Context: an optimization exercise on an open-source flow, tuned for small area. The choices shown serve that exercise and are no tape-out recipe. Where RTL was checked, it was by simulation tests only, not by an equivalence proof against the original. The series may have gaps, and a smaller design here may also do less where the tests do not look. Only the layout flow was run in runs 3 to 8; the RTL was not checked for function there. No activity file was given, so power comes from the tool's default toggle rates.

### Supply network, run 1

Scale bar: 20 um. Pins as bars on the die edge. Tap cells in gray.
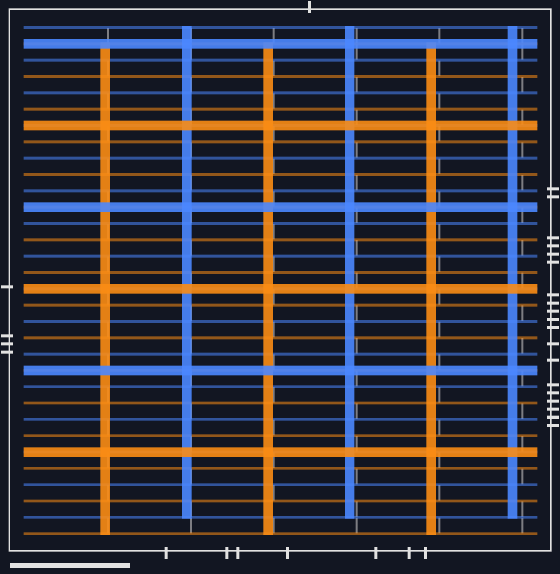
### Placement by cell class, run 1

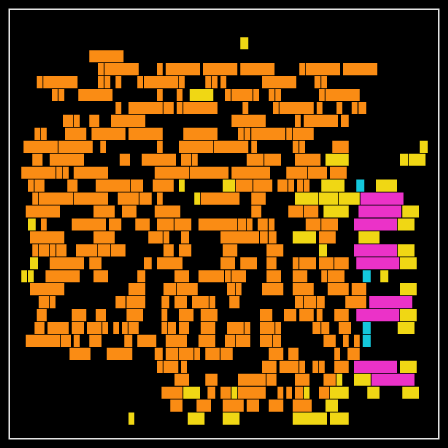
### Routed clock nets over the placement, run 1

Scale bar: 20 um.
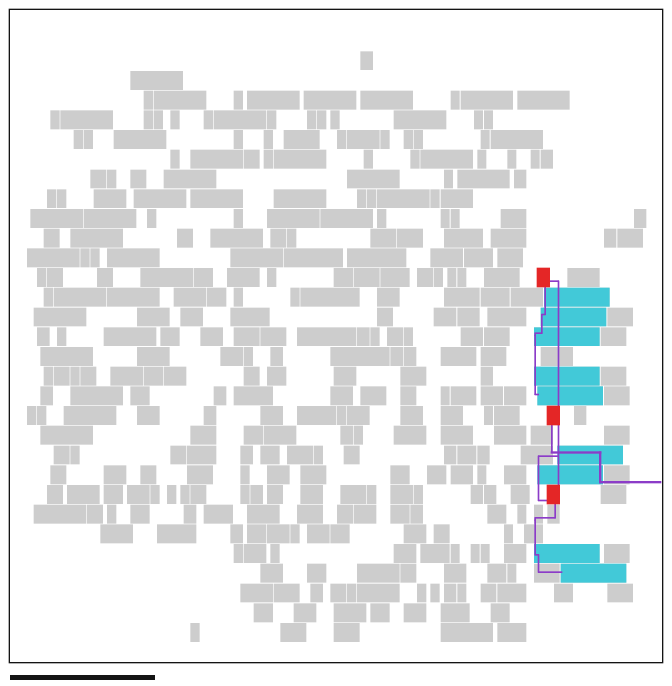
### Wiring by layer, run 1

Scale bar: 20 um.
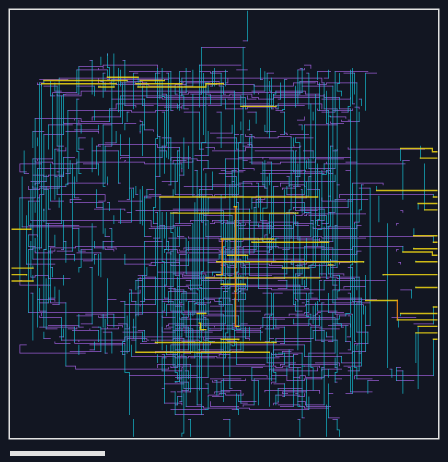
[design/flow/design.v]
module alu_fa(input x, input y, input z, output s, output c);
    assign s = x ^ y ^ z;
    assign c = (x & y) | (x & z) | (y & z);
endmodule
module alu_ha(input x, input y, output s, output c);
    assign s = x ^ y;
    assign c = x & y;
endmodule
module alu_ao(input g, input p, input c, output o);
    assign o = g | (p & c);
endmodule
module alu #(
    parameter INT_W  = 3,
    parameter FRAC_W = 5,
    parameter INST_W = 3,
    parameter DATA_W = INT_W + FRAC_W
)(
    input                     i_clk,
    input                     i_rst_n,
    input                     i_valid,
    input signed [DATA_W-1:0] i_data_a,
    input signed [DATA_W-1:0] i_data_b,
    input        [INST_W-1:0] i_inst,
    output                    o_valid,
    output signed      [DATA_W-1:0] o_data
);
wire [7:0] a = i_data_a;
wire [7:0] b = i_data_b;
wire [2:0] op = i_inst;
wire       t  = op[2] | (op[0] & ~op[1]);
wire [7:0] bx = b ^ {8{t}};
wire [7:0] ag, ap;
wire [8:0] ac;
assign ac[0] = t;
genvar gi;
generate for (gi = 0; gi < 8; gi = gi + 1) begin : g_add
    alu_ha u_ha (.x(a[gi]), .y(bx[gi]), .s(ap[gi]), .c(ag[gi]));
    alu_ao u_ao (.g(ag[gi]), .p(ap[gi]), .c(ac[gi]), .o(ac[gi+1]));
end endgenerate
wire [7:0] sum = ap ^ ac[7:0];
wire       ovf    = ac[7] ^ ac[8];
wire       a_lt_b = sum[7] ^ ovf;
wire [15:4] q;
wire pp01_1 = ~(a[0] & b[1]);
wire pp02_2 = ~(a[0] & b[2]);
wire pp03_3 = ~(a[0] & b[3]);
wire pp04_4 = ~(a[0] & b[4]);
wire pp05_5 = ~(a[0] & b[5]);
wire pp06_6 = ~(a[0] & b[6]);
wire pp07_7 = a[0] & b[7];
wire pp10_8 = ~(a[1] & b[0]);
wire pp11_9 = ~(a[1] & b[1]);
wire pp12_10 = ~(a[1] & b[2]);
wire pp13_11 = ~(a[1] & b[3]);
wire pp14_12 = ~(a[1] & b[4]);
wire pp15_13 = ~(a[1] & b[5]);
wire pp16_14 = ~(a[1] & b[6]);
wire pp17_15 = a[1] & b[7];
wire pp20_16 = ~(a[2] & b[0]);
wire pp21_17 = ~(a[2] & b[1]);
wire pp22_18 = ~(a[2] & b[2]);
wire pp23_19 = ~(a[2] & b[3]);
wire pp24_20 = ~(a[2] & b[4]);
wire pp25_21 = ~(a[2] & b[5]);
wire pp26_22 = ~(a[2] & b[6]);
wire pp27_23 = a[2] & b[7];
wire pp30_24 = ~(a[3] & b[0]);
wire pp31_25 = ~(a[3] & b[1]);
wire pp32_26 = ~(a[3] & b[2]);
wire pp33_27 = ~(a[3] & b[3]);
wire pp34_28 = ~(a[3] & b[4]);
wire pp35_29 = ~(a[3] & b[5]);
wire pp36_30 = ~(a[3] & b[6]);
wire pp37_31 = a[3] & b[7];
wire pp40_32 = ~(a[4] & b[0]);
wire pp41_33 = ~(a[4] & b[1]);
wire pp42_34 = ~(a[4] & b[2]);
wire pp43_35 = ~(a[4] & b[3]);
wire pp44_36 = ~(a[4] & b[4]);
wire pp45_37 = ~(a[4] & b[5]);
wire pp46_38 = ~(a[4] & b[6]);
wire pp47_39 = a[4] & b[7];
wire pp50_40 = ~(a[5] & b[0]);
wire pp51_41 = ~(a[5] & b[1]);
wire pp52_42 = ~(a[5] & b[2]);
wire pp53_43 = ~(a[5] & b[3]);
wire pp54_44 = ~(a[5] & b[4]);
wire pp55_45 = ~(a[5] & b[5]);
wire pp56_46 = ~(a[5] & b[6]);
wire pp57_47 = a[5] & b[7];
wire pp60_48 = ~(a[6] & b[0]);
wire pp61_49 = ~(a[6] & b[1]);
wire pp62_50 = ~(a[6] & b[2]);
wire pp63_51 = ~(a[6] & b[3]);
wire pp64_52 = ~(a[6] & b[4]);
wire pp65_53 = ~(a[6] & b[5]);
wire pp66_54 = ~(a[6] & b[6]);
wire pp67_55 = a[6] & b[7];
wire pp70_56 = a[7] & b[0];
wire pp71_57 = a[7] & b[1];
wire pp72_58 = a[7] & b[2];
wire pp73_59 = a[7] & b[3];
wire pp74_60 = a[7] & b[4];
wire pp75_61 = a[7] & b[5];
wire pp76_62 = a[7] & b[6];
wire pp77_63 = ~(a[7] & b[7]);
wire s64, c65;
wire s66, c67;
wire s68, c69;
wire s70, c71;
wire s72, c73;
wire s74, c75;
wire s76, c77;
wire s78, c79;
wire s80, c81;
wire s82, c83;
wire s84, c85;
wire s86, c87;
wire s88, c89;
wire s90, c91;
wire s92, c93;
wire s94, c95;
wire s96, c97;
wire s98, c99;
wire s100, c101;
wire s102, c103;
wire s104, c105;
wire s106, c107;
wire s108, c109;
wire s110, c111;
wire s112, c113;
wire s114, c115;
wire s116, c117;
wire s118, c119;
wire s120, c121;
wire s122, c123;
wire s124, c125;
wire s126, c127;
wire s128, c129;
wire s130, c131;
wire s132, c133;
wire s134, c135;
wire s136, c137;
wire s138, c139;
wire s140, c141;
wire s142, c143;
wire s144, c145;
wire s146, c147;
wire c148 = pp01_1 | pp10_8;
wire c149 = s64 | c148;
wire c150 = s68 | c149;
wire s151, c152;
wire s153 = ~(s82 ^ c152);
wire c154 = s82 | c152;
wire s155 = ~(s92 ^ c154);
wire c156 = s92 | c154;
wire s157 = ~(s104 ^ c156);
wire c158 = s104 | c156;
wire s159, c160;
wire s161 = s159 ^ c158;
wire c162;
wire s163, c164;
wire s165 = s163 ^ c162;
wire c166;
wire s167, c168;
wire s169 = s167 ^ c166;
wire c170;
wire s171, c172;
wire s173 = s171 ^ c170;
wire c174;
wire s175, c176;
wire s177 = s175 ^ c174;
wire c178;
wire s179, c180;
wire s181 = s179 ^ c178;
wire c182;
wire s183, c184;
wire s185 = s183 ^ c182;
wire c186;
wire s187 = ~c186;
assign q[4] = ~s151;
assign q[5] = ~s153;
assign q[6] = ~s155;
assign q[7] = ~s157;
assign q[8] = ~s161;
assign q[9] = ~s165;
assign q[10] = ~s169;
assign q[11] = ~s173;
assign q[12] = ~s177;
assign q[13] = ~s181;
assign q[14] = ~s185;
assign q[15] = ~s187;
alu_fa u_s64 (.x(pp02_2), .y(pp11_9), .z(pp20_16), .s(s64), .c(c65));
alu_fa u_s66 (.x(pp03_3), .y(pp12_10), .z(pp21_17), .s(s66), .c(c67));
alu_fa u_s68 (.x(pp30_24), .y(c65), .z(s66), .s(s68), .c(c69));
alu_ha u_s70 (.x(pp04_4), .y(pp13_11), .s(s70), .c(c71));
alu_fa u_s72 (.x(pp22_18), .y(pp31_25), .z(pp40_32), .s(s72), .c(c73));
alu_fa u_s74 (.x(s70), .y(c67), .z(s72), .s(s74), .c(c75));
alu_fa u_s76 (.x(pp05_5), .y(pp14_12), .z(pp23_19), .s(s76), .c(c77));
alu_fa u_s78 (.x(pp32_26), .y(pp41_33), .z(pp50_40), .s(s78), .c(c79));
alu_fa u_s80 (.x(c71), .y(c73), .z(s76), .s(s80), .c(c81));
alu_fa u_s82 (.x(s78), .y(c75), .z(s80), .s(s82), .c(c83));
alu_fa u_s84 (.x(pp06_6), .y(pp15_13), .z(pp24_20), .s(s84), .c(c85));
alu_fa u_s86 (.x(pp33_27), .y(pp42_34), .z(pp51_41), .s(s86), .c(c87));
alu_fa u_s88 (.x(pp60_48), .y(c77), .z(c79), .s(s88), .c(c89));
alu_fa u_s90 (.x(s84), .y(s86), .z(c81), .s(s90), .c(c91));
alu_fa u_s92 (.x(s88), .y(c83), .z(s90), .s(s92), .c(c93));
alu_fa u_s94 (.x(pp07_7), .y(pp16_14), .z(pp25_21), .s(s94), .c(c95));
alu_fa u_s96 (.x(pp34_28), .y(pp43_35), .z(pp52_42), .s(s96), .c(c97));
alu_fa u_s98 (.x(pp61_49), .y(pp70_56), .z(c85), .s(s98), .c(c99));
alu_fa u_s100 (.x(c87), .y(s94), .z(s96), .s(s100), .c(c101));
alu_fa u_s102 (.x(c89), .y(s98), .z(s100), .s(s102), .c(c103));
alu_fa u_s104 (.x(c91), .y(s102), .z(c93), .s(s104), .c(c105));
alu_ha u_s106 (.x(pp17_15), .y(pp26_22), .s(s106), .c(c107));
alu_fa u_s108 (.x(pp35_29), .y(pp44_36), .z(pp53_43), .s(s108), .c(c109));
alu_fa u_s110 (.x(pp62_50), .y(pp71_57), .z(s106), .s(s110), .c(c111));
alu_fa u_s112 (.x(c95), .y(c97), .z(s108), .s(s112), .c(c113));
alu_fa u_s114 (.x(s110), .y(c99), .z(c101), .s(s114), .c(c115));
alu_fa u_s116 (.x(s112), .y(c103), .z(s114), .s(s116), .c(c117));
alu_fa u_s118 (.x(pp27_23), .y(pp36_30), .z(pp45_37), .s(s118), .c(c119));
alu_fa u_s120 (.x(pp54_44), .y(pp63_51), .z(pp72_58), .s(s120), .c(c121));
alu_fa u_s122 (.x(c107), .y(c109), .z(s118), .s(s122), .c(c123));
alu_fa u_s124 (.x(s120), .y(c111), .z(c113), .s(s124), .c(c125));
alu_fa u_s126 (.x(s122), .y(c115), .z(s124), .s(s126), .c(c127));
alu_fa u_s128 (.x(pp37_31), .y(pp46_38), .z(pp55_45), .s(s128), .c(c129));
alu_fa u_s130 (.x(pp64_52), .y(pp73_59), .z(c119), .s(s130), .c(c131));
alu_fa u_s132 (.x(c121), .y(s128), .z(c123), .s(s132), .c(c133));
alu_fa u_s134 (.x(s130), .y(c125), .z(s132), .s(s134), .c(c135));
alu_fa u_s136 (.x(pp47_39), .y(pp56_46), .z(pp65_53), .s(s136), .c(c137));
alu_fa u_s138 (.x(pp74_60), .y(c129), .z(s136), .s(s138), .c(c139));
alu_fa u_s140 (.x(c131), .y(s138), .z(c133), .s(s140), .c(c141));
alu_fa u_s142 (.x(pp57_47), .y(pp66_54), .z(pp75_61), .s(s142), .c(c143));
alu_fa u_s144 (.x(c137), .y(s142), .z(c139), .s(s144), .c(c145));
alu_fa u_s146 (.x(pp67_55), .y(pp76_62), .z(c143), .s(s146), .c(c147));
alu_fa u_s151 (.x(c69), .y(s74), .z(c150), .s(s151), .c(c152));
alu_ha u_s159 (.x(c105), .y(s116), .s(s159), .c(c160));
alu_ao u_c162 (.g(c160), .p(s159), .c(c158), .o(c162));
alu_ha u_s163 (.x(c117), .y(s126), .s(s163), .c(c164));
alu_ao u_c166 (.g(c164), .p(s163), .c(c162), .o(c166));
alu_ha u_s167 (.x(c127), .y(s134), .s(s167), .c(c168));
alu_ao u_c170 (.g(c168), .p(s167), .c(c166), .o(c170));
alu_ha u_s171 (.x(c135), .y(s140), .s(s171), .c(c172));
alu_ao u_c174 (.g(c172), .p(s171), .c(c170), .o(c174));
alu_ha u_s175 (.x(c141), .y(s144), .s(s175), .c(c176));
alu_ao u_c178 (.g(c176), .p(s175), .c(c174), .o(c178));
alu_ha u_s179 (.x(c145), .y(s146), .s(s179), .c(c180));
alu_ao u_c182 (.g(c180), .p(s179), .c(c178), .o(c182));
alu_ha u_s183 (.x(pp77_63), .y(c147), .s(s183), .c(c184));
alu_ao u_c186 (.g(c184), .p(s183), .c(c182), .o(c186));
wire       z    = ~|q[11:4];
wire       msat = q[15] ? ~&q[14:12] : (|q[14:13] | (q[12] & ~z));
wire       sg_hi  = ~a[7] & a[6] & a[5];
wire       sg_lo  = a[7] & (~a[6] | ~|a[5:0]);
wire       sg_mid = ~sg_hi & ~sg_lo;
wire [7:0] sigv   = {2'b00, ~a[7] & a[6], sg_mid & ~a[7] & ~a[6], a[5:2] & {4{sg_mid}}};
wire [7:0] r1   = b[0] ? {a[0], a[7:1]} : a;
wire [7:0] r2   = b[1] ? {r1[1:0], r1[7:2]} : r1;
wire [7:0] rotv = b[2] ? {r2[3:0], r2[7:4]} : r2;
wire       is_as = ~op[2] & ~op[1];
wire       is_mul = ~op[2] & op[1] & ~op[0];
wire       sat = (is_as & ovf) | (is_mul & msat);
wire       sgn = is_as ? ~sum[7] : q[15];
wire       v      = i_valid;
wire       e_as   = v & is_as & ~ovf;
wire       e_mul  = v & is_mul & ~msat;
wire       e_sat1 = v & ((is_as & ovf & ~sum[7]) | (is_mul & msat & q[15]));
wire       e_sat0 = v & ((is_as & ovf & sum[7]) | (is_mul & msat & ~q[15]));
wire       e_nand = v & (op == 3'd3);
wire       e_xnor = v & (op == 3'd4);
wire       e_sig  = v & (op == 3'd5);
wire       e_rot  = v & (op == 3'd6);
wire       e_min  = v & (op == 3'd7);
wire       e_r0   = e_rot & ~b[2];
wire       e_r1   = e_rot & b[2];
wire       e_ma   = e_min & a_lt_b;
wire       e_mb   = e_min & ~a_lt_b;
wire [7:0] mulb   = {q[15] | z, q[11:5]};
wire [7:0] res    = ({8{e_as}} & sum) | ({8{e_mul}} & mulb) | ({8{e_nand}} & ~ag) |
                    ({8{e_xnor}} & ap) | ({8{e_sig}} & sigv) |
                    ({8{e_r0}} & r2) | ({8{e_r1}} & {r2[3:0], r2[7:4]}) |
                    ({8{e_ma}} & a) | ({8{e_mb}} & b) | {e_sat1, {7{e_sat0}}};
reg [7:0] o_data_r;
reg       o_valid_r;
always @(posedge i_clk or negedge i_rst_n) begin
    if (!i_rst_n) begin
        o_data_r  <= 8'd0;
        o_valid_r <= 1'b0;
    end else begin
        o_data_r  <= res;
        o_valid_r <= i_valid;
    end
end
assign o_valid = o_valid_r;
assign o_data  = o_data_r;
endmodule
[design/flow/run.sh]
#!/bin/bash
# synth_recipe.tcl (not shown) runs the flow's synth.tcl, then flattens the netlist and writes it again
# the make line also repeats each setting of config.mk as NAME=value (left out here)
make -C /OpenROAD-flow-scripts/flow DESIGN_CONFIG=/design/flow/config.mk WORK_HOME=/design/flow/orfs CLKGATE_MAP_FILE= SYNTH_SCRIPT=/design/flow/synth_recipe.tcl finish
[design/flow/config.mk]
export PLATFORM = sky130hd
export DESIGN_NAME = alu
export DESIGN_NICKNAME = alu
export VERILOG_FILES = /design/flow/design.v
export SDC_FILE = /design/flow/constraint.sdc
export NUM_CORES = 4
export LEC_CHECK = 0
export CAP_MARGIN = 20
export CORE_MARGIN = 2
export CORE_UTILIZATION = 40
export CTS_BUF_LIST = sky130_fd_sc_hd__clkbuf_2
export GPL_TIMING_DRIVEN = 0
export SLEW_MARGIN = 20
export SYNTH_HIERARCHICAL = 1
[design/flow/constraint.sdc]
create_clock -name core_clock -period 7.0 [get_ports {i_clk}]
set_input_delay 1.4000 -clock core_clock [delete_from_list [all_inputs] [get_ports {i_clk}]]
set_output_delay 1.4000 -clock core_clock [all_outputs]
set_load 0.01 [all_outputs]
==> metrics.md, run 1 <==
| Metric | Value |
|---|---|
| Status | complete, no violations |
| Filler cell count | 740 |
| Setup WS pre-CTS | -0.671 ns |
| EDFF count, synth | 0 |
| Drc violations | 0 |
| Setup TNS | 0 ns |
| Most instantiated library cell after synthesis | nand2_1 |
| Routability cong. | 0.930 |
| Hold-fix buffers, CTS | 0 |
| Crit-path cells | clkdlybuf4s50_1 > clkbuf_4 > nand2_1 > fa_1 > fa_1 > fa_1 > fa_1 > inv_1 > ha_2 > inv_1 > a21o_1 > a21o_1 > a21o_1 > a21o_1 > a21o_1 > a21o_1 > xor2_1 > nand2_1 > o2bb2ai_2 > or4bb_1 > nand4_1 |
| Post-route standard cell area excluding fillers | about 3400 um^2 |
| Worst Tran Pin Value | 0.858 ns |
| Post-CTS setup buffers | 0 |
| Worst path depth | 21 |
| Worst path max stage delay | 0.62 ns |
| Maximum clock frequency | 148 MHz |
| CP max-delay cell | clkdlybuf4s50_1 |
| Worst Path Required | 7.17 ns |
| Yosys Warn Count | 7 |
| Layout cells sized above 1 | 12.7% |
| Vias in the first global route | 2619 |
| Clock transition at path regs | 0.09 ns |
| Flop+latch power | 0.0659 mW |
| TritonCTS clock tree | done |
| Root Driver | clkbuf_2 |
| Final Hold Viols | 0 |
| Sequential share of the synthesized area | 7.62% |
| Combinational share of power | 86.8% |
| Top post-synthesis cells by count | nand2_1 (53), fa_1 (41), ha_1 (20) |
| Pwr top | combinational cells |
| RSZ-0062 raised after global routing | no |
| Placed inst area | 3280 um^2 |
| Commonest cells after routing, fill and taps aside | nand2_1 (53), fa_1 (41), ha_1 (19) |
| Number of diodes | 0 |
| Clock Tree Buf Depth | 2 |
| Power Density | 218 nW/um^2 |
| CTS H-tree depth | 1 |
| First-pass iteration count of the detailed router | 4 |
| Adder-Cell Fraction of Synth Area | 36.2% |
| Compound-Gate Fraction of Synth Area | approximately 15% |
| Mean Syn Cell Area | 9.15 um^2 |
| TritonCTS buffer count | 3 |
| Global-route wire length before repair | 13400 um |
| CTS resizes | 25 |
| Register bit total from synthesis | 9 |
| Sequential share of power | 8.9% |
| Hold WS | 1.43 ns |
| Critical Path Sink Type | flip-flop |
| Placed Cells | 442 |
| Final slew viol count | 0 |
| Min Tclk post-route | 6.75 ns |
| Final WS setup | 0.248 ns |
| Core area | slightly above 7000 um^2 |
| Wire per inst | 17.9 um |
| CP dominant cell by count | a21o_1 |
| Worst Path Arrival | 6.92 ns |
| CP Buf/Inv Count | 4 |
| Area grow syn2layout | 14.7% |
| Initial DRC count | 181 |
| Max Cap Viol | 0 |
| Remaining antenna violation count | 0 |
| Total power | 0.738 mW |
| Mapped Area | about 3000 um^2 |
| Simple-gate portion of the synthesized area | a little under a fifth |
| Synth top area cells | fa_1 (28%), ha_1 (8.5%), dfrtp_1 (7.6%) |
| Main synth FF type | dfrtp_1 |
| Int Power | 0.362 mW |
| Initial antenna violation count | 0 |
| Commonest non-fill, non-tap cell in the layout | nand2_1 |
| Drt via density | 5.66 |
| CP Class | input pin to flip-flop |
| PortBufs | 20 |
| Synth Area in XOR/XNOR | 5.84% |
| Yosys top cell area share | 27.8% |
| Post-synthesis mux area share | between 8 and 9% |
| Layout Utilization | 47.0% |
| Fin crit share | 96.5% |
| Switching share of power | 51.0% |
| Initial core utilization | 41.0% |
| Multi-input logic area | 2550 um^2 |
| DP HPWL | 6270 um |
| Sw Pwr | 0.376 mW |
| Startpoint Class | input pin |
| Yosys top cell by area | fa_1 |
| Crit path from | i_data_a[5] |
| Post-synthesis async set-or-reset flop share | 100% |
| Synth cell types | 57 |
| Syn Inst Count | 323 |
| Combinational power | about 0.64 mW |
## Picture notes: 'Supply network'
[orange] VSS
[blue] VDD
met4 straps: 6
rows: 31
met5 straps: 6
Max VDD drop: 0.136 mV
die width: 90.0 um

## Picture notes: 'Placement by cell class'
[yellow] other buffers and delay cells | cells: 45
[cyan] clock drivers and dummy loads | cells: 4
[orange] all other logic | cells: 288
[magenta] flip-flops | cells: 9
Site Rows: 31
Seq/total area: 6.64%

## Picture notes: 'Routed clock nets over the placement'
[red] cells driving clock nets | count: 3
[purple] clock wires | length: 103 um
[cyan] flip-flops | count: 9
routed clock nets: 4
Clock Power Share: 4.2%
Clock Power: 0.0314 mW

## Picture notes: 'Wiring by layer'
[purple] met1 | wire length: 3590 um
[cyan] met2 | wire length: 3900 um
[yellow] met3 | wire length: 422 um
[orange] met4 | wire length: 36.7 um
gr usage total: 20.3%
DR vias: 2518
final WL: 7940 um

## run 1: layer usage
| metal | vias up | global-route usage (%) | part of all wire [%] |
|---|---|---|---|
| met5 | - | 0 | 0 |
| met4 | 0 | 2.82 | 0.45 |
| met3 | 6 | 1.51 | 5.3 |
| met2 | 76 | 35.0 | 49 |
| met1 | 1262 | 29.0 | 45 |
| li1 | 1174 | - | - |
## run 1: per-module statistics from Yosys (local to each module, per instance)
module | times used | cells inside
alu | 1 | 250
alu_ao | 15 | 1
alu_fa | 41 | 1
alu_ha | 17 | 1
## run 1: worst max-delay path by stage
stage / endpoint / slack, ns
6_report: o_data_r[3] / 0.25
5_1_grt: o_data_r[3] / 0.03
4_1_cts: o_data_r[4] / 0.001
3_5_place_dp: o_data_r[4] / -0.67
3_3_place_gp: o_data_r[6] / -0.70
2_1_floorplan: o_data_r[3] / 0.39
## run 1: state kept, by name (all words and copies together) (netlist names)
name,flops
o_valid_r,1
o_data_r,8
## run 1: layout make-up
type,count,area share [%]
multi-input cells,271,75.3
flip-flops and latches,9,6.64
plain buffers,25,6.20
repair buffers,20,5.68
well taps,99,3.65
inverters,17,1.88
clock buffers,4,0.591
### Clock wiring as the flow saved it, run 1

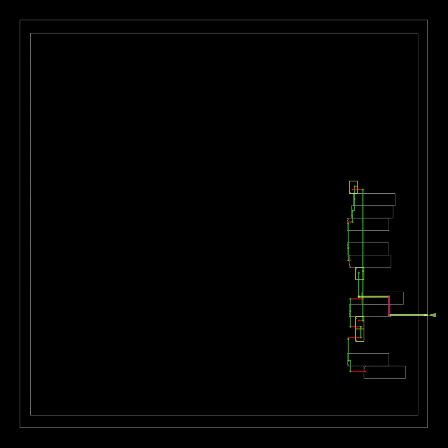

--- run 2 (diff from run 1) ---
==> design/flow/flow/run.sh (new file) <==
#!/bin/bash
# Own layout flow: the standard ORFS flow (standard.sh, which runs the
# standard synthesis unchanged), with three ORFS settings changed:
#   - port buffers are the smallest buffer cell (every port still gets one),
#   - the buffers ABC adds during synthesis are removed at floorplan,
#   - non-critical cells are downsized after global routing (ORFS's
#     power-recovery step).
# The make output goes to flow_make.log; ORFS writes each step's log under
# orfs/logs/.
set -euo pipefail
export BUFFER_PORTS_ARGS="-buffer_cell sky130_fd_sc_hd__buf_1"
export REMOVE_ABC_BUFFERS=1
export RECOVER_POWER=100
bash standard.sh > flow_make.log 2>&1
==> design/flow/standard.sh (new file) <==
#!/bin/bash
# synth_recipe.tcl (not shown) runs the flow's synth.tcl, then flattens the netlist and writes it again
# the make line also repeats each setting of config.mk as NAME=value (left out here)
make -C /OpenROAD-flow-scripts/flow DESIGN_CONFIG=/design/flow/config.mk WORK_HOME=/design/flow/orfs CLKGATE_MAP_FILE= SYNTH_SCRIPT=/design/flow/synth_recipe.tcl "${@:-finish}"
removed: design/flow/run.sh
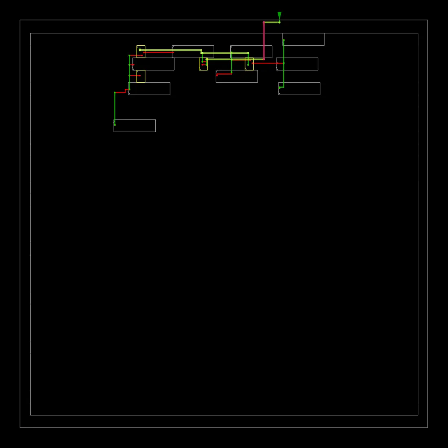
*Clock wiring as the flow saved it, run 2*
clock buf count: 4
Clock Power: 0.0320 mW
TritonCTS buffer count: 3
seq_cells: 9
clock tree sinks: 9

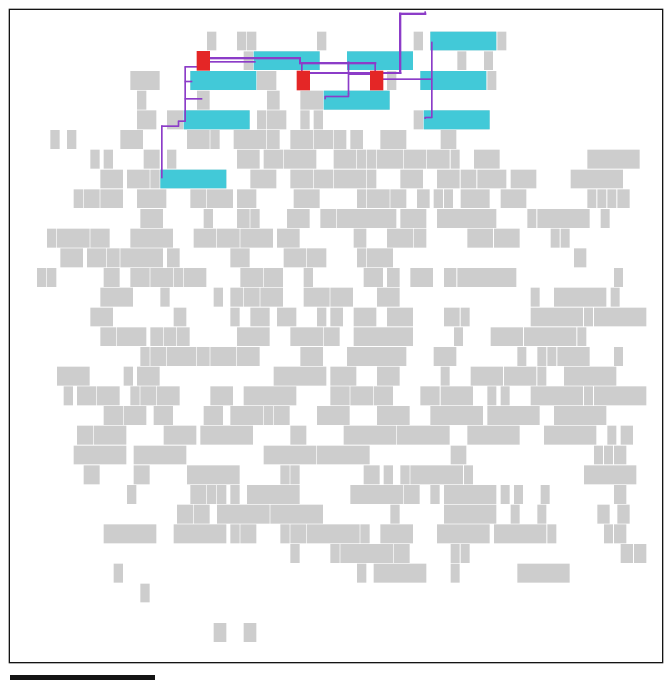
*Routed clock nets over the placement, run 2*
Scale bar: 20 um.
[purple] clock wires | length: 119 um
[cyan] flip-flops | count: 9
[red] cells driving clock nets | count: 3
flops lie: top center
Clock Power Share: 4.7%

==> run 2 against run 1 <==
Non-clock buffer count shrank 15. Global-route usage is 0.49 points higher. Area after synthesis stayed put. Core utilization is 4.3 points lower.
==> metrics.md, run 2 <==
| Metric | Value |
|---|---|
| Sequential share of the synthesized area | ~7.6% |
| Switching share of power | a little over 50% |
| Commonest cells after routing, fill and taps aside | nand2_1 (53), fa_1 (41), ha_1 (20) |
| Commonest non-fill, non-tap cell in the layout | nand2_1 |
| Gr usage total | 20.8% |
| Register bit total from synthesis | 9 |
| Final slew viol count | 0 |
| Flop+latch power | 0.0662 mW |
| Min Tclk post-route | 6.61 ns |
| Grt met3 use | 2.77% |
| Wire per inst | 18.2 um |
| Syn Inst Count | 323 |
| Die width | 90.0 um |
| Hold-fix buffers, CTS | 0 |
| Fin crit share | 94.4% |
| EDFF count, synth | 0 |
| Initial core utilization | slightly above 40% |
| DRT met1 WL | about 3500 um |
| Combinational power | 0.588 mW |
| Multi-input combinational area share | 81.9% |
| Sequential share of power | 9.6% |
| Area grow syn2layout | 4.15% |
| Hold WS | 1.08 ns |
| Status | complete, no violations |
| Worst Path Arrival | 6.74 ns |
| Site Rows | 31 |
| Synth cell types | 57 |
| Startpoint Class | input pin |
| Setup WS pre-CTS | -0.350 ns |
| Core area | 7210 um^2 |
| Seq/total area | 7.32% |
| Remaining antenna violation count | 0 |
| Power Density | 223 nW/um^2 |
| Yosys top cell by area | fa_1 |
| Drt via density | 5.87 |
| Clock transition at path regs | 0.08 ns |
| #MultiIn Comb | 271 |
| Placed inst area | between 3000 and 4000 um^2 |
| Combinational share of power | 85.7% |
| DR top layer | met4 |
| Vias in the first global route | 2652 |
| CP Buf/Inv Count | 3 |
| Final clock-cell share | less than 1% |
| Final WL | 7840 um |
| Routability cong. | 0.871 |
| Worst path max stage delay | 0.53 ns |
| Pwr top | combinational cells |
| Most instantiated library cell after synthesis | nand2_1 |
| Max VDD drop | 0.164 mV |
| CTS resizes | 3 |
| Multi-input logic area | 2520 um^2 |
| Layout Cells excl Fill | 430 |
| CP Class | input pin to flip-flop |
| Max Cap Viol | 0 |
| Layout cells sized above 1 | ~8.5% |
| Drc violations | 0 |
| Yosys Warn Count | 7 |
| Placed Cells | roughly 430 |
| Post-synthesis async set-or-reset flop share | 100% |
| Layout Utilization | approximately 43% |
| DP HPWL | 5730 um |
| Root Driver | clkbuf_2 |
| DR vias | 2523 |
| CTS H-tree depth | 1 |
| Dominant kind of cell by area | multi-input combinational cells |
| Worst Path Required | 7.13 ns |
| CP dominant cell by count | a21o_1 |
| RSZ-0062 raised after global routing | no |
| GR peak layer | met2 |
| Critical Path Sink Type | flip-flop |
| Signal inverters | 17 |
| Met3 WL | 485 um |
| Int Power | 0.331 mW |
| Initial antenna violation count | 0 |
| Mapped Area | 2960 um^2 |
| Worst Tran Pin Value | 0.910 ns |
| GR Util met2 | 35.7% |
| Filler cell count | 750 |
| First-pass iteration count of the detailed router | 5 |
| Biggest regs | o_data_r (8), o_valid_r (1) |
| CP max-delay cell | fa_1 |
| PortBufs | 30 |
| Top reg by flops | o_data_r |
| TritonCTS clock tree | done |
| Mean Syn Cell Area | 9.15 um^2 |
| Number of diodes | 0 |
| Synth top area cells | fa_1 (28%), ha_1 (8.5%), dfrtp_1 (7.6%) |
| Final WS setup | 0.391 ns |
| Top post-synthesis cells by count | nand2_1 (53), fa_1 (41), ha_1 (20) |
| Tapcells | 99 |
| Global-route wire length before repair | 13700 um |
| Maximum clock frequency | 151 MHz |
| Crit-path cells | buf_1 > nand2_1 > fa_1 > fa_1 > fa_1 > fa_1 > fa_1 > inv_1 > ha_1 > inv_1 > a21o_1 > a21o_1 > a21o_1 > a21o_1 > a21o_1 > a21o_1 > xor2_1 > nand2_1 > o2bb2ai_1 > nand3_1 > o2111ai_1 |
| Yosys top cell area share | 27.8% |
| Main synth FF type | dfrtp_1 |
| Initial DRC count | 228 |
| Non-clk bufs | 30 |
-- run 2: cell count changes in the layout (fill, tap and decap cells not counted), moves of 4 or more --
cell,before,now
buf_1,1,18
clkbuf_1,7,2
clkbuf_2,9,13
clkbuf_8,5,0
clkdlybuf4s50_1,14,0
-- run 2: modules after synthesis (local to each module, per instance) --
| module | times used | cells inside |
|---|---|---|
| alu_ha | 17 | 1 |
| alu_ao | 15 | 1 |
| alu | 1 | 250 |
| alu_fa | 41 | 1 |
-- run 2: cell families (layout without fill, tap and decap cells) --
| kind of cell | Yosys count | in the layout | synth area share (%) |
|---|---|---|---|
| buf+inv | 43 | 51 | 7.24 |
| simple gates | 114 | 114 | 19.1 |
| mux | 20 | 20 | 8.98 |
| flops | 9 | 9 | 7.62 |
| xor+xnor | 18 | 18 | 5.84 |
| fa+ha+maj | 61 | 61 | 36.2 |
| compound gates | 58 | 58 | 15.0 |
-- run 2: path summary, 6_finish.rpt --
kind | from | endpoint | slack [ns] | cells past startpoint
min | i_rst_n | o_data_r[4] | 1.08 | 1
max | i_data_b[5] | o_data_r[4] | 0.39 | 21
max in group asynchronous | i_rst_n | o_data_r[5] | 5.59 | 1
min in group core_clock | i_valid | o_valid_r | 1.42 | 1
### Wiring by layer, run 2

Scale bar: 20 um.
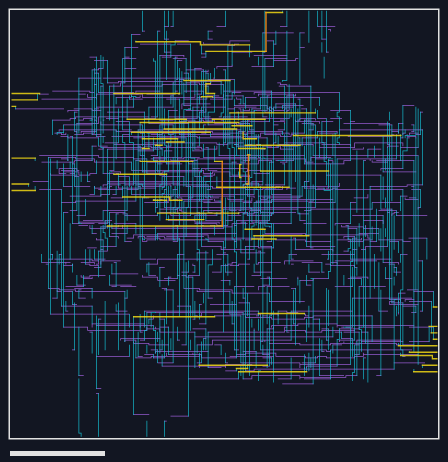

--- run 3 (diff from run 2) ---
--- a/design/flow/design.v
+++ b/design/flow/design.v
@@ -150,46 +150,48 @@
 wire c149 = s64 | c148;
 wire c150 = s68 | c149;
 wire s151, c152;
-wire s153 = ~(s82 ^ c152);
-wire c154 = s82 | c152;
-wire s155 = ~(s92 ^ c154);
-wire c156 = s92 | c154;
-wire s157 = ~(s104 ^ c156);
-wire c158 = s104 | c156;
-wire s159, c160;
-wire s161 = s159 ^ c158;
-wire c162;
-wire s163, c164;
-wire s165 = s163 ^ c162;
-wire c166;
-wire s167, c168;
-wire s169 = s167 ^ c166;
-wire c170;
-wire s171, c172;
-wire s173 = s171 ^ c170;
-wire c174;
-wire s175, c176;
-wire s177 = s175 ^ c174;
-wire c178;
-wire s179, c180;
-wire s181 = s179 ^ c178;
-wire c182;
-wire s183, c184;
-wire s185 = s183 ^ c182;
-wire c186;
-wire s187 = ~c186;
-assign q[4] = ~s151;
-assign q[5] = ~s153;
-assign q[6] = ~s155;
-assign q[7] = ~s157;
-assign q[8] = ~s161;
-assign q[9] = ~s165;
-assign q[10] = ~s169;
-assign q[11] = ~s173;
-assign q[12] = ~s177;
-assign q[13] = ~s181;
-assign q[14] = ~s185;
-assign q[15] = ~s187;
+wire s153 = s151 ^ c150;
+wire c154;
+wire s155 = ~(s82 ^ c154);
+wire c156 = s82 | c154;
+wire s157 = ~(s92 ^ c156);
+wire c158 = s92 | c156;
+wire s159 = ~(s104 ^ c158);
+wire c160 = s104 | c158;
+wire s161, c162;
+wire s163 = s161 ^ c160;
+wire c164;
+wire s165, c166;
+wire s167 = s165 ^ c164;
+wire c168;
+wire s169, c170;
+wire s171 = s169 ^ c168;
+wire c172;
+wire s173, c174;
+wire s175 = s173 ^ c172;
+wire c176;
+wire s177, c178;
+wire s179 = s177 ^ c176;
+wire c180;
+wire s181, c182;
+wire s183 = s181 ^ c180;
+wire c184;
+wire s185, c186;
+wire s187 = s185 ^ c184;
+wire c188;
+wire s189 = ~c188;
+assign q[4] = ~s153;
+assign q[5] = ~s155;
+assign q[6] = ~s157;
+assign q[7] = ~s159;
+assign q[8] = ~s163;
+assign q[9] = ~s167;
+assign q[10] = ~s171;
+assign q[11] = ~s175;
+assign q[12] = ~s179;
+assign q[13] = ~s183;
+assign q[14] = ~s187;
+assign q[15] = ~s189;
 alu_fa u_s64 (.x(pp02_2), .y(pp11_9), .z(pp20_16), .s(s64), .c(c65));
 alu_fa u_s66 (.x(pp03_3), .y(pp12_10), .z(pp21_17), .s(s66), .c(c67));
 alu_fa u_s68 (.x(pp30_24), .y(c65), .z(s66), .s(s68), .c(c69));
@@ -232,21 +234,22 @@
 alu_fa u_s142 (.x(pp57_47), .y(pp66_54), .z(pp75_61), .s(s142), .c(c143));
 alu_fa u_s144 (.x(c137), .y(s142), .z(c139), .s(s144), .c(c145));
 alu_fa u_s146 (.x(pp67_55), .y(pp76_62), .z(c143), .s(s146), .c(c147));
-alu_fa u_s151 (.x(c69), .y(s74), .z(c150), .s(s151), .c(c152));
-alu_ha u_s159 (.x(c105), .y(s116), .s(s159), .c(c160));
-alu_ao u_c162 (.g(c160), .p(s159), .c(c158), .o(c162));
-alu_ha u_s163 (.x(c117), .y(s126), .s(s163), .c(c164));
-alu_ao u_c166 (.g(c164), .p(s163), .c(c162), .o(c166));
-alu_ha u_s167 (.x(c127), .y(s134), .s(s167), .c(c168));
-alu_ao u_c170 (.g(c168), .p(s167), .c(c166), .o(c170));
-alu_ha u_s171 (.x(c135), .y(s140), .s(s171), .c(c172));
-alu_ao u_c174 (.g(c172), .p(s171), .c(c170), .o(c174));
-alu_ha u_s175 (.x(c141), .y(s144), .s(s175), .c(c176));
-alu_ao u_c178 (.g(c176), .p(s175), .c(c174), .o(c178));
-alu_ha u_s179 (.x(c145), .y(s146), .s(s179), .c(c180));
-alu_ao u_c182 (.g(c180), .p(s179), .c(c178), .o(c182));
-alu_ha u_s183 (.x(pp77_63), .y(c147), .s(s183), .c(c184));
-alu_ao u_c186 (.g(c184), .p(s183), .c(c182), .o(c186));
+alu_ha u_s151 (.x(c69), .y(s74), .s(s151), .c(c152));
+alu_ao u_c154 (.g(c152), .p(s151), .c(c150), .o(c154));
+alu_ha u_s161 (.x(c105), .y(s116), .s(s161), .c(c162));
+alu_ao u_c164 (.g(c162), .p(s161), .c(c160), .o(c164));
+alu_ha u_s165 (.x(c117), .y(s126), .s(s165), .c(c166));
+alu_ao u_c168 (.g(c166), .p(s165), .c(c164), .o(c168));
+alu_ha u_s169 (.x(c127), .y(s134), .s(s169), .c(c170));
+alu_ao u_c172 (.g(c170), .p(s169), .c(c168), .o(c172));
+alu_ha u_s173 (.x(c135), .y(s140), .s(s173), .c(c174));
+alu_ao u_c176 (.g(c174), .p(s173), .c(c172), .o(c176));
+alu_ha u_s177 (.x(c141), .y(s144), .s(s177), .c(c178));
+alu_ao u_c180 (.g(c178), .p(s177), .c(c176), .o(c180));
+alu_ha u_s181 (.x(c145), .y(s146), .s(s181), .c(c182));
+alu_ao u_c184 (.g(c182), .p(s181), .c(c180), .o(c184));
+alu_ha u_s185 (.x(pp77_63), .y(c147), .s(s185), .c(c186));
+alu_ao u_c188 (.g(c186), .p(s185), .c(c184), .o(c188));
 wire       z    = ~|q[11:4];
 wire       msat = q[15] ? ~&q[14:12] : (|q[14:13] | (q[12] & ~z));
 wire       sg_hi  = ~a[7] & a[6] & a[5];
==> design/flow/run.sh (new file) <==
#!/bin/bash
# synth_recipe.tcl (not shown) runs the flow's synth.tcl, then flattens the netlist and writes it again
# the make line also repeats each setting of config.mk as NAME=value (left out here)
make -C /OpenROAD-flow-scripts/flow DESIGN_CONFIG=/design/flow/config.mk WORK_HOME=/design/flow/orfs CLKGATE_MAP_FILE= SYNTH_SCRIPT=/design/flow/synth_recipe.tcl finish
removed: design/flow/flow/run.sh
removed: design/flow/standard.sh
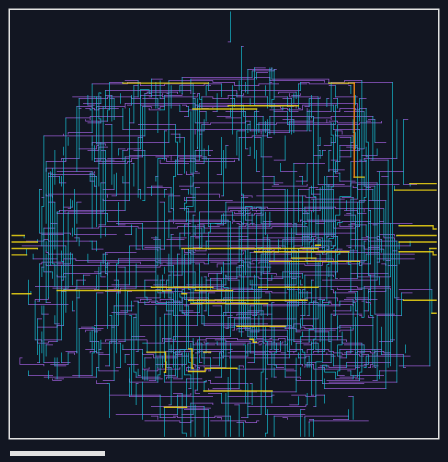
*Wiring by layer, run 3*
Scale bar: 20 um.
[purple] met1 | wire length: 3860 um
[cyan] met2 | wire length: 4060 um
[yellow] met3 | wire length: 358 um
[orange] met4 | wire length: 19.7 um
DR vias: 2629
gr usage total: 20.4%
wire per inst: 18.0 um
final WL: 8300 um

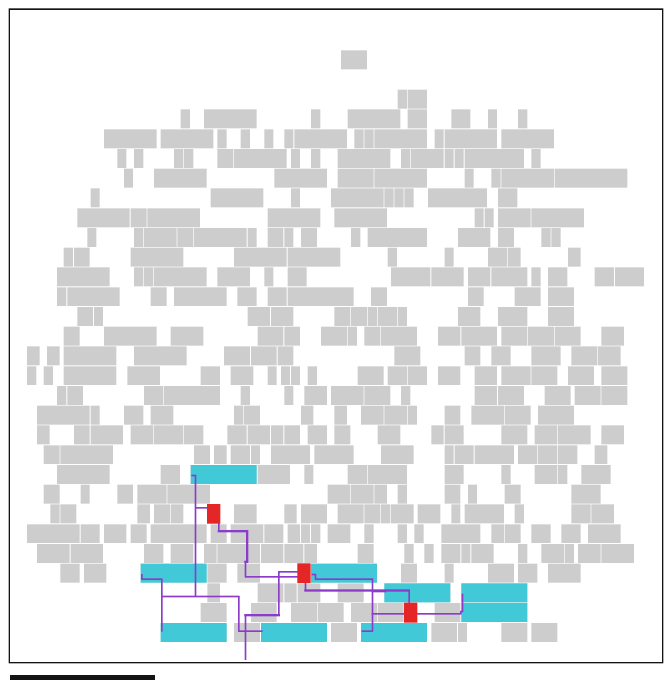
*Routed clock nets over the placement, run 3*
Scale bar: 20 um.
[red] cells driving clock nets | count: 3
[cyan] flip-flops | count: 9
[purple] clock wires | length: 145 um
routed clock nets: 4
Clock Power Share: 4.3%
Clock Power: 0.0347 mW

==> run 3 against run 2 <==
Still clean on timing, DRC and antenna. Synthesized cell count rose by 1.5%. Wire length up 5.9%. Global-route usage is 0.43 points lower. Sequential power grew 4.8%. Area after synthesis down 0.34%. Count of clock-buffer cells in the layout unchanged. Core utilization grew 6.4 points. Clock power increased by 8.4%. Via count grew 4.2%. Flip-flop and latch count unchanged. Worst setup slack lost 0.17 ns. Largest cell class unchanged. Largest power group unchanged.
==> metrics.md, run 3 <==
| Metric | Value |
|---|---|
| Status | complete, no violations |
| Mean Syn Cell Area | 8.98 um^2 |
| Layout Cells excl Fill | 462 |
| DR top layer | met4 |
| Vias in the first global route | 2610 |
| Synth Area in XOR/XNOR | 5.90% |
| Post-synthesis mux area share | 8.28% |
| Syn Inst Count | ~330 |
| Maximum clock frequency | about 150 MHz |
| Routability cong. | 0.931 |
| Crit-path cells | clkdlybuf4s15_1 > clkbuf_8 > nand2_1 > fa_1 > fa_1 > fa_2 > fa_2 > fa_1 > inv_1 > ha_2 > inv_1 > a21o_1 > a21o_1 > a21o_1 > a21o_1 > a21o_1 > a21o_1 > a21o_1 > or4_4 > nor4_4 > o21ai_4 > o2111ai_2 |
| Top post-synthesis cells by count | nand2_1 (53), fa_1 (40), ha_1 (21), mux2i_1 (21) |
| Filler cell count | between 700 and 800 |
| DRT met1 WL | ~3900 um |
| Setup TNS | 0 ns |
| Clock Tree Buf Depth | 2 |
| Worst path max stage delay | 0.56 ns |
| Sequential share of the synthesized area | between 7 and 8% |
| CTS resizes | 38 |
| Fin crit share | between 90% and 100% |
| GR Util met2 | 33.8% |
| Post-CTS setup buffers | 9 |
| CP Buf/Inv Count | 4 |
| Largest family of logic cells by synthesized area | adder cells |
| Setup WS pre-CTS | -1.00 ns |
| Register bit total from synthesis | 9 |
| CP max-delay cell | or4_4 |
| Placed Cells | 449 |
| CP Class | input pin to flip-flop |
| Max reg flops | 8 |
| RSZ-0062 raised after global routing | no |
| Post-route standard cell area excluding fillers | 3520 um^2 |
| Post-synthesis async set-or-reset flop share | 100% |
| Worst Tran Pin Value | 0.850 ns |
| Placed inst area | 3290 um^2 |
| Adder-Cell Fraction of Synth Area | 36.1% |
| Critical Path Sink Type | flip-flop |
| Drt via density | 5.69 |
| Most instantiated library cell after synthesis | nand2_1 |
| Initial antenna violation count | 0 |
| Max VDD drop | ~0.18 mV |
| Final WS setup | 0.219 ns |
| Hold WS | 1.43 ns |
| EDFF count, synth | 0 |
| Remaining antenna violation count | 0 |
| Die width | 89.8 um |
| Compound-Gate Fraction of Synth Area | around 16% |
| CP dominant cell by count | a21o_1 |
| Initial DRC count | 130 |
| Clock tree sinks | 9 |
| Global-route wire length before repair | 13500 um |
| Yosys Warn Count | 7 |
| Worst Path Arrival | 6.95 ns |
| Hold-fix buffers, CTS | 0 |
| Synth top area cells | fa_1 (27%), ha_1 (8.9%), dfrtp_1 (7.6%) |
| DP HPWL | 6230 um |
| Final Hold Viols | 0 |
| Drc violations | 0 |
| Layout cells sized above 1 | 15.2% |
| Mapped Area | 2950 um^2 |
| Startpoint Class | input pin |
| Yosys top cell by area | fa_1 |
| Met3 WL | approximately 360 um |
| Clock transition at path regs | around 0.10 ns |
[run 3: power breakdown]
part / internal, mW / total (mW) / switching (mW)
registers: 0.0660 / 0.0694 / 0.00339
clock network: 0.0152 / 0.0347 / 0.0196
logic: 0.318 / 0.708 / 0.390
total: 0.399 / 0.812 / 0.413
[run 3: logic make-up after synthesis]
| logic type | Yosys count |
|---|---|
| buffers and inverters | 39 |
| muxes | 24 |
| and+or+nand+nor | 115 |
| xor gates and xnor gates | 19 |
| AOI/OAI and AO/OA | 61 |
| DFF | 9 |
| adders and majority gates | 61 |
[run 3: path summary, 6_finish.rpt]
kind,slack (ns),startpoint,to,depth (start not counted)
setup / recovery,0.22,i_data_a[3],o_data_r[4],22
min in group core_clock,1.63,i_valid,o_valid_r,1
max in group asynchronous,5.27,i_rst_n,o_data_r[2],1
hold / removal,1.43,i_rst_n,o_data_r[3],1
[run 3: cell type report]
type	count	area (um^2)	share of cell area, %
clock buffers	4	20.0	0.568
flip-flops and latches	9	225	6.39
multi-input cells	280	2640	74.8
plain buffers	24	176	5.01
well taps	99	124	3.52
inverters	14	52.6	1.49
repair buffers	32	289	8.21
### Clock wiring as the flow saved it, run 3

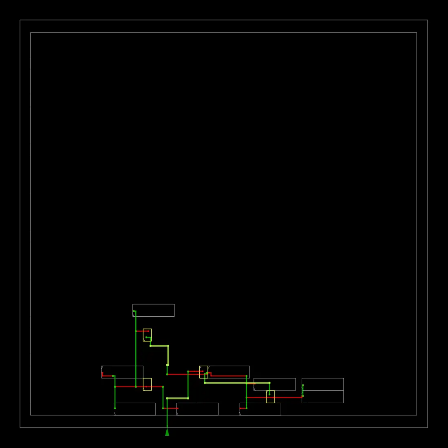

--- run 4 (diff from run 3) ---
==> design/flow/design.v (replaced) <==
module alu #(
    parameter INT_W  = 3,
    parameter FRAC_W = 5,
    parameter INST_W = 3,
    parameter DATA_W = INT_W + FRAC_W
)(
    input                     i_clk,
    input                     i_rst_n,
    input                     i_valid,
    input signed [DATA_W-1:0] i_data_a,
    input signed [DATA_W-1:0] i_data_b,
    input        [INST_W-1:0] i_inst,
    output                    o_valid,
    output signed      [DATA_W-1:0] o_data
);
   parameter OP_ADD 	= 3'd0,
			 OP_SUB 	= 3'd1,
			 OP_MULT 	= 3'd2,
			 OP_NAND 	= 3'd3,
			 OP_XNOR	= 3'd4,
			 OP_SIGMOID = 3'd5,
			 OP_SHIFT 	= 3'd6,
			 OP_MIN 	= 3'd7;
integer i;
reg signed [DATA_W:0] o_data_w, o_data_r;
reg             o_valid_w, o_valid_r;
wire [DATA_W-2:0]	upper_limit;
wire [DATA_W-2:0]	bottom_limit;
wire signed [DATA_W*2-1:0] mult;
wire signed [DATA_W-1:0] signed_sigmoid;
wire signed [DATA_W-1:0] compare_positive;
wire signed [DATA_W-1:0] compare_negtive;
wire [DATA_W-1:0] 	unsigned_idatab;
wire [DATA_W-1:0] 	amount_shift;
wire [DATA_W-1:0] 	shift0, shift1, shift2, shift3, shift4, shift5, shift6, shift7;
assign o_valid = o_valid_r;
assign o_data = o_data_r;
assign upper_limit = ~i_data_a[6:0];
assign bottom_limit = i_data_a[6:0];
assign mult = i_data_a * i_data_b;
assign signed_sigmoid = (i_data_a >>> 2);
assign compare_positive = 8'b01100000 ;
assign compare_negtive = 8'b11000000 ;
assign unsigned_idatab = i_data_b;
assign amount_shift = unsigned_idatab % 8;
assign shift0 = i_data_a;
assign shift1 = {i_data_a[0],i_data_a[7:1]};
assign shift2 = {i_data_a[1:0],i_data_a[7:2]};
assign shift3 = {i_data_a[2:0],i_data_a[7:3]};
assign shift4 = {i_data_a[3:0],i_data_a[7:4]};
assign shift5 = {i_data_a[4:0],i_data_a[7:5]};
assign shift6 = {i_data_a[5:0],i_data_a[7:6]};
assign shift7 = {i_data_a[6:0],i_data_a[7]};
always@(*) o_valid_w = i_valid;
always@(*) begin	
	if( i_valid ) begin
		case( i_inst )
		OP_ADD : begin
			if( i_data_a[7] ) begin
				if( i_data_b[7] == 0 ) o_data_w = i_data_a + i_data_b;	
				else if( -i_data_b > bottom_limit ) o_data_w = -128;
				else o_data_w = i_data_a + i_data_b;	
			end
			else begin
				if( i_data_b[7] ) o_data_w = i_data_a + i_data_b;	
				else if( i_data_b > upper_limit ) o_data_w = 127;
				else o_data_w = i_data_a + i_data_b;	
			end
		end
		OP_SUB : begin
			if( i_data_a[7] ) begin
				if( i_data_b[7] ) o_data_w = i_data_a - i_data_b;	
				else if( i_data_b > bottom_limit ) o_data_w = -128;
				else o_data_w = i_data_a - i_data_b;	
			end
			else begin
				if( i_data_b[7] == 0 ) o_data_w = i_data_a - i_data_b;	
				else if( -i_data_b > upper_limit ) o_data_w = 127;
				else o_data_w = i_data_a - i_data_b;	
			end
		end
		OP_MULT : begin
			if( mult[15] == 0 ) begin
				if( mult[14:10] > 3 ) o_data_w = 127;
				else o_data_w = ( mult[4] )? mult[12:5] + 1 : mult[12:5];
			end
			else begin
				if( mult[14:10] < 5'b11100 ) o_data_w = -128;
				else o_data_w = ( mult[4] )? {1'b1,mult[11:5]+1'b1}: {1'b1,mult[11:5]};
			end
		end
		OP_NAND : o_data_w = ~(i_data_a & i_data_b);	
		OP_XNOR	: o_data_w = ~(i_data_a ^ i_data_b);
		OP_SIGMOID : begin 
			if( i_data_a >= compare_positive ) o_data_w = 8'b00100000;
			else if( i_data_a <= compare_negtive ) o_data_w = 0;
			else o_data_w = 8'b00010000 + signed_sigmoid;
		end
		OP_SHIFT : begin 
			case(amount_shift)
			0: o_data_w = shift0;	
			1: o_data_w = shift1;	
			2: o_data_w = shift2;	
			3: o_data_w = shift3;	
			4: o_data_w = shift4;	
			5: o_data_w = shift5;	
			6: o_data_w = shift6;	
			7: o_data_w = shift7;	
			default: o_data_w = shift0;
			endcase
		end
		OP_MIN : begin 
			if( i_data_a > i_data_b ) o_data_w = i_data_b;
			else o_data_w = i_data_a;
		end
		endcase
	end
	else 	o_data_w = 0;
end
always@(posedge i_clk or negedge i_rst_n) begin
    if(!i_rst_n) begin
        o_data_r  <= 0;
        o_valid_r <= 0;
    end 
	else begin
        o_data_r  <= o_data_w;
        o_valid_r <= o_valid_w;
    end
end
endmodule
--- a/design/flow/config.mk
+++ b/design/flow/config.mk
@@ -8,7 +8,4 @@
 export CAP_MARGIN = 20
 export CORE_MARGIN = 2
 export CORE_UTILIZATION = 40
-export CTS_BUF_LIST = sky130_fd_sc_hd__clkbuf_2
-export GPL_TIMING_DRIVEN = 0
 export SLEW_MARGIN = 20
-export SYNTH_HIERARCHICAL = 1
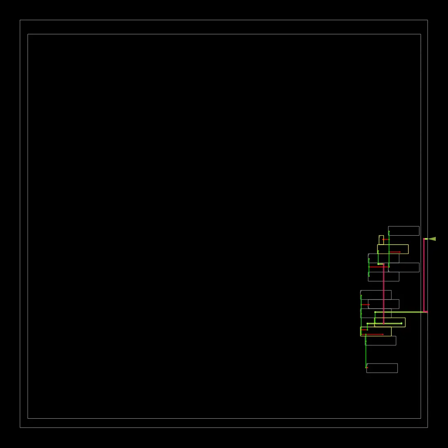
*Clock wiring as the flow saved it, run 4*
Clock Power: 0.0982 mW

==> run 4 against run 3 <==
Core utilization fell by 2.2 points. Sequential share of layout area fell by 2.8 points. Largest cell class unchanged. Critical endpoint is now o_data_r[7]. Die area increased by 82%. Total power grew 140%.
==> metrics.md, run 4 <==
| Metric | Value |
|---|---|
| Status | complete, no violations |
| Max Cap Viol | 0 |
| Placed Cells | ~900 |
| Maximum clock frequency | between 100 and 150 MHz |
| Drc violations | 0 |
| Yosys top cell by area | fa_1 |
| CTS H-tree depth | 1 |
| Post-CTS setup buffers | 0 |
| Initial antenna violation count | 0 |
| Flip-flop and latch area | 225 um^2 |
| #MultiIn Comb | 554 |
| Main synth FF type | dfrtp_1 |
| RSZ-0062 raised after global routing | no |
| Mapped Area | 5490 um^2 |
| Post-route standard cell area excluding fillers | between 6000 and 7000 um^2 |
| DRT met1 WL | 9040 um |
| Post-synthesis async set-or-reset flop share | 100% |
| Die width | ~120 um |
| Worst path max stage delay | about 0.73 ns |
| Commonest non-fill, non-tap cell in the layout | inv_1 |
| Routability cong. | between 0.9 and 1 |
| Register bit total from synthesis | 9 |
| Drt via density | 6.07 |
| Yosys top cell area share | 20.4% |
| Hold WS | about 1.5 ns |
| Number of diodes | 0 |
| Synth top area cells | fa_1 (20%), ha_1 (16%), inv_1 (6.2%) |
| PortBufs | 30 |
| DP HPWL | about 17000 um |
| Final Hold Viols | 0 |
| Final WS setup | 0.270 ns |
| Tapcells | approximately 180 |
| Commonest cells after routing, fill and taps aside | inv_1 (90), ha_1 (72), nor2_1 (62) |
| CP Buf/Inv Count | 4 |
| Setup WS pre-CTS | -0.0539 ns |
| Seq_cells | 9 |
| Met1 Resource Use GR | 39.4% |
| Syn Inst Count | around 700 |
| Site Rows | 42 |
| Remaining antenna violation count | 0 |
| Non-clk buf share | 9.31% |
| Worst Tran Pin Value | 0.913 ns |
| Met3 WL | 1230 um |
| EDFF count, synth | 0 |
| TritonCTS buffer count | 3 |
| Filler cell count | 1358 |
| Max VDD drop | approximately 0.28 mV |
| Mean Syn Cell Area | 7.97 um^2 |
| Multi-input combinational area share | 76.4% |
| Layout Utilization | 46.9% |
| Most instantiated library cell after synthesis | inv_1 |
| GR Util met2 | a little under half |
| Dominant kind of cell by area | multi-input combinational cells |
| Layout cells sized above 1 | 9.29% |
| Total power | 1.95 mW |
| Crit-path cells | clkdlybuf4s50_1 > nand2_1 > fa_1 > inv_1 > fa_1 > inv_1 > fa_1 > fa_1 > inv_1 > ha_1 > a21o_1 > or3_1 > a31oi_1 > o21ai_1 > and3_1 > a2111oi_1 > a221oi_1 |
| Final clock-cell share | under 10% |
| Global-route wire length before repair | 31800 um |
| Vias in the first global route | 5547 |
| Seq/total area | 3.60% |
| Clock tree sinks | 9 |
| Clock buf count | 4 |
| Top post-synthesis cells by count | inv_1 (90), ha_1 (72), nor2_1 (62) |
| WL met2 | roughly 9500 um |
| Root Driver | clkbuf_16 |
| Startpoint Class | input pin |
| CP max-delay cell | clkdlybuf4s50_1 |
| TritonCTS clock tree | done |
| Sequential share of the synthesized area | 4.10% |
| Worst Path Required | between 7 and 8 ns |
| Area grow syn2layout | 14.1% |
| Critical Path Sink Type | flip-flop |
| Core area | 13300 um^2 |
| CP dominant cell by count | fa_1 |
| Placed inst area | 6150 um^2 |
| Layout Cells excl Fill | 908 |
| Worst Path Arrival | 6.81 ns |
| CP Class | input pin to flip-flop |
| Yosys Warn Count | 1 |
| Clock Tree Buf Depth | 2 |
| Biggest regs | o_data_r (8), o_valid_r (1) |
| Power Density | 311 nW/um^2 |
| Clock transition at path regs | 0.04 ns |
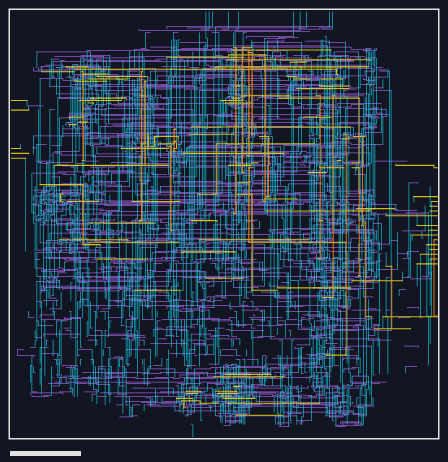
*Wiring by layer, run 4*
Scale bar: 20 um.
[orange] met4 | wire length: 701 um
[cyan] met2 | wire length: 9490 um
[yellow] met3 | wire length: 1230 um
[purple] met1 | wire length: 9040 um
wire per inst: 22.5 um
final WL: 20500 um
gr usage total: 28.4%
DR vias: 5513

## run 4: timing repair
| item | in CTS | in global routing |
|---|---|---|
| gates resized for setup | 0 | 6 |
| setup endpoints to repair | 0 | 7 |
| hold buffers | 0 | 0 |
| hold endpoints to repair | 0 | 0 |
## run 4: logic make-up (layout without fill, tap and decap cells)
| family | Yosys count | after routing | synth area share, % |
|---|---|---|---|
| AO/OA/AOI/OAI | 192 | 192 | 25.9 |
| buffers and inverters | 126 | 169 | 9.18 |
| flip-flops | 9 | 9 | 4.10 |
| AND/OR/NAND/NOR | 199 | 199 | 17.7 |
| XOR/XNOR | 27 | 27 | 4.56 |
| multiplexers | 8 | 8 | 1.73 |
| adder cells (fa/ha/maj) | 128 | 128 | 36.8 |
## run 4: path summary, 6_finish.rpt
path                              from     endpoint  cells past startpoint
max in group asynchronous      i_rst_n  o_data_r[6]                      1
max                        i_data_b[2]  o_data_r[7]                     17
min in group core_clock        i_valid    o_valid_r                      1
min                            i_rst_n  o_data_r[5]                      1
## run 4: power breakdown
| part | internal (mW) | switching [mW] |
|---|---|---|
| Clock | 0.0759 | 0.0223 |
| Sequential | 0.0681 | 0.00376 |
| Combinational | 0.715 | 1.06 |
| Total | 0.859 | 1.09 |
### Supply network, run 4

Scale bar: 20 um. Pins as bars on the die edge. Tap cells in gray.
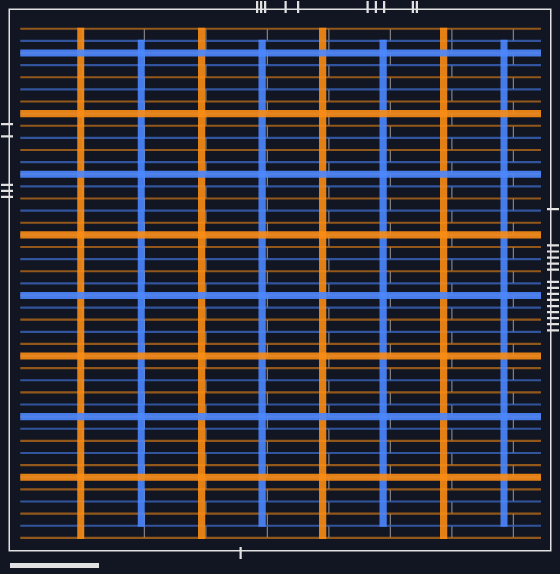

==> run 5: a larger rewrite; changed files in full <==
==> design/flow/design.v <==
module alu_fa(input x, input y, input z, output s, output c);
    assign s = x ^ y ^ z;
    assign c = (x & y) | (x & z) | (y & z);
endmodule
module alu_ha(input x, input y, output s, output c);
    assign s = x ^ y;
    assign c = x & y;
endmodule
module alu_ao(input g, input p, input c, output o);
    assign o = g | (p & c);
endmodule
module alu #(
    parameter INT_W  = 3,
    parameter FRAC_W = 5,
    parameter INST_W = 3,
    parameter DATA_W = INT_W + FRAC_W
)(
    input                     i_clk,
    input                     i_rst_n,
    input                     i_valid,
    input signed [DATA_W-1:0] i_data_a,
    input signed [DATA_W-1:0] i_data_b,
    input        [INST_W-1:0] i_inst,
    output                    o_valid,
    output signed      [DATA_W-1:0] o_data
);
wire [7:0] a = i_data_a;
wire [7:0] b = i_data_b;
wire [2:0] op = i_inst;
wire       t  = op[2] | (op[0] & ~op[1]);
wire [7:0] bx = b ^ {8{t}};
wire [7:0] ag, ap;
wire [8:0] ac;
assign ac[0] = t;
genvar gi;
generate for (gi = 0; gi < 8; gi = gi + 1) begin : g_add
    alu_ha u_ha (.x(a[gi]), .y(bx[gi]), .s(ap[gi]), .c(ag[gi]));
    alu_ao u_ao (.g(ag[gi]), .p(ap[gi]), .c(ac[gi]), .o(ac[gi+1]));
end endgenerate
wire [7:0] sum = ap ^ ac[7:0];
wire       ovf    = ac[7] ^ ac[8];
wire       a_lt_b = sum[7] ^ ovf;
wire [15:4] q;
wire pp01_1 = a[0] & b[1];
wire pp02_2 = a[0] & b[2];
wire pp03_3 = a[0] & b[3];
wire pp04_4 = a[0] & b[4];
wire pp05_5 = a[0] & b[5];
wire pp06_6 = a[0] & b[6];
wire pp07_7 = ~(a[0] & b[7]);
wire pp10_8 = a[1] & b[0];
wire pp11_9 = a[1] & b[1];
wire pp12_10 = a[1] & b[2];
wire pp13_11 = a[1] & b[3];
wire pp14_12 = a[1] & b[4];
wire pp15_13 = a[1] & b[5];
wire pp16_14 = a[1] & b[6];
wire pp17_15 = ~(a[1] & b[7]);
wire pp20_16 = a[2] & b[0];
wire pp21_17 = a[2] & b[1];
wire pp22_18 = a[2] & b[2];
wire pp23_19 = a[2] & b[3];
wire pp24_20 = a[2] & b[4];
wire pp25_21 = a[2] & b[5];
wire pp26_22 = a[2] & b[6];
wire pp27_23 = ~(a[2] & b[7]);
wire pp30_24 = a[3] & b[0];
wire pp31_25 = a[3] & b[1];
wire pp32_26 = a[3] & b[2];
wire pp33_27 = a[3] & b[3];
wire pp34_28 = a[3] & b[4];
wire pp35_29 = a[3] & b[5];
wire pp36_30 = a[3] & b[6];
wire pp37_31 = ~(a[3] & b[7]);
wire pp40_32 = a[4] & b[0];
wire pp41_33 = a[4] & b[1];
wire pp42_34 = a[4] & b[2];
wire pp43_35 = a[4] & b[3];
wire pp44_36 = a[4] & b[4];
wire pp45_37 = a[4] & b[5];
wire pp46_38 = a[4] & b[6];
wire pp47_39 = ~(a[4] & b[7]);
wire pp50_40 = a[5] & b[0];
wire pp51_41 = a[5] & b[1];
wire pp52_42 = a[5] & b[2];
wire pp53_43 = a[5] & b[3];
wire pp54_44 = a[5] & b[4];
wire pp55_45 = a[5] & b[5];
wire pp56_46 = a[5] & b[6];
wire pp57_47 = ~(a[5] & b[7]);
wire pp60_48 = a[6] & b[0];
wire pp61_49 = a[6] & b[1];
wire pp62_50 = a[6] & b[2];
wire pp63_51 = a[6] & b[3];
wire pp64_52 = a[6] & b[4];
wire pp65_53 = a[6] & b[5];
wire pp66_54 = a[6] & b[6];
wire pp67_55 = ~(a[6] & b[7]);
wire pp70_56 = ~(a[7] & b[0]);
wire pp71_57 = ~(a[7] & b[1]);
wire pp72_58 = ~(a[7] & b[2]);
wire pp73_59 = ~(a[7] & b[3]);
wire pp74_60 = ~(a[7] & b[4]);
wire pp75_61 = ~(a[7] & b[5]);
wire pp76_62 = ~(a[7] & b[6]);
wire pp77_63 = a[7] & b[7];
wire s64, c65;
wire s66, c67;
wire s68, c69;
wire s70 = ~(pp04_4 ^ pp13_11);
wire c71 = pp04_4 | pp13_11;
wire s72, c73;
wire s74, c75;
wire s76, c77;
wire s78, c79;
wire s80, c81;
wire s82, c83;
wire s84, c85;
wire s86, c87;
wire s88, c89;
wire s90, c91;
wire s92, c93;
wire s94, c95;
wire s96, c97;
wire s98, c99;
wire s100, c101;
wire s102, c103;
wire s104, c105;
wire s106 = ~(pp17_15 ^ pp26_22);
wire c107 = pp17_15 | pp26_22;
wire s108, c109;
wire s110, c111;
wire s112, c113;
wire s114, c115;
wire s116, c117;
wire s118, c119;
wire s120, c121;
wire s122, c123;
wire s124, c125;
wire s126, c127;
wire s128, c129;
wire s130, c131;
wire s132, c133;
wire s134, c135;
wire s136, c137;
wire s138, c139;
wire s140, c141;
wire s142, c143;
wire s144, c145;
wire s146, c147;
wire c148 = pp01_1 & pp10_8;
wire c149 = s64 & c148;
wire c150 = s68 & c149;
wire s151, c152;
wire s153 = s151 ^ c150;
wire c154;
wire s155, c156;
wire s157, c158;
wire s159, c160;
wire s161, c162;
wire s163 = s161 ^ c160;
wire c164;
wire s165, c166;
wire s167 = s165 ^ c164;
wire c168;
wire s169, c170;
wire s171 = s169 ^ c168;
wire c172;
wire s173, c174;
wire s175 = s173 ^ c172;
wire c176;
wire s177, c178;
wire s179 = s177 ^ c176;
wire c180;
wire s181, c182;
wire s183 = s181 ^ c180;
wire c184;
wire s185, c186;
wire s187 = s185 ^ c184;
wire c188;
wire s189 = ~c188;
assign q[4] = s153;
assign q[5] = s155;
assign q[6] = s157;
assign q[7] = s159;
assign q[8] = s163;
assign q[9] = s167;
assign q[10] = s171;
assign q[11] = s175;
assign q[12] = s179;
assign q[13] = s183;
assign q[14] = s187;
assign q[15] = s189;
alu_fa u_s64 (.x(pp02_2), .y(pp11_9), .z(pp20_16), .s(s64), .c(c65));
alu_fa u_s66 (.x(pp03_3), .y(pp12_10), .z(pp21_17), .s(s66), .c(c67));
alu_fa u_s68 (.x(pp30_24), .y(c65), .z(s66), .s(s68), .c(c69));
alu_fa u_s72 (.x(pp22_18), .y(pp31_25), .z(pp40_32), .s(s72), .c(c73));
alu_fa u_s74 (.x(s70), .y(c67), .z(s72), .s(s74), .c(c75));
alu_fa u_s76 (.x(pp05_5), .y(pp14_12), .z(pp23_19), .s(s76), .c(c77));
alu_fa u_s78 (.x(pp32_26), .y(pp41_33), .z(pp50_40), .s(s78), .c(c79));
alu_fa u_s80 (.x(c71), .y(c73), .z(s76), .s(s80), .c(c81));
alu_fa u_s82 (.x(s78), .y(c75), .z(s80), .s(s82), .c(c83));
alu_fa u_s84 (.x(pp06_6), .y(pp15_13), .z(pp24_20), .s(s84), .c(c85));
alu_fa u_s86 (.x(pp33_27), .y(pp42_34), .z(pp51_41), .s(s86), .c(c87));
alu_fa u_s88 (.x(pp60_48), .y(c77), .z(c79), .s(s88), .c(c89));
alu_fa u_s90 (.x(s84), .y(s86), .z(c81), .s(s90), .c(c91));
alu_fa u_s92 (.x(s88), .y(c83), .z(s90), .s(s92), .c(c93));
alu_fa u_s94 (.x(pp07_7), .y(pp16_14), .z(pp25_21), .s(s94), .c(c95));
alu_fa u_s96 (.x(pp34_28), .y(pp43_35), .z(pp52_42), .s(s96), .c(c97));
alu_fa u_s98 (.x(pp61_49), .y(pp70_56), .z(c85), .s(s98), .c(c99));
alu_fa u_s100 (.x(c87), .y(s94), .z(s96), .s(s100), .c(c101));
alu_fa u_s102 (.x(c89), .y(s98), .z(s100), .s(s102), .c(c103));
alu_fa u_s104 (.x(c91), .y(s102), .z(c93), .s(s104), .c(c105));
alu_fa u_s108 (.x(pp35_29), .y(pp44_36), .z(pp53_43), .s(s108), .c(c109));
alu_fa u_s110 (.x(pp62_50), .y(pp71_57), .z(s106), .s(s110), .c(c111));
alu_fa u_s112 (.x(c95), .y(c97), .z(s108), .s(s112), .c(c113));
alu_fa u_s114 (.x(s110), .y(c99), .z(c101), .s(s114), .c(c115));
alu_fa u_s116 (.x(s112), .y(c103), .z(s114), .s(s116), .c(c117));
alu_fa u_s118 (.x(pp27_23), .y(pp36_30), .z(pp45_37), .s(s118), .c(c119));
alu_fa u_s120 (.x(pp54_44), .y(pp63_51), .z(pp72_58), .s(s120), .c(c121));
alu_fa u_s122 (.x(c107), .y(c109), .z(s118), .s(s122), .c(c123));
alu_fa u_s124 (.x(s120), .y(c111), .z(c113), .s(s124), .c(c125));
alu_fa u_s126 (.x(s122), .y(c115), .z(s124), .s(s126), .c(c127));
alu_fa u_s128 (.x(pp37_31), .y(pp46_38), .z(pp55_45), .s(s128), .c(c129));
alu_fa u_s130 (.x(pp64_52), .y(pp73_59), .z(c119), .s(s130), .c(c131));
alu_fa u_s132 (.x(c121), .y(s128), .z(c123), .s(s132), .c(c133));
alu_fa u_s134 (.x(s130), .y(c125), .z(s132), .s(s134), .c(c135));
alu_fa u_s136 (.x(pp47_39), .y(pp56_46), .z(pp65_53), .s(s136), .c(c137));
alu_fa u_s138 (.x(pp74_60), .y(c129), .z(s136), .s(s138), .c(c139));
alu_fa u_s140 (.x(c131), .y(s138), .z(c133), .s(s140), .c(c141));
alu_fa u_s142 (.x(pp57_47), .y(pp66_54), .z(pp75_61), .s(s142), .c(c143));
alu_fa u_s144 (.x(c137), .y(s142), .z(c139), .s(s144), .c(c145));
alu_fa u_s146 (.x(pp67_55), .y(pp76_62), .z(c143), .s(s146), .c(c147));
alu_ha u_s151 (.x(c69), .y(s74), .s(s151), .c(c152));
alu_ao u_c154 (.g(c152), .p(s151), .c(c150), .o(c154));
alu_ha u_s155 (.x(s82), .y(c154), .s(s155), .c(c156));
alu_ha u_s157 (.x(s92), .y(c156), .s(s157), .c(c158));
alu_ha u_s159 (.x(s104), .y(c158), .s(s159), .c(c160));
alu_ha u_s161 (.x(c105), .y(s116), .s(s161), .c(c162));
alu_ao u_c164 (.g(c162), .p(s161), .c(c160), .o(c164));
alu_ha u_s165 (.x(c117), .y(s126), .s(s165), .c(c166));
alu_ao u_c168 (.g(c166), .p(s165), .c(c164), .o(c168));
alu_ha u_s169 (.x(c127), .y(s134), .s(s169), .c(c170));
alu_ao u_c172 (.g(c170), .p(s169), .c(c168), .o(c172));
alu_ha u_s173 (.x(c135), .y(s140), .s(s173), .c(c174));
alu_ao u_c176 (.g(c174), .p(s173), .c(c172), .o(c176));
alu_ha u_s177 (.x(c141), .y(s144), .s(s177), .c(c178));
alu_ao u_c180 (.g(c178), .p(s177), .c(c176), .o(c180));
alu_ha u_s181 (.x(c145), .y(s146), .s(s181), .c(c182));
alu_ao u_c184 (.g(c182), .p(s181), .c(c180), .o(c184));
alu_ha u_s185 (.x(pp77_63), .y(c147), .s(s185), .c(c186));
alu_ao u_c188 (.g(c186), .p(s185), .c(c184), .o(c188));
wire       z    = ~|q[11:4];
wire       msat = q[15] ? ~&q[14:12] : (|q[14:13] | (q[12] & ~z));
wire       sg_hi  = ~a[7] & a[6] & a[5];
wire       sg_lo  = a[7] & (~a[6] | ~|a[5:0]);
wire       sg_mid = ~sg_hi & ~sg_lo;
wire [7:0] sigv   = {2'b00, ~a[7] & a[6], sg_mid & ~a[7] & ~a[6], a[5:2] & {4{sg_mid}}};
wire [7:0] r1   = b[0] ? {a[0], a[7:1]} : a;
wire [7:0] r2   = b[1] ? {r1[1:0], r1[7:2]} : r1;
wire [7:0] rotv = b[2] ? {r2[3:0], r2[7:4]} : r2;
wire       is_as = ~op[2] & ~op[1];
wire       is_mul = ~op[2] & op[1] & ~op[0];
wire       sat = (is_as & ovf) | (is_mul & msat);
wire       sgn = is_as ? ~sum[7] : q[15];
reg [7:0] base;
always @(*) begin
    case (op)
    3'd0, 3'd1: base = sum;
    3'd2:       base = {q[15] | z, q[11:5]};
    3'd3:       base = ~ag;
    3'd4:       base = ap;
    3'd5:       base = sigv;
    3'd6:       base = rotv;
    default:    base = a_lt_b ? a : b;
    endcase
end
wire [7:0] res = sat ? {sgn, {7{~sgn}}} : base;
reg [7:0] o_data_r;
reg       o_valid_r;
always @(posedge i_clk or negedge i_rst_n) begin
    if (!i_rst_n) begin
        o_data_r  <= 8'd0;
        o_valid_r <= 1'b0;
    end else begin
        o_data_r  <= i_valid ? res : 8'd0;
        o_valid_r <= i_valid;
    end
end
assign o_valid = o_valid_r;
assign o_data  = o_data_r;
endmodule
==> design/flow/config.mk <==
export PLATFORM = sky130hd
export DESIGN_NAME = alu
export DESIGN_NICKNAME = alu
export VERILOG_FILES = /design/flow/design.v
export SDC_FILE = /design/flow/constraint.sdc
export NUM_CORES = 4
export LEC_CHECK = 0
export CAP_MARGIN = 20
export CORE_MARGIN = 2
export CORE_UTILIZATION = 40
export GPL_TIMING_DRIVEN = 0
export SLEW_MARGIN = 20
export SYNTH_HIERARCHICAL = 1
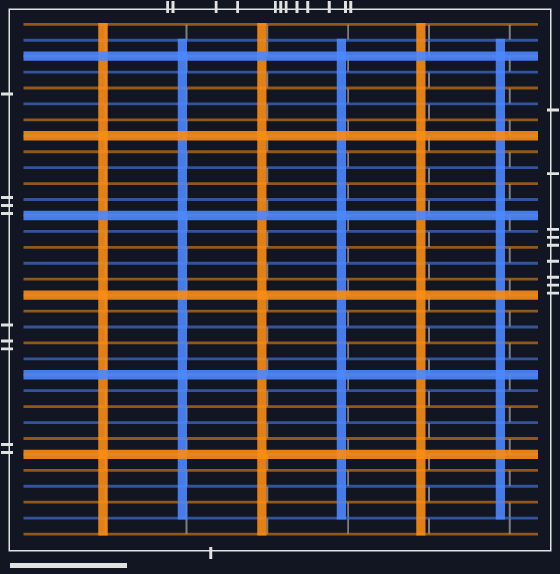
*Supply network, run 5*
Scale bar: 20 um. Pins as bars on the die edge. Tap cells in gray.
[blue] VDD
[orange] VSS
met4 straps: 6
tap cells: 102
signal pins: 31
rows: 32
met1 rails: 33
die width: 92.2 um
Max VDD drop: 0.164 mV

==> run 5 against run 4 <==
Still clean. Core utilization increased by 0.37 points. Maximum frequency is 0.93% lower. Sequential share of layout area increased by 2.6 points. Worst setup slack worse by 0.063 ns. Hold slack improved by 0.019 ns. Sequential power down 3.2%. Final cell count fell by 47%. Via count down 50%. Clock power is 38% lower. Die area fell by 42%. Largest power group unchanged.
==> metrics.md, run 5 <==
| Metric | Value |
|---|---|
| Status | complete, no violations |
| Met3 WL | 430 um |
| EDFF count, synth | 0 |
| Crit-path cells | clkdlybuf4s50_1 > buf_6 > and2_1 > fa_1 > fa_2 > fa_2 > fa_1 > fa_2 > ha_2 > a21o_1 > a21o_1 > a21o_1 > a21o_1 > a21o_1 > a21o_1 > a21o_1 > nor4_2 > o22ai_1 > a21oi_1 > o21ai_2 > buf_4 > o31ai_2 |
| Syn Inst Count | roughly 360 |
| Filler cell count | approximately 750 |
| Largest family of logic cells by synthesized area | adder cells |
| Top post-synthesis cells by count | and2_1 (40), fa_1 (40), nand2_1 (32) |
| Site Rows | 32 |
| Number of diodes | 0 |
| Fin crit share | 97.0% |
| Hold WS | 1.48 ns |
| Clock Tree Buf Depth | 2 |
| Tapcells | 102 |
| Combinational power | 0.632 mW |
| Synth Area in XOR/XNOR | between 6 and 7% |
| Dominant kind of cell by area | multi-input combinational cells |
| Layout Cells excl Fill | 484 |
| Adder-Cell Fraction of Synth Area | 34.2% |
| Int Power | 0.397 mW |
| Simple-gate portion of the synthesized area | between 10% and 20% |
| Initial DRC count | 209 |
| Remaining antenna violation count | 0 |
| Power Density | about 210 nW/um^2 |
| Gr usage total | 21.0% |
| Routability cong. | a little over 0.9 |
| TritonCTS clock tree | done |
| Final WS setup | between 0.2 and 0.25 ns |
| Multi-input combinational area share | 75.9% |
| Layout cells sized above 1 | 11.8% |
| Sequential share of the synthesized area | 7.24% |
| #MultiIn Comb | 308 |
| WL met2 | 3950 um |
| DP HPWL | 6920 um |
| Final clock-cell share | 1.25% |
| Signal inverters | 13 |
| Flop+latch power | 0.0695 mW |
| Worst path max stage delay | roughly 0.51 ns |
| Top reg by flops | o_data_r |
| CP dominant cell by count | a21o_1 |
| Yosys top cell by area | fa_1 |
| Compound-Gate Fraction of Synth Area | 20.3% |
| Yosys top cell area share | 25.7% |
| PortBufs | 21 |
| Clock tree sinks | 9 |
| CP Class | input pin to flip-flop |
| Initial core utilization | 40.7% |
| Maximum clock frequency | 147 MHz |
| Flip-flop and latch area | between 200 and 250 um^2 |
| Clock transition at path regs | 0.04 ns |
| Critical Path Sink Type | flip-flop |
| Worst Path Required | about 7.1 ns |
| Mapped Area | 3110 um^2 |
| Setup WS pre-CTS | -0.877 ns |
| Pwr top | combinational cells |
| Worst Path Arrival | 6.93 ns |
| Synth top area cells | fa_1 (26%), ha_1 (8.4%), and2_1 (8.0%) |
| Drc violations | 0 |
| GR peak layer | met2 |
| Synth cell types | between 40 and 50 |
| Max Cap Viol | 0 |
| Setup TNS | 0 ns |
| Final Hold Viols | 0 |
| Main synth FF type | dfrtp_1 |
| Worst Tran Pin Value | 0.739 ns |
| CTS H-tree depth | 1 |
| Final WL | 8550 um |
| Clock buf count | 4 |
| Root Driver | clkbuf_8 |
| Startpoint Class | input pin |
| DR vias | around 2700 |
| Global-route wire length before repair | 14200 um |
| CP max-delay cell | fa_1 |
| Wire per inst | 17.7 um |
| DR top layer | met4 |
| Final slew viol count | 0 |
| Vias in the first global route | 2771 |
| Area grow syn2layout | 16.2% |
| First-pass iteration count of the detailed router | 4 |
| Seq/total area | 6.23% |
| Post-synthesis mux area share | roughly 5.5% |
| Initial antenna violation count | 0 |
| Biggest regs | o_data_r (8), o_valid_r (1) |
| Core area | ~7600 um^2 |
| Post-synthesis async set-or-reset flop share | 100% |
| Drt via density | 5.65 |
| Placed Cells | 480 |
| Multi-input logic area | 2750 um^2 |
| TritonCTS buffer count | 3 |
| GR Util met2 | between 30% and 40% |
| Met1 Resource Use GR | 31.2% |
| Commonest non-fill, non-tap cell in the layout | and2_1 |
| Non-clk buf share | 11.8% |
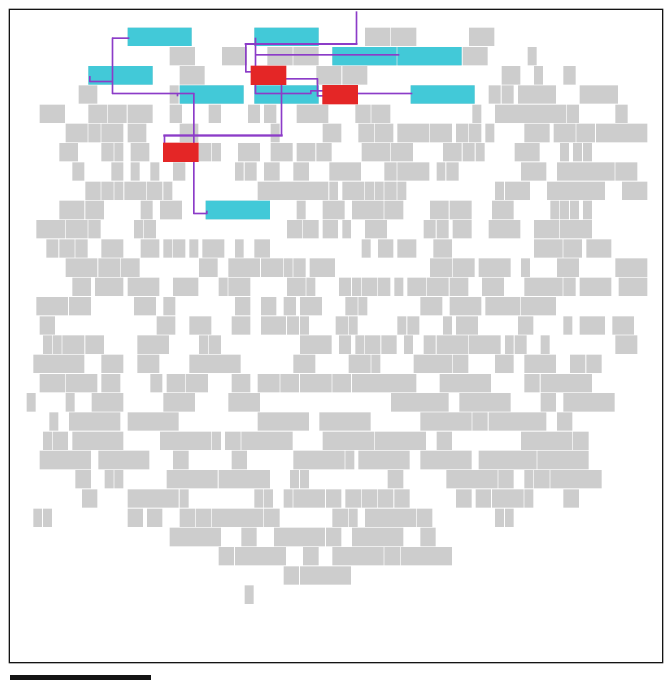
*Routed clock nets over the placement, run 5*
Scale bar: 20 um.
[red] cells driving clock nets | count: 3
[cyan] flip-flops | count: 9
[purple] clock wires | length: 156 um
routed clock nets: 4
Clock Power Share: 7.9%
Clock Power: 0.0604 mW

==> run 5: final timing paths <==
check	startpoint	to	slack (ns)
max	i_data_a[0]	o_data_r[1]	0.21
max in group asynchronous	i_rst_n	o_data_r[6]	5.23
min	i_rst_n	o_data_r[1]	1.48
min in group core_clock	i_data_b[0]	o_data_r[0]	1.72
==> run 5: worst max-delay path, delay by kind of cell <==
| kind | cells | cell delay, ns |
|---|---|---|
| buf+inv | 3 | 0.78 |
| fa+ha+maj | 6 | 2.45 |
| simple gates | 2 | 0.39 |
| compound gates | 11 | 1.91 |
==> run 5: metrics by stage <==
stage / utilization [%] / area, um^2
final: 47.3 / 3620
after global routing: 47.3 / 3620
after CTS: 46.5 / 3550
after detailed placement: 45.1 / 3450
after global placement: 45.1 / 3450
after floorplan: - / 3110
==> run 5: modules after synthesis, one instance, submodules excluded <==
module / cells / flops+latches
alu_ao: 1 / 0
alu_fa: 1 / 0
alu: 282 / 9
alu_ha: 1 / 0
==> run 5: timing repair <==
action                     4_1_cts  5_1_grt
setup endpoints to repair        8        8
pin swaps                        3        3
setup buffers                    1        1
resized for setup               21       16
gates cloned                     0        0
### Clock wiring as the flow saved it, run 5

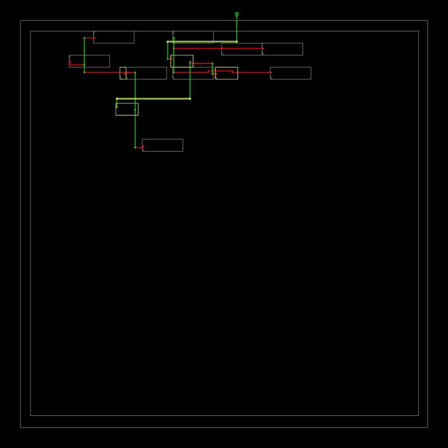

--- run 6 (diff from run 5) ---
--- a/design/flow/config.mk
+++ b/design/flow/config.mk
@@ -8,6 +8,7 @@
 export CAP_MARGIN = 20
 export CORE_MARGIN = 2
 export CORE_UTILIZATION = 40
+export CTS_BUF_LIST = sky130_fd_sc_hd__clkbuf_2
 export GPL_TIMING_DRIVEN = 0
 export SLEW_MARGIN = 20
 export SYNTH_HIERARCHICAL = 1
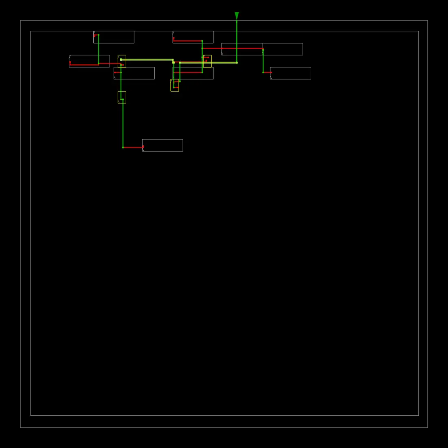
*Clock wiring as the flow saved it, run 6*
Clock Power: 0.0339 mW

==> run 6 against run 5 <==
Count of clock-buffer cells in the layout unchanged. Synthesized cell count stayed put. Design area shrank 0.62%. Non-clock buffer count is the same. Total power decreased by 3.6%. Maximum frequency down 0.68%. Clock power shrank 44%. Wire length increased by 0.41%. Largest cell class unchanged. Die area did not move. Highest routed layer unchanged. First-iteration DRC count is 5.3% lower.
==> metrics.md, run 6 <==
| Metric | Value |
|---|---|
| Met1 Resource Use GR | 31.2% |
| DR vias | 2753 |
| Maximum clock frequency | 146 MHz |
| Crit-path cells | clkdlybuf4s50_1 > buf_6 > and2_1 > fa_1 > fa_2 > fa_2 > fa_1 > fa_1 > ha_4 > a21o_1 > a21o_1 > a21o_1 > a21o_1 > a21o_1 > a21o_1 > a21o_1 > nor4_2 > o22ai_1 > a21oi_1 > o21ai_2 > buf_4 > o31ai_2 |
| Max Cap Viol | 0 |
| Clock transition at path regs | 0.10 ns |
| Total power | 0.735 mW |
| Clock tree sinks | 9 |
| Simple-gate portion of the synthesized area | 19.8% |
| Die width | a little over 90 um |
| CTS H-tree depth | 1 |
| Global-route wire length before repair | 14200 um |
| Yosys Warn Count | 7 |
| Placed Cells | 480 |
| Layout Cells excl Fill | about 480 |
| GR Util met2 | roughly a third |
| Post-synthesis mux area share | 5.51% |
| Worst path max stage delay | 0.51 ns |
| Vias in the first global route | 2783 |
| Number of diodes | 0 |
| Area grow syn2layout | 15.5% |
| Hold WS | 1.46 ns |
| Synth cell types | 47 |
| Wire per inst | 17.7 um |
| DR top layer | met4 |
| First-pass iteration count of the detailed router | 4 |
| Mean Syn Cell Area | a little under 9 um^2 |
| TritonCTS buffer count | 3 |
| Pwr top | combinational cells |
| CP max-delay cell | fa_1 |
| Clock Tree Buf Depth | 2 |
| Adder-Cell Fraction of Synth Area | 34.2% |
| Max reg flops | 8 |
| Commonest non-fill, non-tap cell in the layout | and2_1 |
| Met3 WL | 553 um |
| Delay-heaviest family, CP | adder cells |
| Top post-synthesis cells by count | and2_1 (40), fa_1 (40), nand2_1 (32) |
| TritonCTS clock tree | done |
| Placed inst area | 3450 um^2 |
| Sequential share of power | 9.4% |
| Sequential share of the synthesized area | under 10% |
| Register bit total from synthesis | 9 |
| CP Class | input pin to flip-flop |
| Remaining antenna violation count | 0 |
| Synth Area in XOR/XNOR | under 10% |
| Synth top area cells | fa_1 (26%), ha_1 (8.4%), and2_1 (8.0%) |
| Gr usage total | between 20% and 30% |
| Crit-path max FO | 10 |
| Max VDD drop | around 0.16 mV |
| CP dominant cell by count | a21o_1 |
| Worst Path Required | 7.15 ns |
| Root Driver | clkbuf_2 |
| Critical Path Sink Type | flip-flop |
| Biggest regs | o_data_r (8), o_valid_r (1) |
| Initial antenna violation count | 0 |
| Core area | 7650 um^2 |
| Combinational share of power | about 86% |
| PortBufs | 21 |
| Worst Tran Pin Value | 0.745 ns |
| DRT met1 WL | ~4000 um |
| Hold-fix buffers, CTS | 0 |
| Final WL | around 8600 um |
| Initial DRC count | between 150 and 200 |
| DP HPWL | 6920 um |
| Compound-Gate Fraction of Synth Area | 20.3% |
| Power Density | 204 nW/um^2 |
| EDFF count, synth | 0 |
| Grt met3 use | 1.97% |
| Final slew viol count | 0 |
| Mapped Area | 3110 um^2 |
| Int Power | around 0.37 mW |
| Post-synthesis async set-or-reset flop share | 100% |
| Syn Inst Count | 357 |
| Status | complete, no violations |
| Routability cong. | 0.920 |
| Sw Pwr | between 0.3 and 0.4 mW |
| Initial core utilization | between 40% and 50% |
| Drt via density | around 5.7 |
| WL met2 | 4040 um |
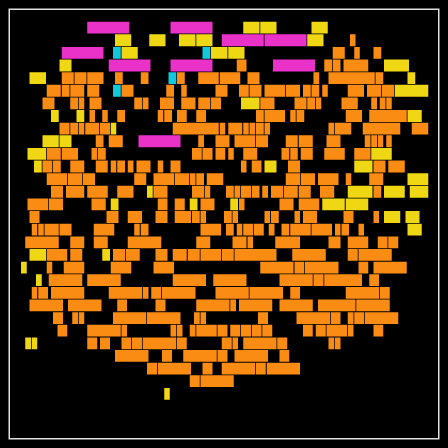
*Placement by cell class, run 6*
[yellow] other buffers and delay cells | cells: 48
[cyan] clock drivers and dummy loads | cells: 4
[magenta] flip-flops | cells: 9
[orange] all other logic | cells: 321
Seq/total area: 6.27%
Layout Utilization: 47.0%
Site Rows: 32

-- run 6: worst paths after layout --
kind	start	to	slack (ns)	depth (start not counted)
max	i_data_a[0]	o_data_r[1]	0.16	22
min	i_rst_n	o_valid_r	1.46	1
max in group asynchronous	i_rst_n	o_data_r[4]	5.23	1
min in group core_clock	i_data_b[0]	o_data_r[0]	1.71	4
-- run 6: area by class of cell --
type | instances | area, um^2
fillers | 752 | 4050
multi-input cells | 308 | 2750
repair buffers | 23 | 229
flip-flops and latches | 9 | 225
plain buffers | 25 | 196
well taps | 102 | 128
inverters | 13 | 48.8
clock buffers | 4 | 20.0
-- run 6: metrics by stage --
| stage | setup slack, ns | utilization, % | TNS, ns |
|---|---|---|---|
| floorplan | 0.356 | - | 0 |
| global placement | -0.855 | 45.1 | -6.61 |
| detailed placement | -0.877 | 45.1 | -6.86 |
| CTS | 0.0104 | 46.1 | 0 |
| global route | -0.0113 | 47.0 | -0.0113 |
| finish | 0.160 | 47.0 | 0 |
-- run 6: what timing repair did --
action,in CTS,in global routing
buffers inserted,0,2
resized for setup,21,16
pin swaps,1,3
endpoints found under the setup margin,8,8
### Wiring by layer, run 6

Scale bar: 20 um.
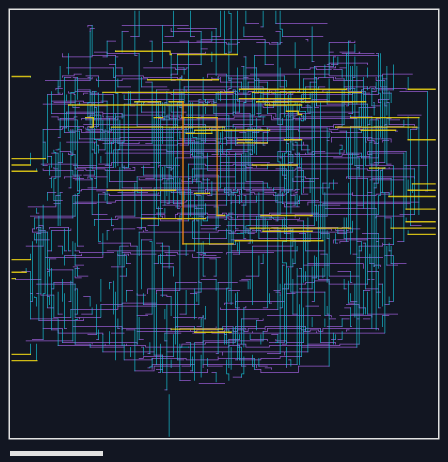

--- run 7 (changed files replaced; the others as in run 6) ---
==> design/flow/design.v <==
module alu_fa(input x, input y, input z, output s, output c);
    assign s = x ^ y ^ z;
    assign c = (x & y) | (x & z) | (y & z);
endmodule
module alu_ha(input x, input y, output s, output c);
    assign s = x ^ y;
    assign c = x & y;
endmodule
module alu #(
    parameter INT_W  = 3,
    parameter FRAC_W = 5,
    parameter INST_W = 3,
    parameter DATA_W = INT_W + FRAC_W
)(
    input                     i_clk,
    input                     i_rst_n,
    input                     i_valid,
    input signed [DATA_W-1:0] i_data_a,
    input signed [DATA_W-1:0] i_data_b,
    input        [INST_W-1:0] i_inst,
    output                    o_valid,
    output signed      [DATA_W-1:0] o_data
);
wire [7:0] a = i_data_a;
wire [7:0] b = i_data_b;
wire       sub = i_inst[0];
wire [7:0] bx  = b ^ {8{sub}};
wire [8:0] ac;
wire [7:0] sum;
assign ac[0] = sub;
genvar gi;
generate for (gi = 0; gi < 8; gi = gi + 1) begin : g_add
    alu_fa u_fa (.x(a[gi]), .y(bx[gi]), .z(ac[gi]), .s(sum[gi]), .c(ac[gi+1]));
end endgenerate
wire       ovf    = ac[7] ^ ac[8];
wire [7:0] addsub = ovf ? {~sum[7], {7{sum[7]}}} : sum;
wire       a_lt_b = sum[7] ^ ovf;
wire [7:0] minv   = a_lt_b ? a : b;
wire [15:4] q;
wire pp01_1 = a[0] & b[1];
wire pp02_2 = a[0] & b[2];
wire pp03_3 = a[0] & b[3];
wire pp04_4 = a[0] & b[4];
wire pp05_5 = a[0] & b[5];
wire pp06_6 = a[0] & b[6];
wire pp07_7 = ~(a[0] & b[7]);
wire pp10_8 = a[1] & b[0];
wire pp11_9 = a[1] & b[1];
wire pp12_10 = a[1] & b[2];
wire pp13_11 = a[1] & b[3];
wire pp14_12 = a[1] & b[4];
wire pp15_13 = a[1] & b[5];
wire pp16_14 = a[1] & b[6];
wire pp17_15 = ~(a[1] & b[7]);
wire pp20_16 = a[2] & b[0];
wire pp21_17 = a[2] & b[1];
wire pp22_18 = a[2] & b[2];
wire pp23_19 = a[2] & b[3];
wire pp24_20 = a[2] & b[4];
wire pp25_21 = a[2] & b[5];
wire pp26_22 = a[2] & b[6];
wire pp27_23 = ~(a[2] & b[7]);
wire pp30_24 = a[3] & b[0];
wire pp31_25 = a[3] & b[1];
wire pp32_26 = a[3] & b[2];
wire pp33_27 = a[3] & b[3];
wire pp34_28 = a[3] & b[4];
wire pp35_29 = a[3] & b[5];
wire pp36_30 = a[3] & b[6];
wire pp37_31 = ~(a[3] & b[7]);
wire pp40_32 = a[4] & b[0];
wire pp41_33 = a[4] & b[1];
wire pp42_34 = a[4] & b[2];
wire pp43_35 = a[4] & b[3];
wire pp44_36 = a[4] & b[4];
wire pp45_37 = a[4] & b[5];
wire pp46_38 = a[4] & b[6];
wire pp47_39 = ~(a[4] & b[7]);
wire pp50_40 = a[5] & b[0];
wire pp51_41 = a[5] & b[1];
wire pp52_42 = a[5] & b[2];
wire pp53_43 = a[5] & b[3];
wire pp54_44 = a[5] & b[4];
wire pp55_45 = a[5] & b[5];
wire pp56_46 = a[5] & b[6];
wire pp57_47 = ~(a[5] & b[7]);
wire pp60_48 = a[6] & b[0];
wire pp61_49 = a[6] & b[1];
wire pp62_50 = a[6] & b[2];
wire pp63_51 = a[6] & b[3];
wire pp64_52 = a[6] & b[4];
wire pp65_53 = a[6] & b[5];
wire pp66_54 = a[6] & b[6];
wire pp67_55 = ~(a[6] & b[7]);
wire pp70_56 = ~(a[7] & b[0]);
wire pp71_57 = ~(a[7] & b[1]);
wire pp72_58 = ~(a[7] & b[2]);
wire pp73_59 = ~(a[7] & b[3]);
wire pp74_60 = ~(a[7] & b[4]);
wire pp75_61 = ~(a[7] & b[5]);
wire pp76_62 = ~(a[7] & b[6]);
wire pp77_63 = a[7] & b[7];
wire s64, c65;
wire s66, c67;
wire s68, c69;
wire s70 = ~(pp17_15 ^ pp26_22);
wire c71 = pp17_15 | pp26_22;
wire s72, c73;
wire s74, c75;
wire s76 = ~(pp04_4 ^ pp13_11);
wire c77 = pp04_4 | pp13_11;
wire s78, c79;
wire s80, c81;
wire s82, c83;
wire s84, c85;
wire s86, c87;
wire s88, c89;
wire s90, c91;
wire s92, c93;
wire s94, c95;
wire s96, c97;
wire s98, c99;
wire s100, c101;
wire s102, c103;
wire s104, c105;
wire s106, c107;
wire s108, c109;
wire s110, c111;
wire s112, c113;
wire s114, c115;
wire s116, c117;
wire s118, c119;
wire s120, c121;
wire s122, c123;
wire s124, c125;
wire s126, c127;
wire s128, c129;
wire s130, c131;
wire s132, c133;
wire s134, c135;
wire s136, c137;
wire s138, c139;
wire s140, c141;
wire s142, c143;
wire s144, c145;
wire s146, c147;
wire c148 = pp01_1 & pp10_8;
wire c149 = (pp20_16 & s124) | (pp20_16 & c148) | (s124 & c148);
wire c150 = (s126 & c125) | (s126 & c149) | (c125 & c149);
wire s151, c152;
wire s153, c154;
wire s155, c156;
wire s157, c158;
wire s159, c160;
wire s161, c162;
wire s163, c164;
wire s165, c166;
wire s167, c168;
wire s169, c170;
wire s171, c172;
wire s173 = ~c172;
assign q[4] = s151;
assign q[5] = s153;
assign q[6] = s155;
assign q[7] = s157;
assign q[8] = s159;
assign q[9] = s161;
assign q[10] = s163;
assign q[11] = s165;
assign q[12] = s167;
assign q[13] = s169;
assign q[14] = s171;
assign q[15] = s173;
alu_ha u_s64 (.x(pp06_6), .y(pp15_13), .s(s64), .c(c65));
alu_fa u_s66 (.x(pp07_7), .y(pp16_14), .z(pp25_21), .s(s66), .c(c67));
alu_ha u_s68 (.x(pp34_28), .y(pp43_35), .s(s68), .c(c69));
alu_fa u_s72 (.x(pp35_29), .y(pp44_36), .z(pp53_43), .s(s72), .c(c73));
alu_fa u_s74 (.x(pp27_23), .y(pp36_30), .z(pp45_37), .s(s74), .c(c75));
alu_fa u_s78 (.x(pp05_5), .y(pp14_12), .z(pp23_19), .s(s78), .c(c79));
alu_ha u_s80 (.x(pp32_26), .y(pp41_33), .s(s80), .c(c81));
alu_fa u_s82 (.x(pp24_20), .y(pp33_27), .z(pp42_34), .s(s82), .c(c83));
alu_fa u_s84 (.x(pp51_41), .y(pp60_48), .z(s64), .s(s84), .c(c85));
alu_fa u_s86 (.x(pp52_42), .y(pp61_49), .z(pp70_56), .s(s86), .c(c87));
alu_fa u_s88 (.x(s66), .y(s68), .z(c65), .s(s88), .c(c89));
alu_fa u_s90 (.x(pp62_50), .y(pp71_57), .z(s70), .s(s90), .c(c91));
alu_fa u_s92 (.x(s72), .y(c67), .z(c69), .s(s92), .c(c93));
alu_fa u_s94 (.x(pp54_44), .y(pp63_51), .z(pp72_58), .s(s94), .c(c95));
alu_fa u_s96 (.x(s74), .y(c71), .z(c73), .s(s96), .c(c97));
alu_fa u_s98 (.x(pp37_31), .y(pp46_38), .z(pp55_45), .s(s98), .c(c99));
alu_fa u_s100 (.x(pp64_52), .y(pp73_59), .z(c75), .s(s100), .c(c101));
alu_fa u_s102 (.x(pp47_39), .y(pp56_46), .z(pp65_53), .s(s102), .c(c103));
alu_ha u_s104 (.x(pp03_3), .y(pp12_10), .s(s104), .c(c105));
alu_fa u_s106 (.x(pp22_18), .y(pp31_25), .z(pp40_32), .s(s106), .c(c107));
alu_fa u_s108 (.x(pp50_40), .y(s78), .z(s80), .s(s108), .c(c109));
alu_fa u_s110 (.x(s82), .y(s84), .z(c79), .s(s110), .c(c111));
alu_fa u_s112 (.x(s86), .y(s88), .z(c83), .s(s112), .c(c113));
alu_fa u_s114 (.x(s90), .y(s92), .z(c87), .s(s114), .c(c115));
alu_fa u_s116 (.x(s94), .y(s96), .z(c91), .s(s116), .c(c117));
alu_fa u_s118 (.x(s98), .y(s100), .z(c95), .s(s118), .c(c119));
alu_fa u_s120 (.x(pp74_60), .y(s102), .z(c99), .s(s120), .c(c121));
alu_fa u_s122 (.x(pp57_47), .y(pp66_54), .z(pp75_61), .s(s122), .c(c123));
alu_ha u_s124 (.x(pp02_2), .y(pp11_9), .s(s124), .c(c125));
alu_fa u_s126 (.x(pp21_17), .y(pp30_24), .z(s104), .s(s126), .c(c127));
alu_fa u_s128 (.x(s76), .y(s106), .z(c105), .s(s128), .c(c129));
alu_fa u_s130 (.x(c77), .y(s108), .z(c107), .s(s130), .c(c131));
alu_fa u_s132 (.x(c81), .y(s110), .z(c109), .s(s132), .c(c133));
alu_fa u_s134 (.x(c85), .y(s112), .z(c111), .s(s134), .c(c135));
alu_fa u_s136 (.x(c89), .y(s114), .z(c113), .s(s136), .c(c137));
alu_fa u_s138 (.x(c93), .y(s116), .z(c115), .s(s138), .c(c139));
alu_fa u_s140 (.x(c97), .y(s118), .z(c117), .s(s140), .c(c141));
alu_fa u_s142 (.x(c101), .y(s120), .z(c119), .s(s142), .c(c143));
alu_fa u_s144 (.x(c103), .y(s122), .z(c121), .s(s144), .c(c145));
alu_fa u_s146 (.x(pp67_55), .y(pp76_62), .z(c123), .s(s146), .c(c147));
alu_fa u_s151 (.x(s128), .y(c127), .z(c150), .s(s151), .c(c152));
alu_fa u_s153 (.x(s130), .y(c129), .z(c152), .s(s153), .c(c154));
alu_fa u_s155 (.x(s132), .y(c131), .z(c154), .s(s155), .c(c156));
alu_fa u_s157 (.x(s134), .y(c133), .z(c156), .s(s157), .c(c158));
alu_fa u_s159 (.x(s136), .y(c135), .z(c158), .s(s159), .c(c160));
alu_fa u_s161 (.x(s138), .y(c137), .z(c160), .s(s161), .c(c162));
alu_fa u_s163 (.x(s140), .y(c139), .z(c162), .s(s163), .c(c164));
alu_fa u_s165 (.x(s142), .y(c141), .z(c164), .s(s165), .c(c166));
alu_fa u_s167 (.x(s144), .y(c143), .z(c166), .s(s167), .c(c168));
alu_fa u_s169 (.x(s146), .y(c145), .z(c168), .s(s169), .c(c170));
alu_fa u_s171 (.x(pp77_63), .y(c147), .z(c170), .s(s171), .c(c172));
wire       z    = ~|q[11:4];
wire       sat  = q[15] ? ~&q[14:12] : (|q[14:13] | (q[12] & ~z));
wire [7:0] mulv = sat ? {q[15], {7{~q[15]}}} : {q[15] | z, q[11:5]};
wire       sg_hi  = ~a[7] & a[6] & a[5];
wire       sg_lo  = a[7] & (~a[6] | ~|a[5:0]);
wire       sg_mid = ~sg_hi & ~sg_lo;
wire [7:0] sigv   = {2'b00, ~a[7] & a[6], sg_mid & ~a[7] & ~a[6], a[5:2] & {4{sg_mid}}};
wire [7:0] r1   = b[0] ? {a[0], a[7:1]} : a;
wire [7:0] r2   = b[1] ? {r1[1:0], r1[7:2]} : r1;
wire [7:0] rotv = b[2] ? {r2[3:0], r2[7:4]} : r2;
reg [7:0] res;
always @(*) begin
    case (i_inst)
    3'd0, 3'd1: res = addsub;
    3'd2:       res = mulv;
    3'd3:       res = ~(a & b);
    3'd4:       res = ~(a ^ b);
    3'd5:       res = sigv;
    3'd6:       res = rotv;
    default:    res = minv;
    endcase
end
reg [7:0] o_data_r;
reg       o_valid_r;
always @(posedge i_clk or negedge i_rst_n) begin
    if (!i_rst_n) begin
        o_data_r  <= 8'd0;
        o_valid_r <= 1'b0;
    end else begin
        o_data_r  <= i_valid ? res : 8'd0;
        o_valid_r <= i_valid;
    end
end
assign o_valid = o_valid_r;
assign o_data  = o_data_r;
endmodule
==> design/flow/config.mk <==
export PLATFORM = sky130hd
export DESIGN_NAME = alu
export DESIGN_NICKNAME = alu
export VERILOG_FILES = /design/flow/design.v
export SDC_FILE = /design/flow/constraint.sdc
export NUM_CORES = 4
export LEC_CHECK = 0
export CAP_MARGIN = 20
export CORE_MARGIN = 2
export CORE_UTILIZATION = 40
export SLEW_MARGIN = 20
export SYNTH_HIERARCHICAL = 1
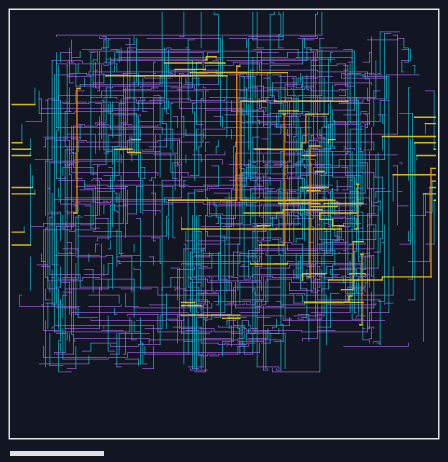
*Wiring by layer, run 7*
Scale bar: 20 um.
[orange] met4 | wire length: 198 um
[purple] met1 | wire length: 4230 um
[yellow] met3 | wire length: 422 um
[cyan] met2 | wire length: 4750 um
gr usage total: 23.8%
final WL: 9600 um
wire per inst: 21.2 um
DR vias: 2743

==> run 7 against run 6 <==
Now fails the layout checks on negative setup slack. Flip-flop and latch count unchanged. Combinational power increased by 49%. Clock power rose by 81%. Area after synthesis down 2.3%. Global-route usage is 2.8 points higher. Hold slack better by 0.00068 ns. Count of clock-buffer cells in the layout unchanged. Via count decreased by 0.36%. Non-clock buffer count up 38. Final cell count fell by 6.4%. Critical path depth shrank 4. Critical endpoint is now o_data_r[3].
==> metrics.md, run 7 <==
| Metric | Value |
|---|---|
| Non-clk bufs | 86 |
| GR Util met2 | 39.9% |
| Flip-flop and latch area | 225 um^2 |
| Tapcells | 99 |
| Max Cap Viol | 0 |
| Routability cong. | 0.858 |
| #MultiIn Comb | between 200 and 250 |
| Site Rows | 31 |
| Crit-path max FO | 8 |
| CTS H-tree depth | 1 |
| Clock buf count | 4 |
| Clock tree sinks | 9 |
| Worst path max stage delay | 0.54 ns |
| Synth top area cells | fa_1 (36%), and2_1 (8.0%), dfrtp_1 (7.4%) |
| Multi-input logic area | about 2800 um^2 |
| Commonest cells after routing, fill and taps aside | buf_4 (54), fa_1 (44), and2_1 (31) |
| Biggest regs | o_data_r (8), o_valid_r (1) |
| Register bit total from synthesis | 9 |
| Root Driver | clkbuf_8 |
| CP dominant cell by count | fa_2 |
| Critical Path Sink Type | flip-flop |
| Setup WS pre-CTS | -1.42 ns |
| Number of diodes | 0 |
| CP max-delay cell | fa_1 |
| Main synth FF type | dfrtp_1 |
| Maximum clock frequency | 131 MHz |
| Mapped Area | 3040 um^2 |
| Initial core utilization | 41.7% |
| Delay-heaviest family, CP | adder cells |
| Worst Path Arrival | 7.72 ns |
| Placed Cells | 446 |
| Status | complete, but fails checks |
| Final slew viol count | 0 |
| Vias in the first global route | 2849 |
| Fin crit share | 109% |
| Global-route wire length before repair | 15300 um |
| Sequential share of the synthesized area | 7.40% |
| Dominant kind of cell by area | multi-input combinational cells |
| Setup violations, final | 8 |
| Adder-Cell Fraction of Synth Area | 42.0% |
| Compound-Gate Fraction of Synth Area | 14.8% |
| SO Viols | negative setup slack |
| Post-route standard cell area excluding fillers | approximately 4000 um^2 |
| DRT met1 WL | 4230 um |
| Seq_cells | 9 |
| Worst Tran Pin Value | 0.940 ns |
| Yosys top cell by area | fa_1 |
| Final WS setup | -0.608 ns |
| Placed inst area | between 3000 and 4000 um^2 |
| Drt via density | 6.06 |
| DR top layer | met4 |
| Post-CTS setup buffers | 1 |
| Met3 WL | 421 um |
| Remaining antenna violation count | 0 |
| Drc violations | 0 |
| Most instantiated library cell after synthesis | fa_1 |
| RSZ-0062 raised after global routing | yes |
| Met1 Resource Use GR | 32.9% |
| Layout Cells excl Fill | 453 |
| Initial antenna violation count | 0 |
| CP Buf/Inv Count | 1 |
| Top post-synthesis cells by count | fa_1 (54), and2_1 (39), clkbuf_1 (26) |
| Setup TNS | -4.53 ns |
| Yosys Warn Count | 7 |
| WL met2 | approximately 4800 um |
| Total power | 1.07 mW |
| Syn Inst Count | 295 |
| Seq/total area | 5.66% |
| Clock Tree Buf Depth | 2 |
| Largest family of logic cells by synthesized area | adder cells |
| EDFF count, synth | 0 |
| Power Density | approximately 270 nW/um^2 |
| Grt met3 use | 2.82% |
| CTS resizes | 81 |
| Hold WS | between 1 and 1.5 ns |
| Max reg flops | 8 |
| PortBufs | 30 |
| First-pass iteration count of the detailed router | 5 |
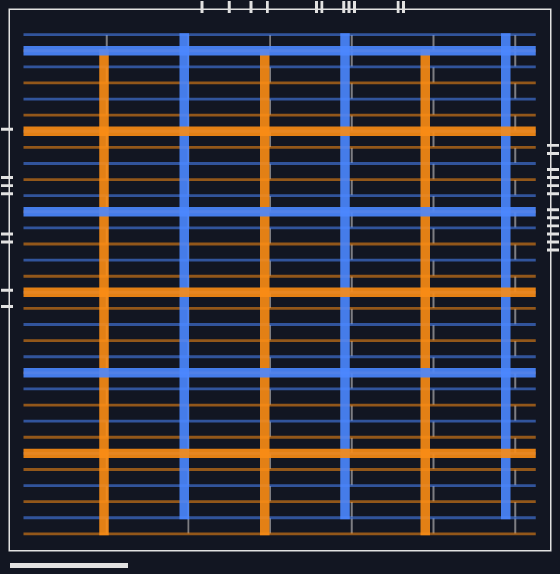
*Supply network, run 7*
Scale bar: 20 um. Pins as bars on the die edge. Tap cells in gray.
[blue] VDD
[orange] VSS
signal pins: 31
met5 straps: 6
met1 rails: 32
met4 straps: 6
die width: 91.2 um
Max VDD drop: 0.172 mV
core area: 7290 um^2
Die Span Y: 91.2 um

## run 7: changes by cell type in the layout (fill, tap and decap cells not counted), sizes merged, moves of 11 or more
cell and change:
fa +14, nand2 -11, xnor2 -13, buf +50, nor2 -18, o21ai -12, a21o -19
## run 7: worst max path at each step
stage | to | start | depth (start not counted) | slack [ns]
after detailed placement | o_data_r[2] | i_data_a[1] | 21 | -1.42
after global placement | o_data_r[2] | i_data_b[1] | 19 | -1.46
after CTS | o_data_r[0] | i_data_a[1] | 18 | -0.59
after global routing | o_data_r[6] | i_data_a[1] | 20 | -0.74
after floorplan | o_data_r[0] | i_data_b[0] | 20 | -0.82
final | o_data_r[3] | i_data_a[1] | 18 | -0.61
## run 7: cell families after synthesis
kind of cell / count (synthesis)
simple gates: 88
xor+xnor: 10
mux: 23
fa+ha+maj: 70
buf+inv: 37
compound gates: 58
flops: 9
## run 7: modules after synthesis, one instance, submodules excluded
module | area, um^2 | copies in the design | cells inside
alu_fa | 20.0 | 54 | 1
alu | 1900 | 1 | 236
alu_ha | 12.5 | 5 | 1
## run 7: power by group
group	internal, mW	switching [mW]
logic	0.485	0.459
clock network	0.0398	0.0215
registers	0.0605	0.00312
### Routed clock nets over the placement, run 7

Scale bar: 20 um.
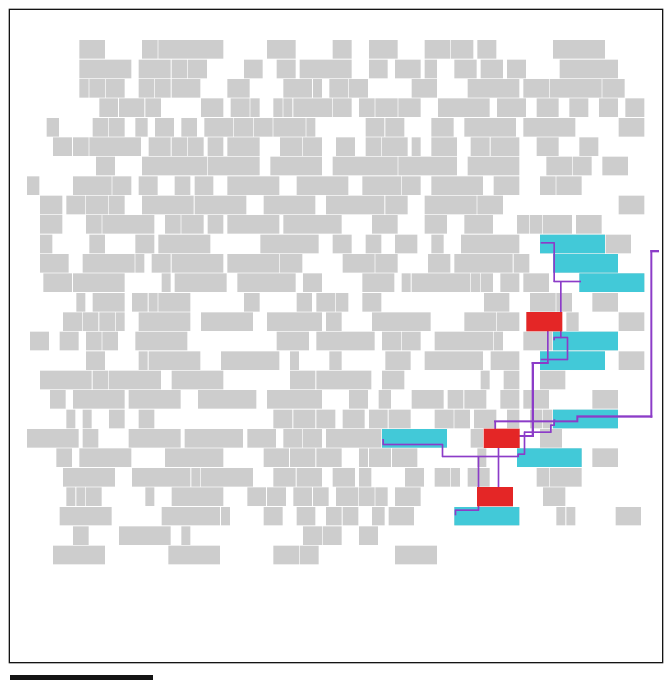

--- run 8 (diff from run 7) ---
--- a/design/flow/design.v
+++ b/design/flow/design.v
@@ -1,6 +1,9 @@
 module alu_fa(input x, input y, input z, output s, output c);
     assign s = x ^ y ^ z;
     assign c = (x & y) | (x & z) | (y & z);
+endmodule
+module alu_ao(input g, input p, input c, output o);
+    assign o = g | (p & c);
 endmodule
 module alu_ha(input x, input y, output s, output c);
     assign s = x ^ y;
@@ -29,9 +32,12 @@
 wire [7:0] sum;
 assign ac[0] = sub;
 genvar gi;
+wire [7:0] ag, ap;
 generate for (gi = 0; gi < 8; gi = gi + 1) begin : g_add
-    alu_fa u_fa (.x(a[gi]), .y(bx[gi]), .z(ac[gi]), .s(sum[gi]), .c(ac[gi+1]));
+    alu_ha u_ha (.x(a[gi]), .y(bx[gi]), .s(ap[gi]), .c(ag[gi]));
+    alu_ao u_ao (.g(ag[gi]), .p(ap[gi]), .c(ac[gi]), .o(ac[gi+1]));
 end endgenerate
+assign sum = ap ^ ac[7:0];
 wire       ovf    = ac[7] ^ ac[8];
 wire [7:0] addsub = ovf ? {~sum[7], {7{sum[7]}}} : sum;
 wire       a_lt_b = sum[7] ^ ovf;
@@ -148,29 +154,51 @@
 wire c149 = (pp20_16 & s124) | (pp20_16 & c148) | (s124 & c148);
 wire c150 = (s126 & c125) | (s126 & c149) | (c125 & c149);
 wire s151, c152;
-wire s153, c154;
+wire s153 = s151 ^ c150;
+wire c154;
 wire s155, c156;
-wire s157, c158;
+wire s157 = s155 ^ c154;
+wire c158;
 wire s159, c160;
-wire s161, c162;
+wire s161 = s159 ^ c158;
+wire c162;
 wire s163, c164;
-wire s165, c166;
+wire s165 = s163 ^ c162;
+wire c166;
 wire s167, c168;
-wire s169, c170;
+wire s169 = s167 ^ c166;
+wire c170;
 wire s171, c172;
-wire s173 = ~c172;
-assign q[4] = s151;
-assign q[5] = s153;
-assign q[6] = s155;
-assign q[7] = s157;
-assign q[8] = s159;
-assign q[9] = s161;
-assign q[10] = s163;
-assign q[11] = s165;
-assign q[12] = s167;
-assign q[13] = s169;
-assign q[14] = s171;
-assign q[15] = s173;
+wire s173 = s171 ^ c170;
+wire c174;
+wire s175, c176;
+wire s177 = s175 ^ c174;
+wire c178;
+wire s179, c180;
+wire s181 = s179 ^ c178;
+wire c182;
+wire s183, c184;
+wire s185 = s183 ^ c182;
+wire c186;
+wire s187, c188;
+wire s189 = s187 ^ c186;
+wire c190;
+wire s191, c192;
+wire s193 = s191 ^ c190;
+wire c194;
+wire s195 = 1'b1 ^ c194;
+assign q[4] = s153;
+assign q[5] = s157;
+assign q[6] = s161;
+assign q[7] = s165;
+assign q[8] = s169;
+assign q[9] = s173;
+assign q[10] = s177;
+assign q[11] = s181;
+assign q[12] = s185;
+assign q[13] = s189;
+assign q[14] = s193;
+assign q[15] = s195;
 alu_ha u_s64 (.x(pp06_6), .y(pp15_13), .s(s64), .c(c65));
 alu_fa u_s66 (.x(pp07_7), .y(pp16_14), .z(pp25_21), .s(s66), .c(c67));
 alu_ha u_s68 (.x(pp34_28), .y(pp43_35), .s(s68), .c(c69));
@@ -211,17 +239,28 @@
 alu_fa u_s142 (.x(c101), .y(s120), .z(c119), .s(s142), .c(c143));
 alu_fa u_s144 (.x(c103), .y(s122), .z(c121), .s(s144), .c(c145));
 alu_fa u_s146 (.x(pp67_55), .y(pp76_62), .z(c123), .s(s146), .c(c147));
-alu_fa u_s151 (.x(s128), .y(c127), .z(c150), .s(s151), .c(c152));
-alu_fa u_s153 (.x(s130), .y(c129), .z(c152), .s(s153), .c(c154));
-alu_fa u_s155 (.x(s132), .y(c131), .z(c154), .s(s155), .c(c156));
-alu_fa u_s157 (.x(s134), .y(c133), .z(c156), .s(s157), .c(c158));
-alu_fa u_s159 (.x(s136), .y(c135), .z(c158), .s(s159), .c(c160));
-alu_fa u_s161 (.x(s138), .y(c137), .z(c160), .s(s161), .c(c162));
-alu_fa u_s163 (.x(s140), .y(c139), .z(c162), .s(s163), .c(c164));
-alu_fa u_s165 (.x(s142), .y(c141), .z(c164), .s(s165), .c(c166));
-alu_fa u_s167 (.x(s144), .y(c143), .z(c166), .s(s167), .c(c168));
-alu_fa u_s169 (.x(s146), .y(c145), .z(c168), .s(s169), .c(c170));
-alu_fa u_s171 (.x(pp77_63), .y(c147), .z(c170), .s(s171), .c(c172));
+alu_ha u_s151 (.x(s128), .y(c127), .s(s151), .c(c152));
+alu_ao u_c154 (.g(c152), .p(s151), .c(c150), .o(c154));
+alu_ha u_s155 (.x(s130), .y(c129), .s(s155), .c(c156));
+alu_ao u_c158 (.g(c156), .p(s155), .c(c154), .o(c158));
+alu_ha u_s159 (.x(s132), .y(c131), .s(s159), .c(c160));
+alu_ao u_c162 (.g(c160), .p(s159), .c(c158), .o(c162));
+alu_ha u_s163 (.x(s134), .y(c133), .s(s163), .c(c164));
+alu_ao u_c166 (.g(c164), .p(s163), .c(c162), .o(c166));
+alu_ha u_s167 (.x(s136), .y(c135), .s(s167), .c(c168));
+alu_ao u_c170 (.g(c168), .p(s167), .c(c166), .o(c170));
+alu_ha u_s171 (.x(s138), .y(c137), .s(s171), .c(c172));
+alu_ao u_c174 (.g(c172), .p(s171), .c(c170), .o(c174));
+alu_ha u_s175 (.x(s140), .y(c139), .s(s175), .c(c176));
+alu_ao u_c178 (.g(c176), .p(s175), .c(c174), .o(c178));
+alu_ha u_s179 (.x(s142), .y(c141), .s(s179), .c(c180));
+alu_ao u_c182 (.g(c180), .p(s179), .c(c178), .o(c182));
+alu_ha u_s183 (.x(s144), .y(c143), .s(s183), .c(c184));
+alu_ao u_c186 (.g(c184), .p(s183), .c(c182), .o(c186));
+alu_ha u_s187 (.x(s146), .y(c145), .s(s187), .c(c188));
+alu_ao u_c190 (.g(c188), .p(s187), .c(c186), .o(c190));
+alu_ha u_s191 (.x(pp77_63), .y(c147), .s(s191), .c(c192));
+alu_ao u_c194 (.g(c192), .p(s191), .c(c190), .o(c194));
 wire       z    = ~|q[11:4];
 wire       sat  = q[15] ? ~&q[14:12] : (|q[14:13] | (q[12] & ~z));
 wire [7:0] mulv = sat ? {q[15], {7{~q[15]}}} : {q[15] | z, q[11:5]};
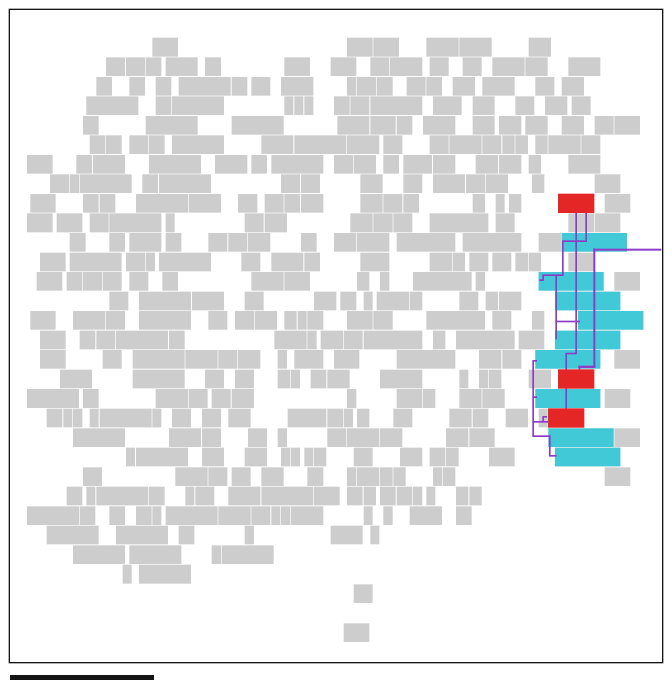
*Routed clock nets over the placement, run 8*
Scale bar: 20 um.
[cyan] flip-flops | count: 9
[red] cells driving clock nets | count: 3
[purple] clock wires | length: 123 um
routed clock nets: 4
Clock Power Share: 7.1%
Clock Power: 0.0578 mW

==> run 8 against run 7 <==
Now clean on timing, DRC and antenna. Die area fell by 0.74%. Global-route usage down 1.5 points. Sequential power hardly changed. Hold slack lost 0.0053 ns. Non-clock buffer count decreased by 13. Sequential share of layout area grew 0.38 points. Area after synthesis shrank 0.78%. Largest cell class unchanged.
==> metrics.md, run 8 <==
| Metric | Value |
|---|---|
| Clock transition at path regs | 0.04 ns |
| Drc violations | 0 |
| Crit path from | i_data_b[6] |
| Min Tclk post-route | between 6 and 7 ns |
| TritonCTS buffer count | 3 |
| Worst path depth | 19 |
| Hold-fix buffers, CTS | 0 |
| Critical Path Sink Type | flip-flop |
| Max Cap Viol | 0 |
| Met3 WL | about 580 um |
| Commonest cells after routing, fill and taps aside | buf_4 (43), and2_1 (37), fa_1 (35) |
| Hold WS | roughly 1.5 ns |
| Most instantiated library cell after synthesis | and2_1 |
| Remaining antenna violation count | 0 |
| Post-synthesis async set-or-reset flop share | 100% |
| TritonCTS clock tree | done |
| Multi-input combinational area share | a little under three quarters |
| CP dominant cell by count | a21o_1 |
| Yosys Warn Count | 7 |
| Biggest regs | o_data_r (8), o_valid_r (1) |
| Flip-flop and latch area | 225 um^2 |
| Post-synthesis mux area share | 8.04% |
| Fin crit share | between 90% and 100% |
| Worst Path Arrival | 6.84 ns |
| Wire per inst | 18.7 um |
| Final WL | roughly 8800 um |
| Seq/total area | 6.05% |
| Worst Tran Pin Value | 0.755 ns |
| Global-route wire length before repair | around 14000 um |
| Non-clk bufs | 73 |
| CP max-delay cell | fa_1 |
| Top post-synthesis cells by count | and2_1 (37), fa_1 (35), ha_1 (34) |
| Number of diodes | 0 |
| CP endpoint | o_data_r[2] |
| Commonest non-fill, non-tap cell in the layout | buf_4 |
| Drt via density | 5.60 |
| Setup TNS | 0 ns |
| Startpoint Class | input pin |
| Maximum clock frequency | between 100 and 150 MHz |
| Root Driver | clkbuf_8 |
| GR peak layer | met2 |
| Largest family of logic cells by synthesized area | adder cells |
| Status | complete, no violations |
| Signal inverters | 6 |
| DR vias | 2645 |
| Final slew viol count | 0 |
| GR Util met2 | 35.8% |
| Vias in the first global route | ~2700 |
| Worst Path Required | 7.11 ns |
| Met1 Resource Use GR | 30.4% |
| Yosys top cell by area | fa_1 |
| Delay-heaviest family, CP | adder cells |
| Post-CTS setup buffers | 0 |
| DRT met1 WL | roughly 3800 um |
| DR top layer | met4 |
| EDFF count, synth | 0 |
| CTS H-tree depth | 1 |
| Non-clk buf share | 16.9% |
| RSZ-0062 raised after global routing | no |
| Area grow syn2layout | 23.4% |
| Core area | 7290 um^2 |
| Total power | 0.811 mW |
| Mapped Area | approximately 3000 um^2 |
| Routability cong. | 0.902 |
| Final clock-cell share | 1.21% |
| Worst path max stage delay | 0.55 ns |
| Simple-gate portion of the synthesized area | 17.5% |
| Layout cells sized above 1 | 16.6% |
| Setup violations, final | 0 |
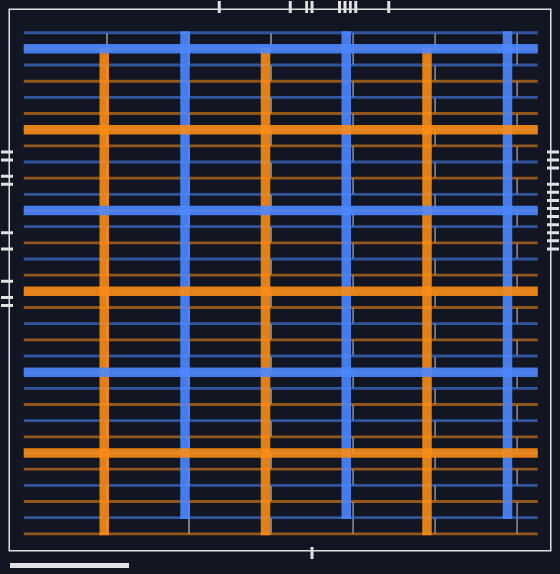
*Supply network, run 8*
Scale bar: 20 um. Pins as bars on the die edge. Tap cells in gray.
[orange] VSS
[blue] VDD
rows: 31
tap cells: 99
Die Span Y: 90.9 um
die width: 90.9 um
Max VDD drop: 0.104 mV

[run 8: changes by cell type after synthesis, moves of 4 or more]
cell and delta:
a21o_1 +19, a41o_1 -4, clkbuf_1 -5, fa_1 -19
ha_1 +19, mux2i_1 -7, nand2_1 +4, nand3_1 +4
nor2_1 +7, o21ai_0 +6, xnor2_1 +7, xor2_1 +12
[run 8: per-stage QoR]
step           instances  area, um^2  worst slack [ns]
3_5_place_dp         468        3660            -0.116
6_report             472        3720             0.264
5_1_grt              472        3720            0.0239
4_1_cts              472        3700            0.0965
3_3_place_gp         468        3660           -0.0403
2_1_floorplan        322        3020             0.281
[run 8: power by group]
part / total, mW / internal [mW] / switching [mW]
sequential: 0.0636 / 0.0610 / 0.00259
clock: 0.0578 / 0.0395 / 0.0183
combinational: 0.689 / 0.358 / 0.332
[run 8: cell families after synthesis]
| logic type | Yosys count |
|---|---|
| AOI/OAI and AO/OA | 72 |
| muxes | 14 |
| adders and majority gates | 70 |
| and+or+nand+nor | 97 |
| DFF | 9 |
| xor gates and xnor gates | 28 |
| buffers and inverters | 32 |

==> screenshots <==
Placement by cell class.
image #1
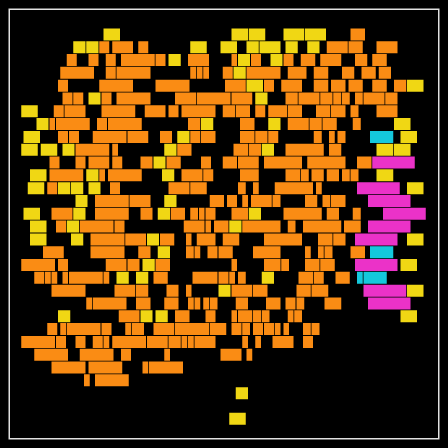
image #2
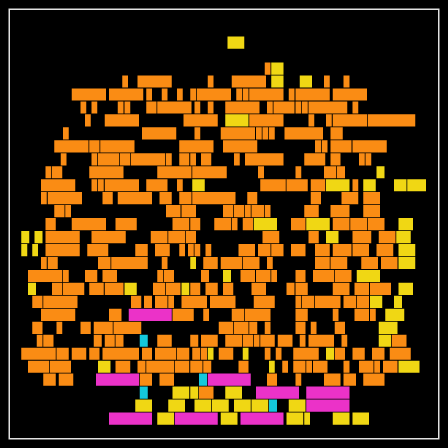
image #3
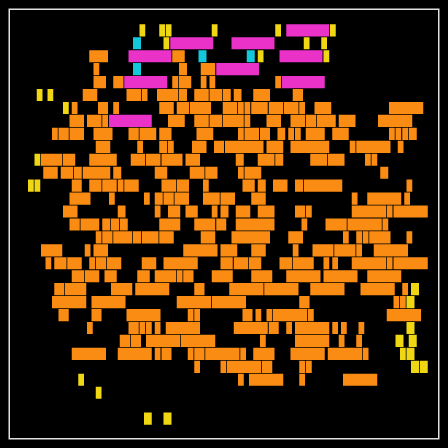
image #4
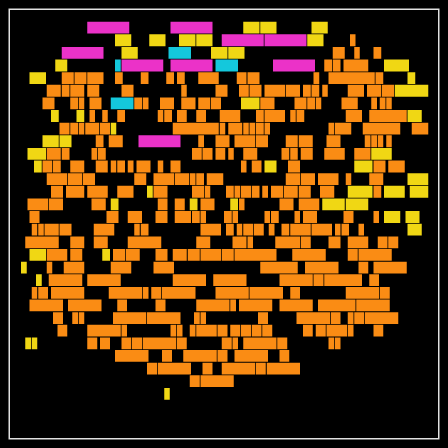
image #5
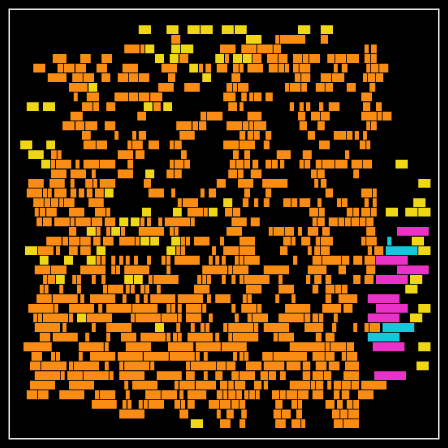
- most cells: image #5
| from | picture |
|---|---|
| run 5 | image #4 |
| run 3 | image #2 |
| run 4 | image #5 |
| run 8 | image #1 |
| run 2 | image #3 |

Key to image #2:
[cyan] clock drivers and dummy loads | cells: 4
[orange] all other logic | cells: 294
[yellow] other buffers and delay cells | cells: 56
[magenta] flip-flops | cells: 9

[static timing again, ports no longer ideal]
Ports are ideal in the flow. The routed layouts listed here were re-timed in OpenROAD.
Step 1 sets driving cells, clkbuf_16 on the clock port and buf_2 on the other inputs (assumed; they add their load-dependent delay and slew).
Step 2 also shifts input and output timing later by t, the mid clock arrival at the registers, as if the neighbouring blocks saw the same clock.
Three values: ideal, step 1, step 2; two values: the first two.
run	t, ns	slack for setup (ns)	clock arrival spread, ns	pins driven straight from the clock port
run 1	0.249	0.248 / 0.239 / -0.010	0.008 / 0.008	1
run 2	0.255	0.391 / 0.384 / 0.130	0.004 / 0.003	1
run 3	0.273	0.219 / 0.207 / -0.066	0.010 / 0.010	1
run 4	0.259	0.270 / 0.273 / 0.015	0.001 / 0.001	1
run 5	0.252	0.207 / 0.205 / -0.047	0.000 / 0.001	1
run 6	0.258	0.160 / 0.155 / -0.103	0.008 / 0.008	1
run 7	0.259	-0.608 / -0.629 / -0.888	0.007 / 0.007	1
run 8	0.248	0.264 / 0.265 / 0.017	0.000 / 0.000	1
With both steps, setup timing fails in run 1, run 3, run 5 and run 6, where it was met with ideal ports. For run 3, which loses most, drivers alone change the setup slack by -0.012 ns; drivers and shift together by -0.285 ns.
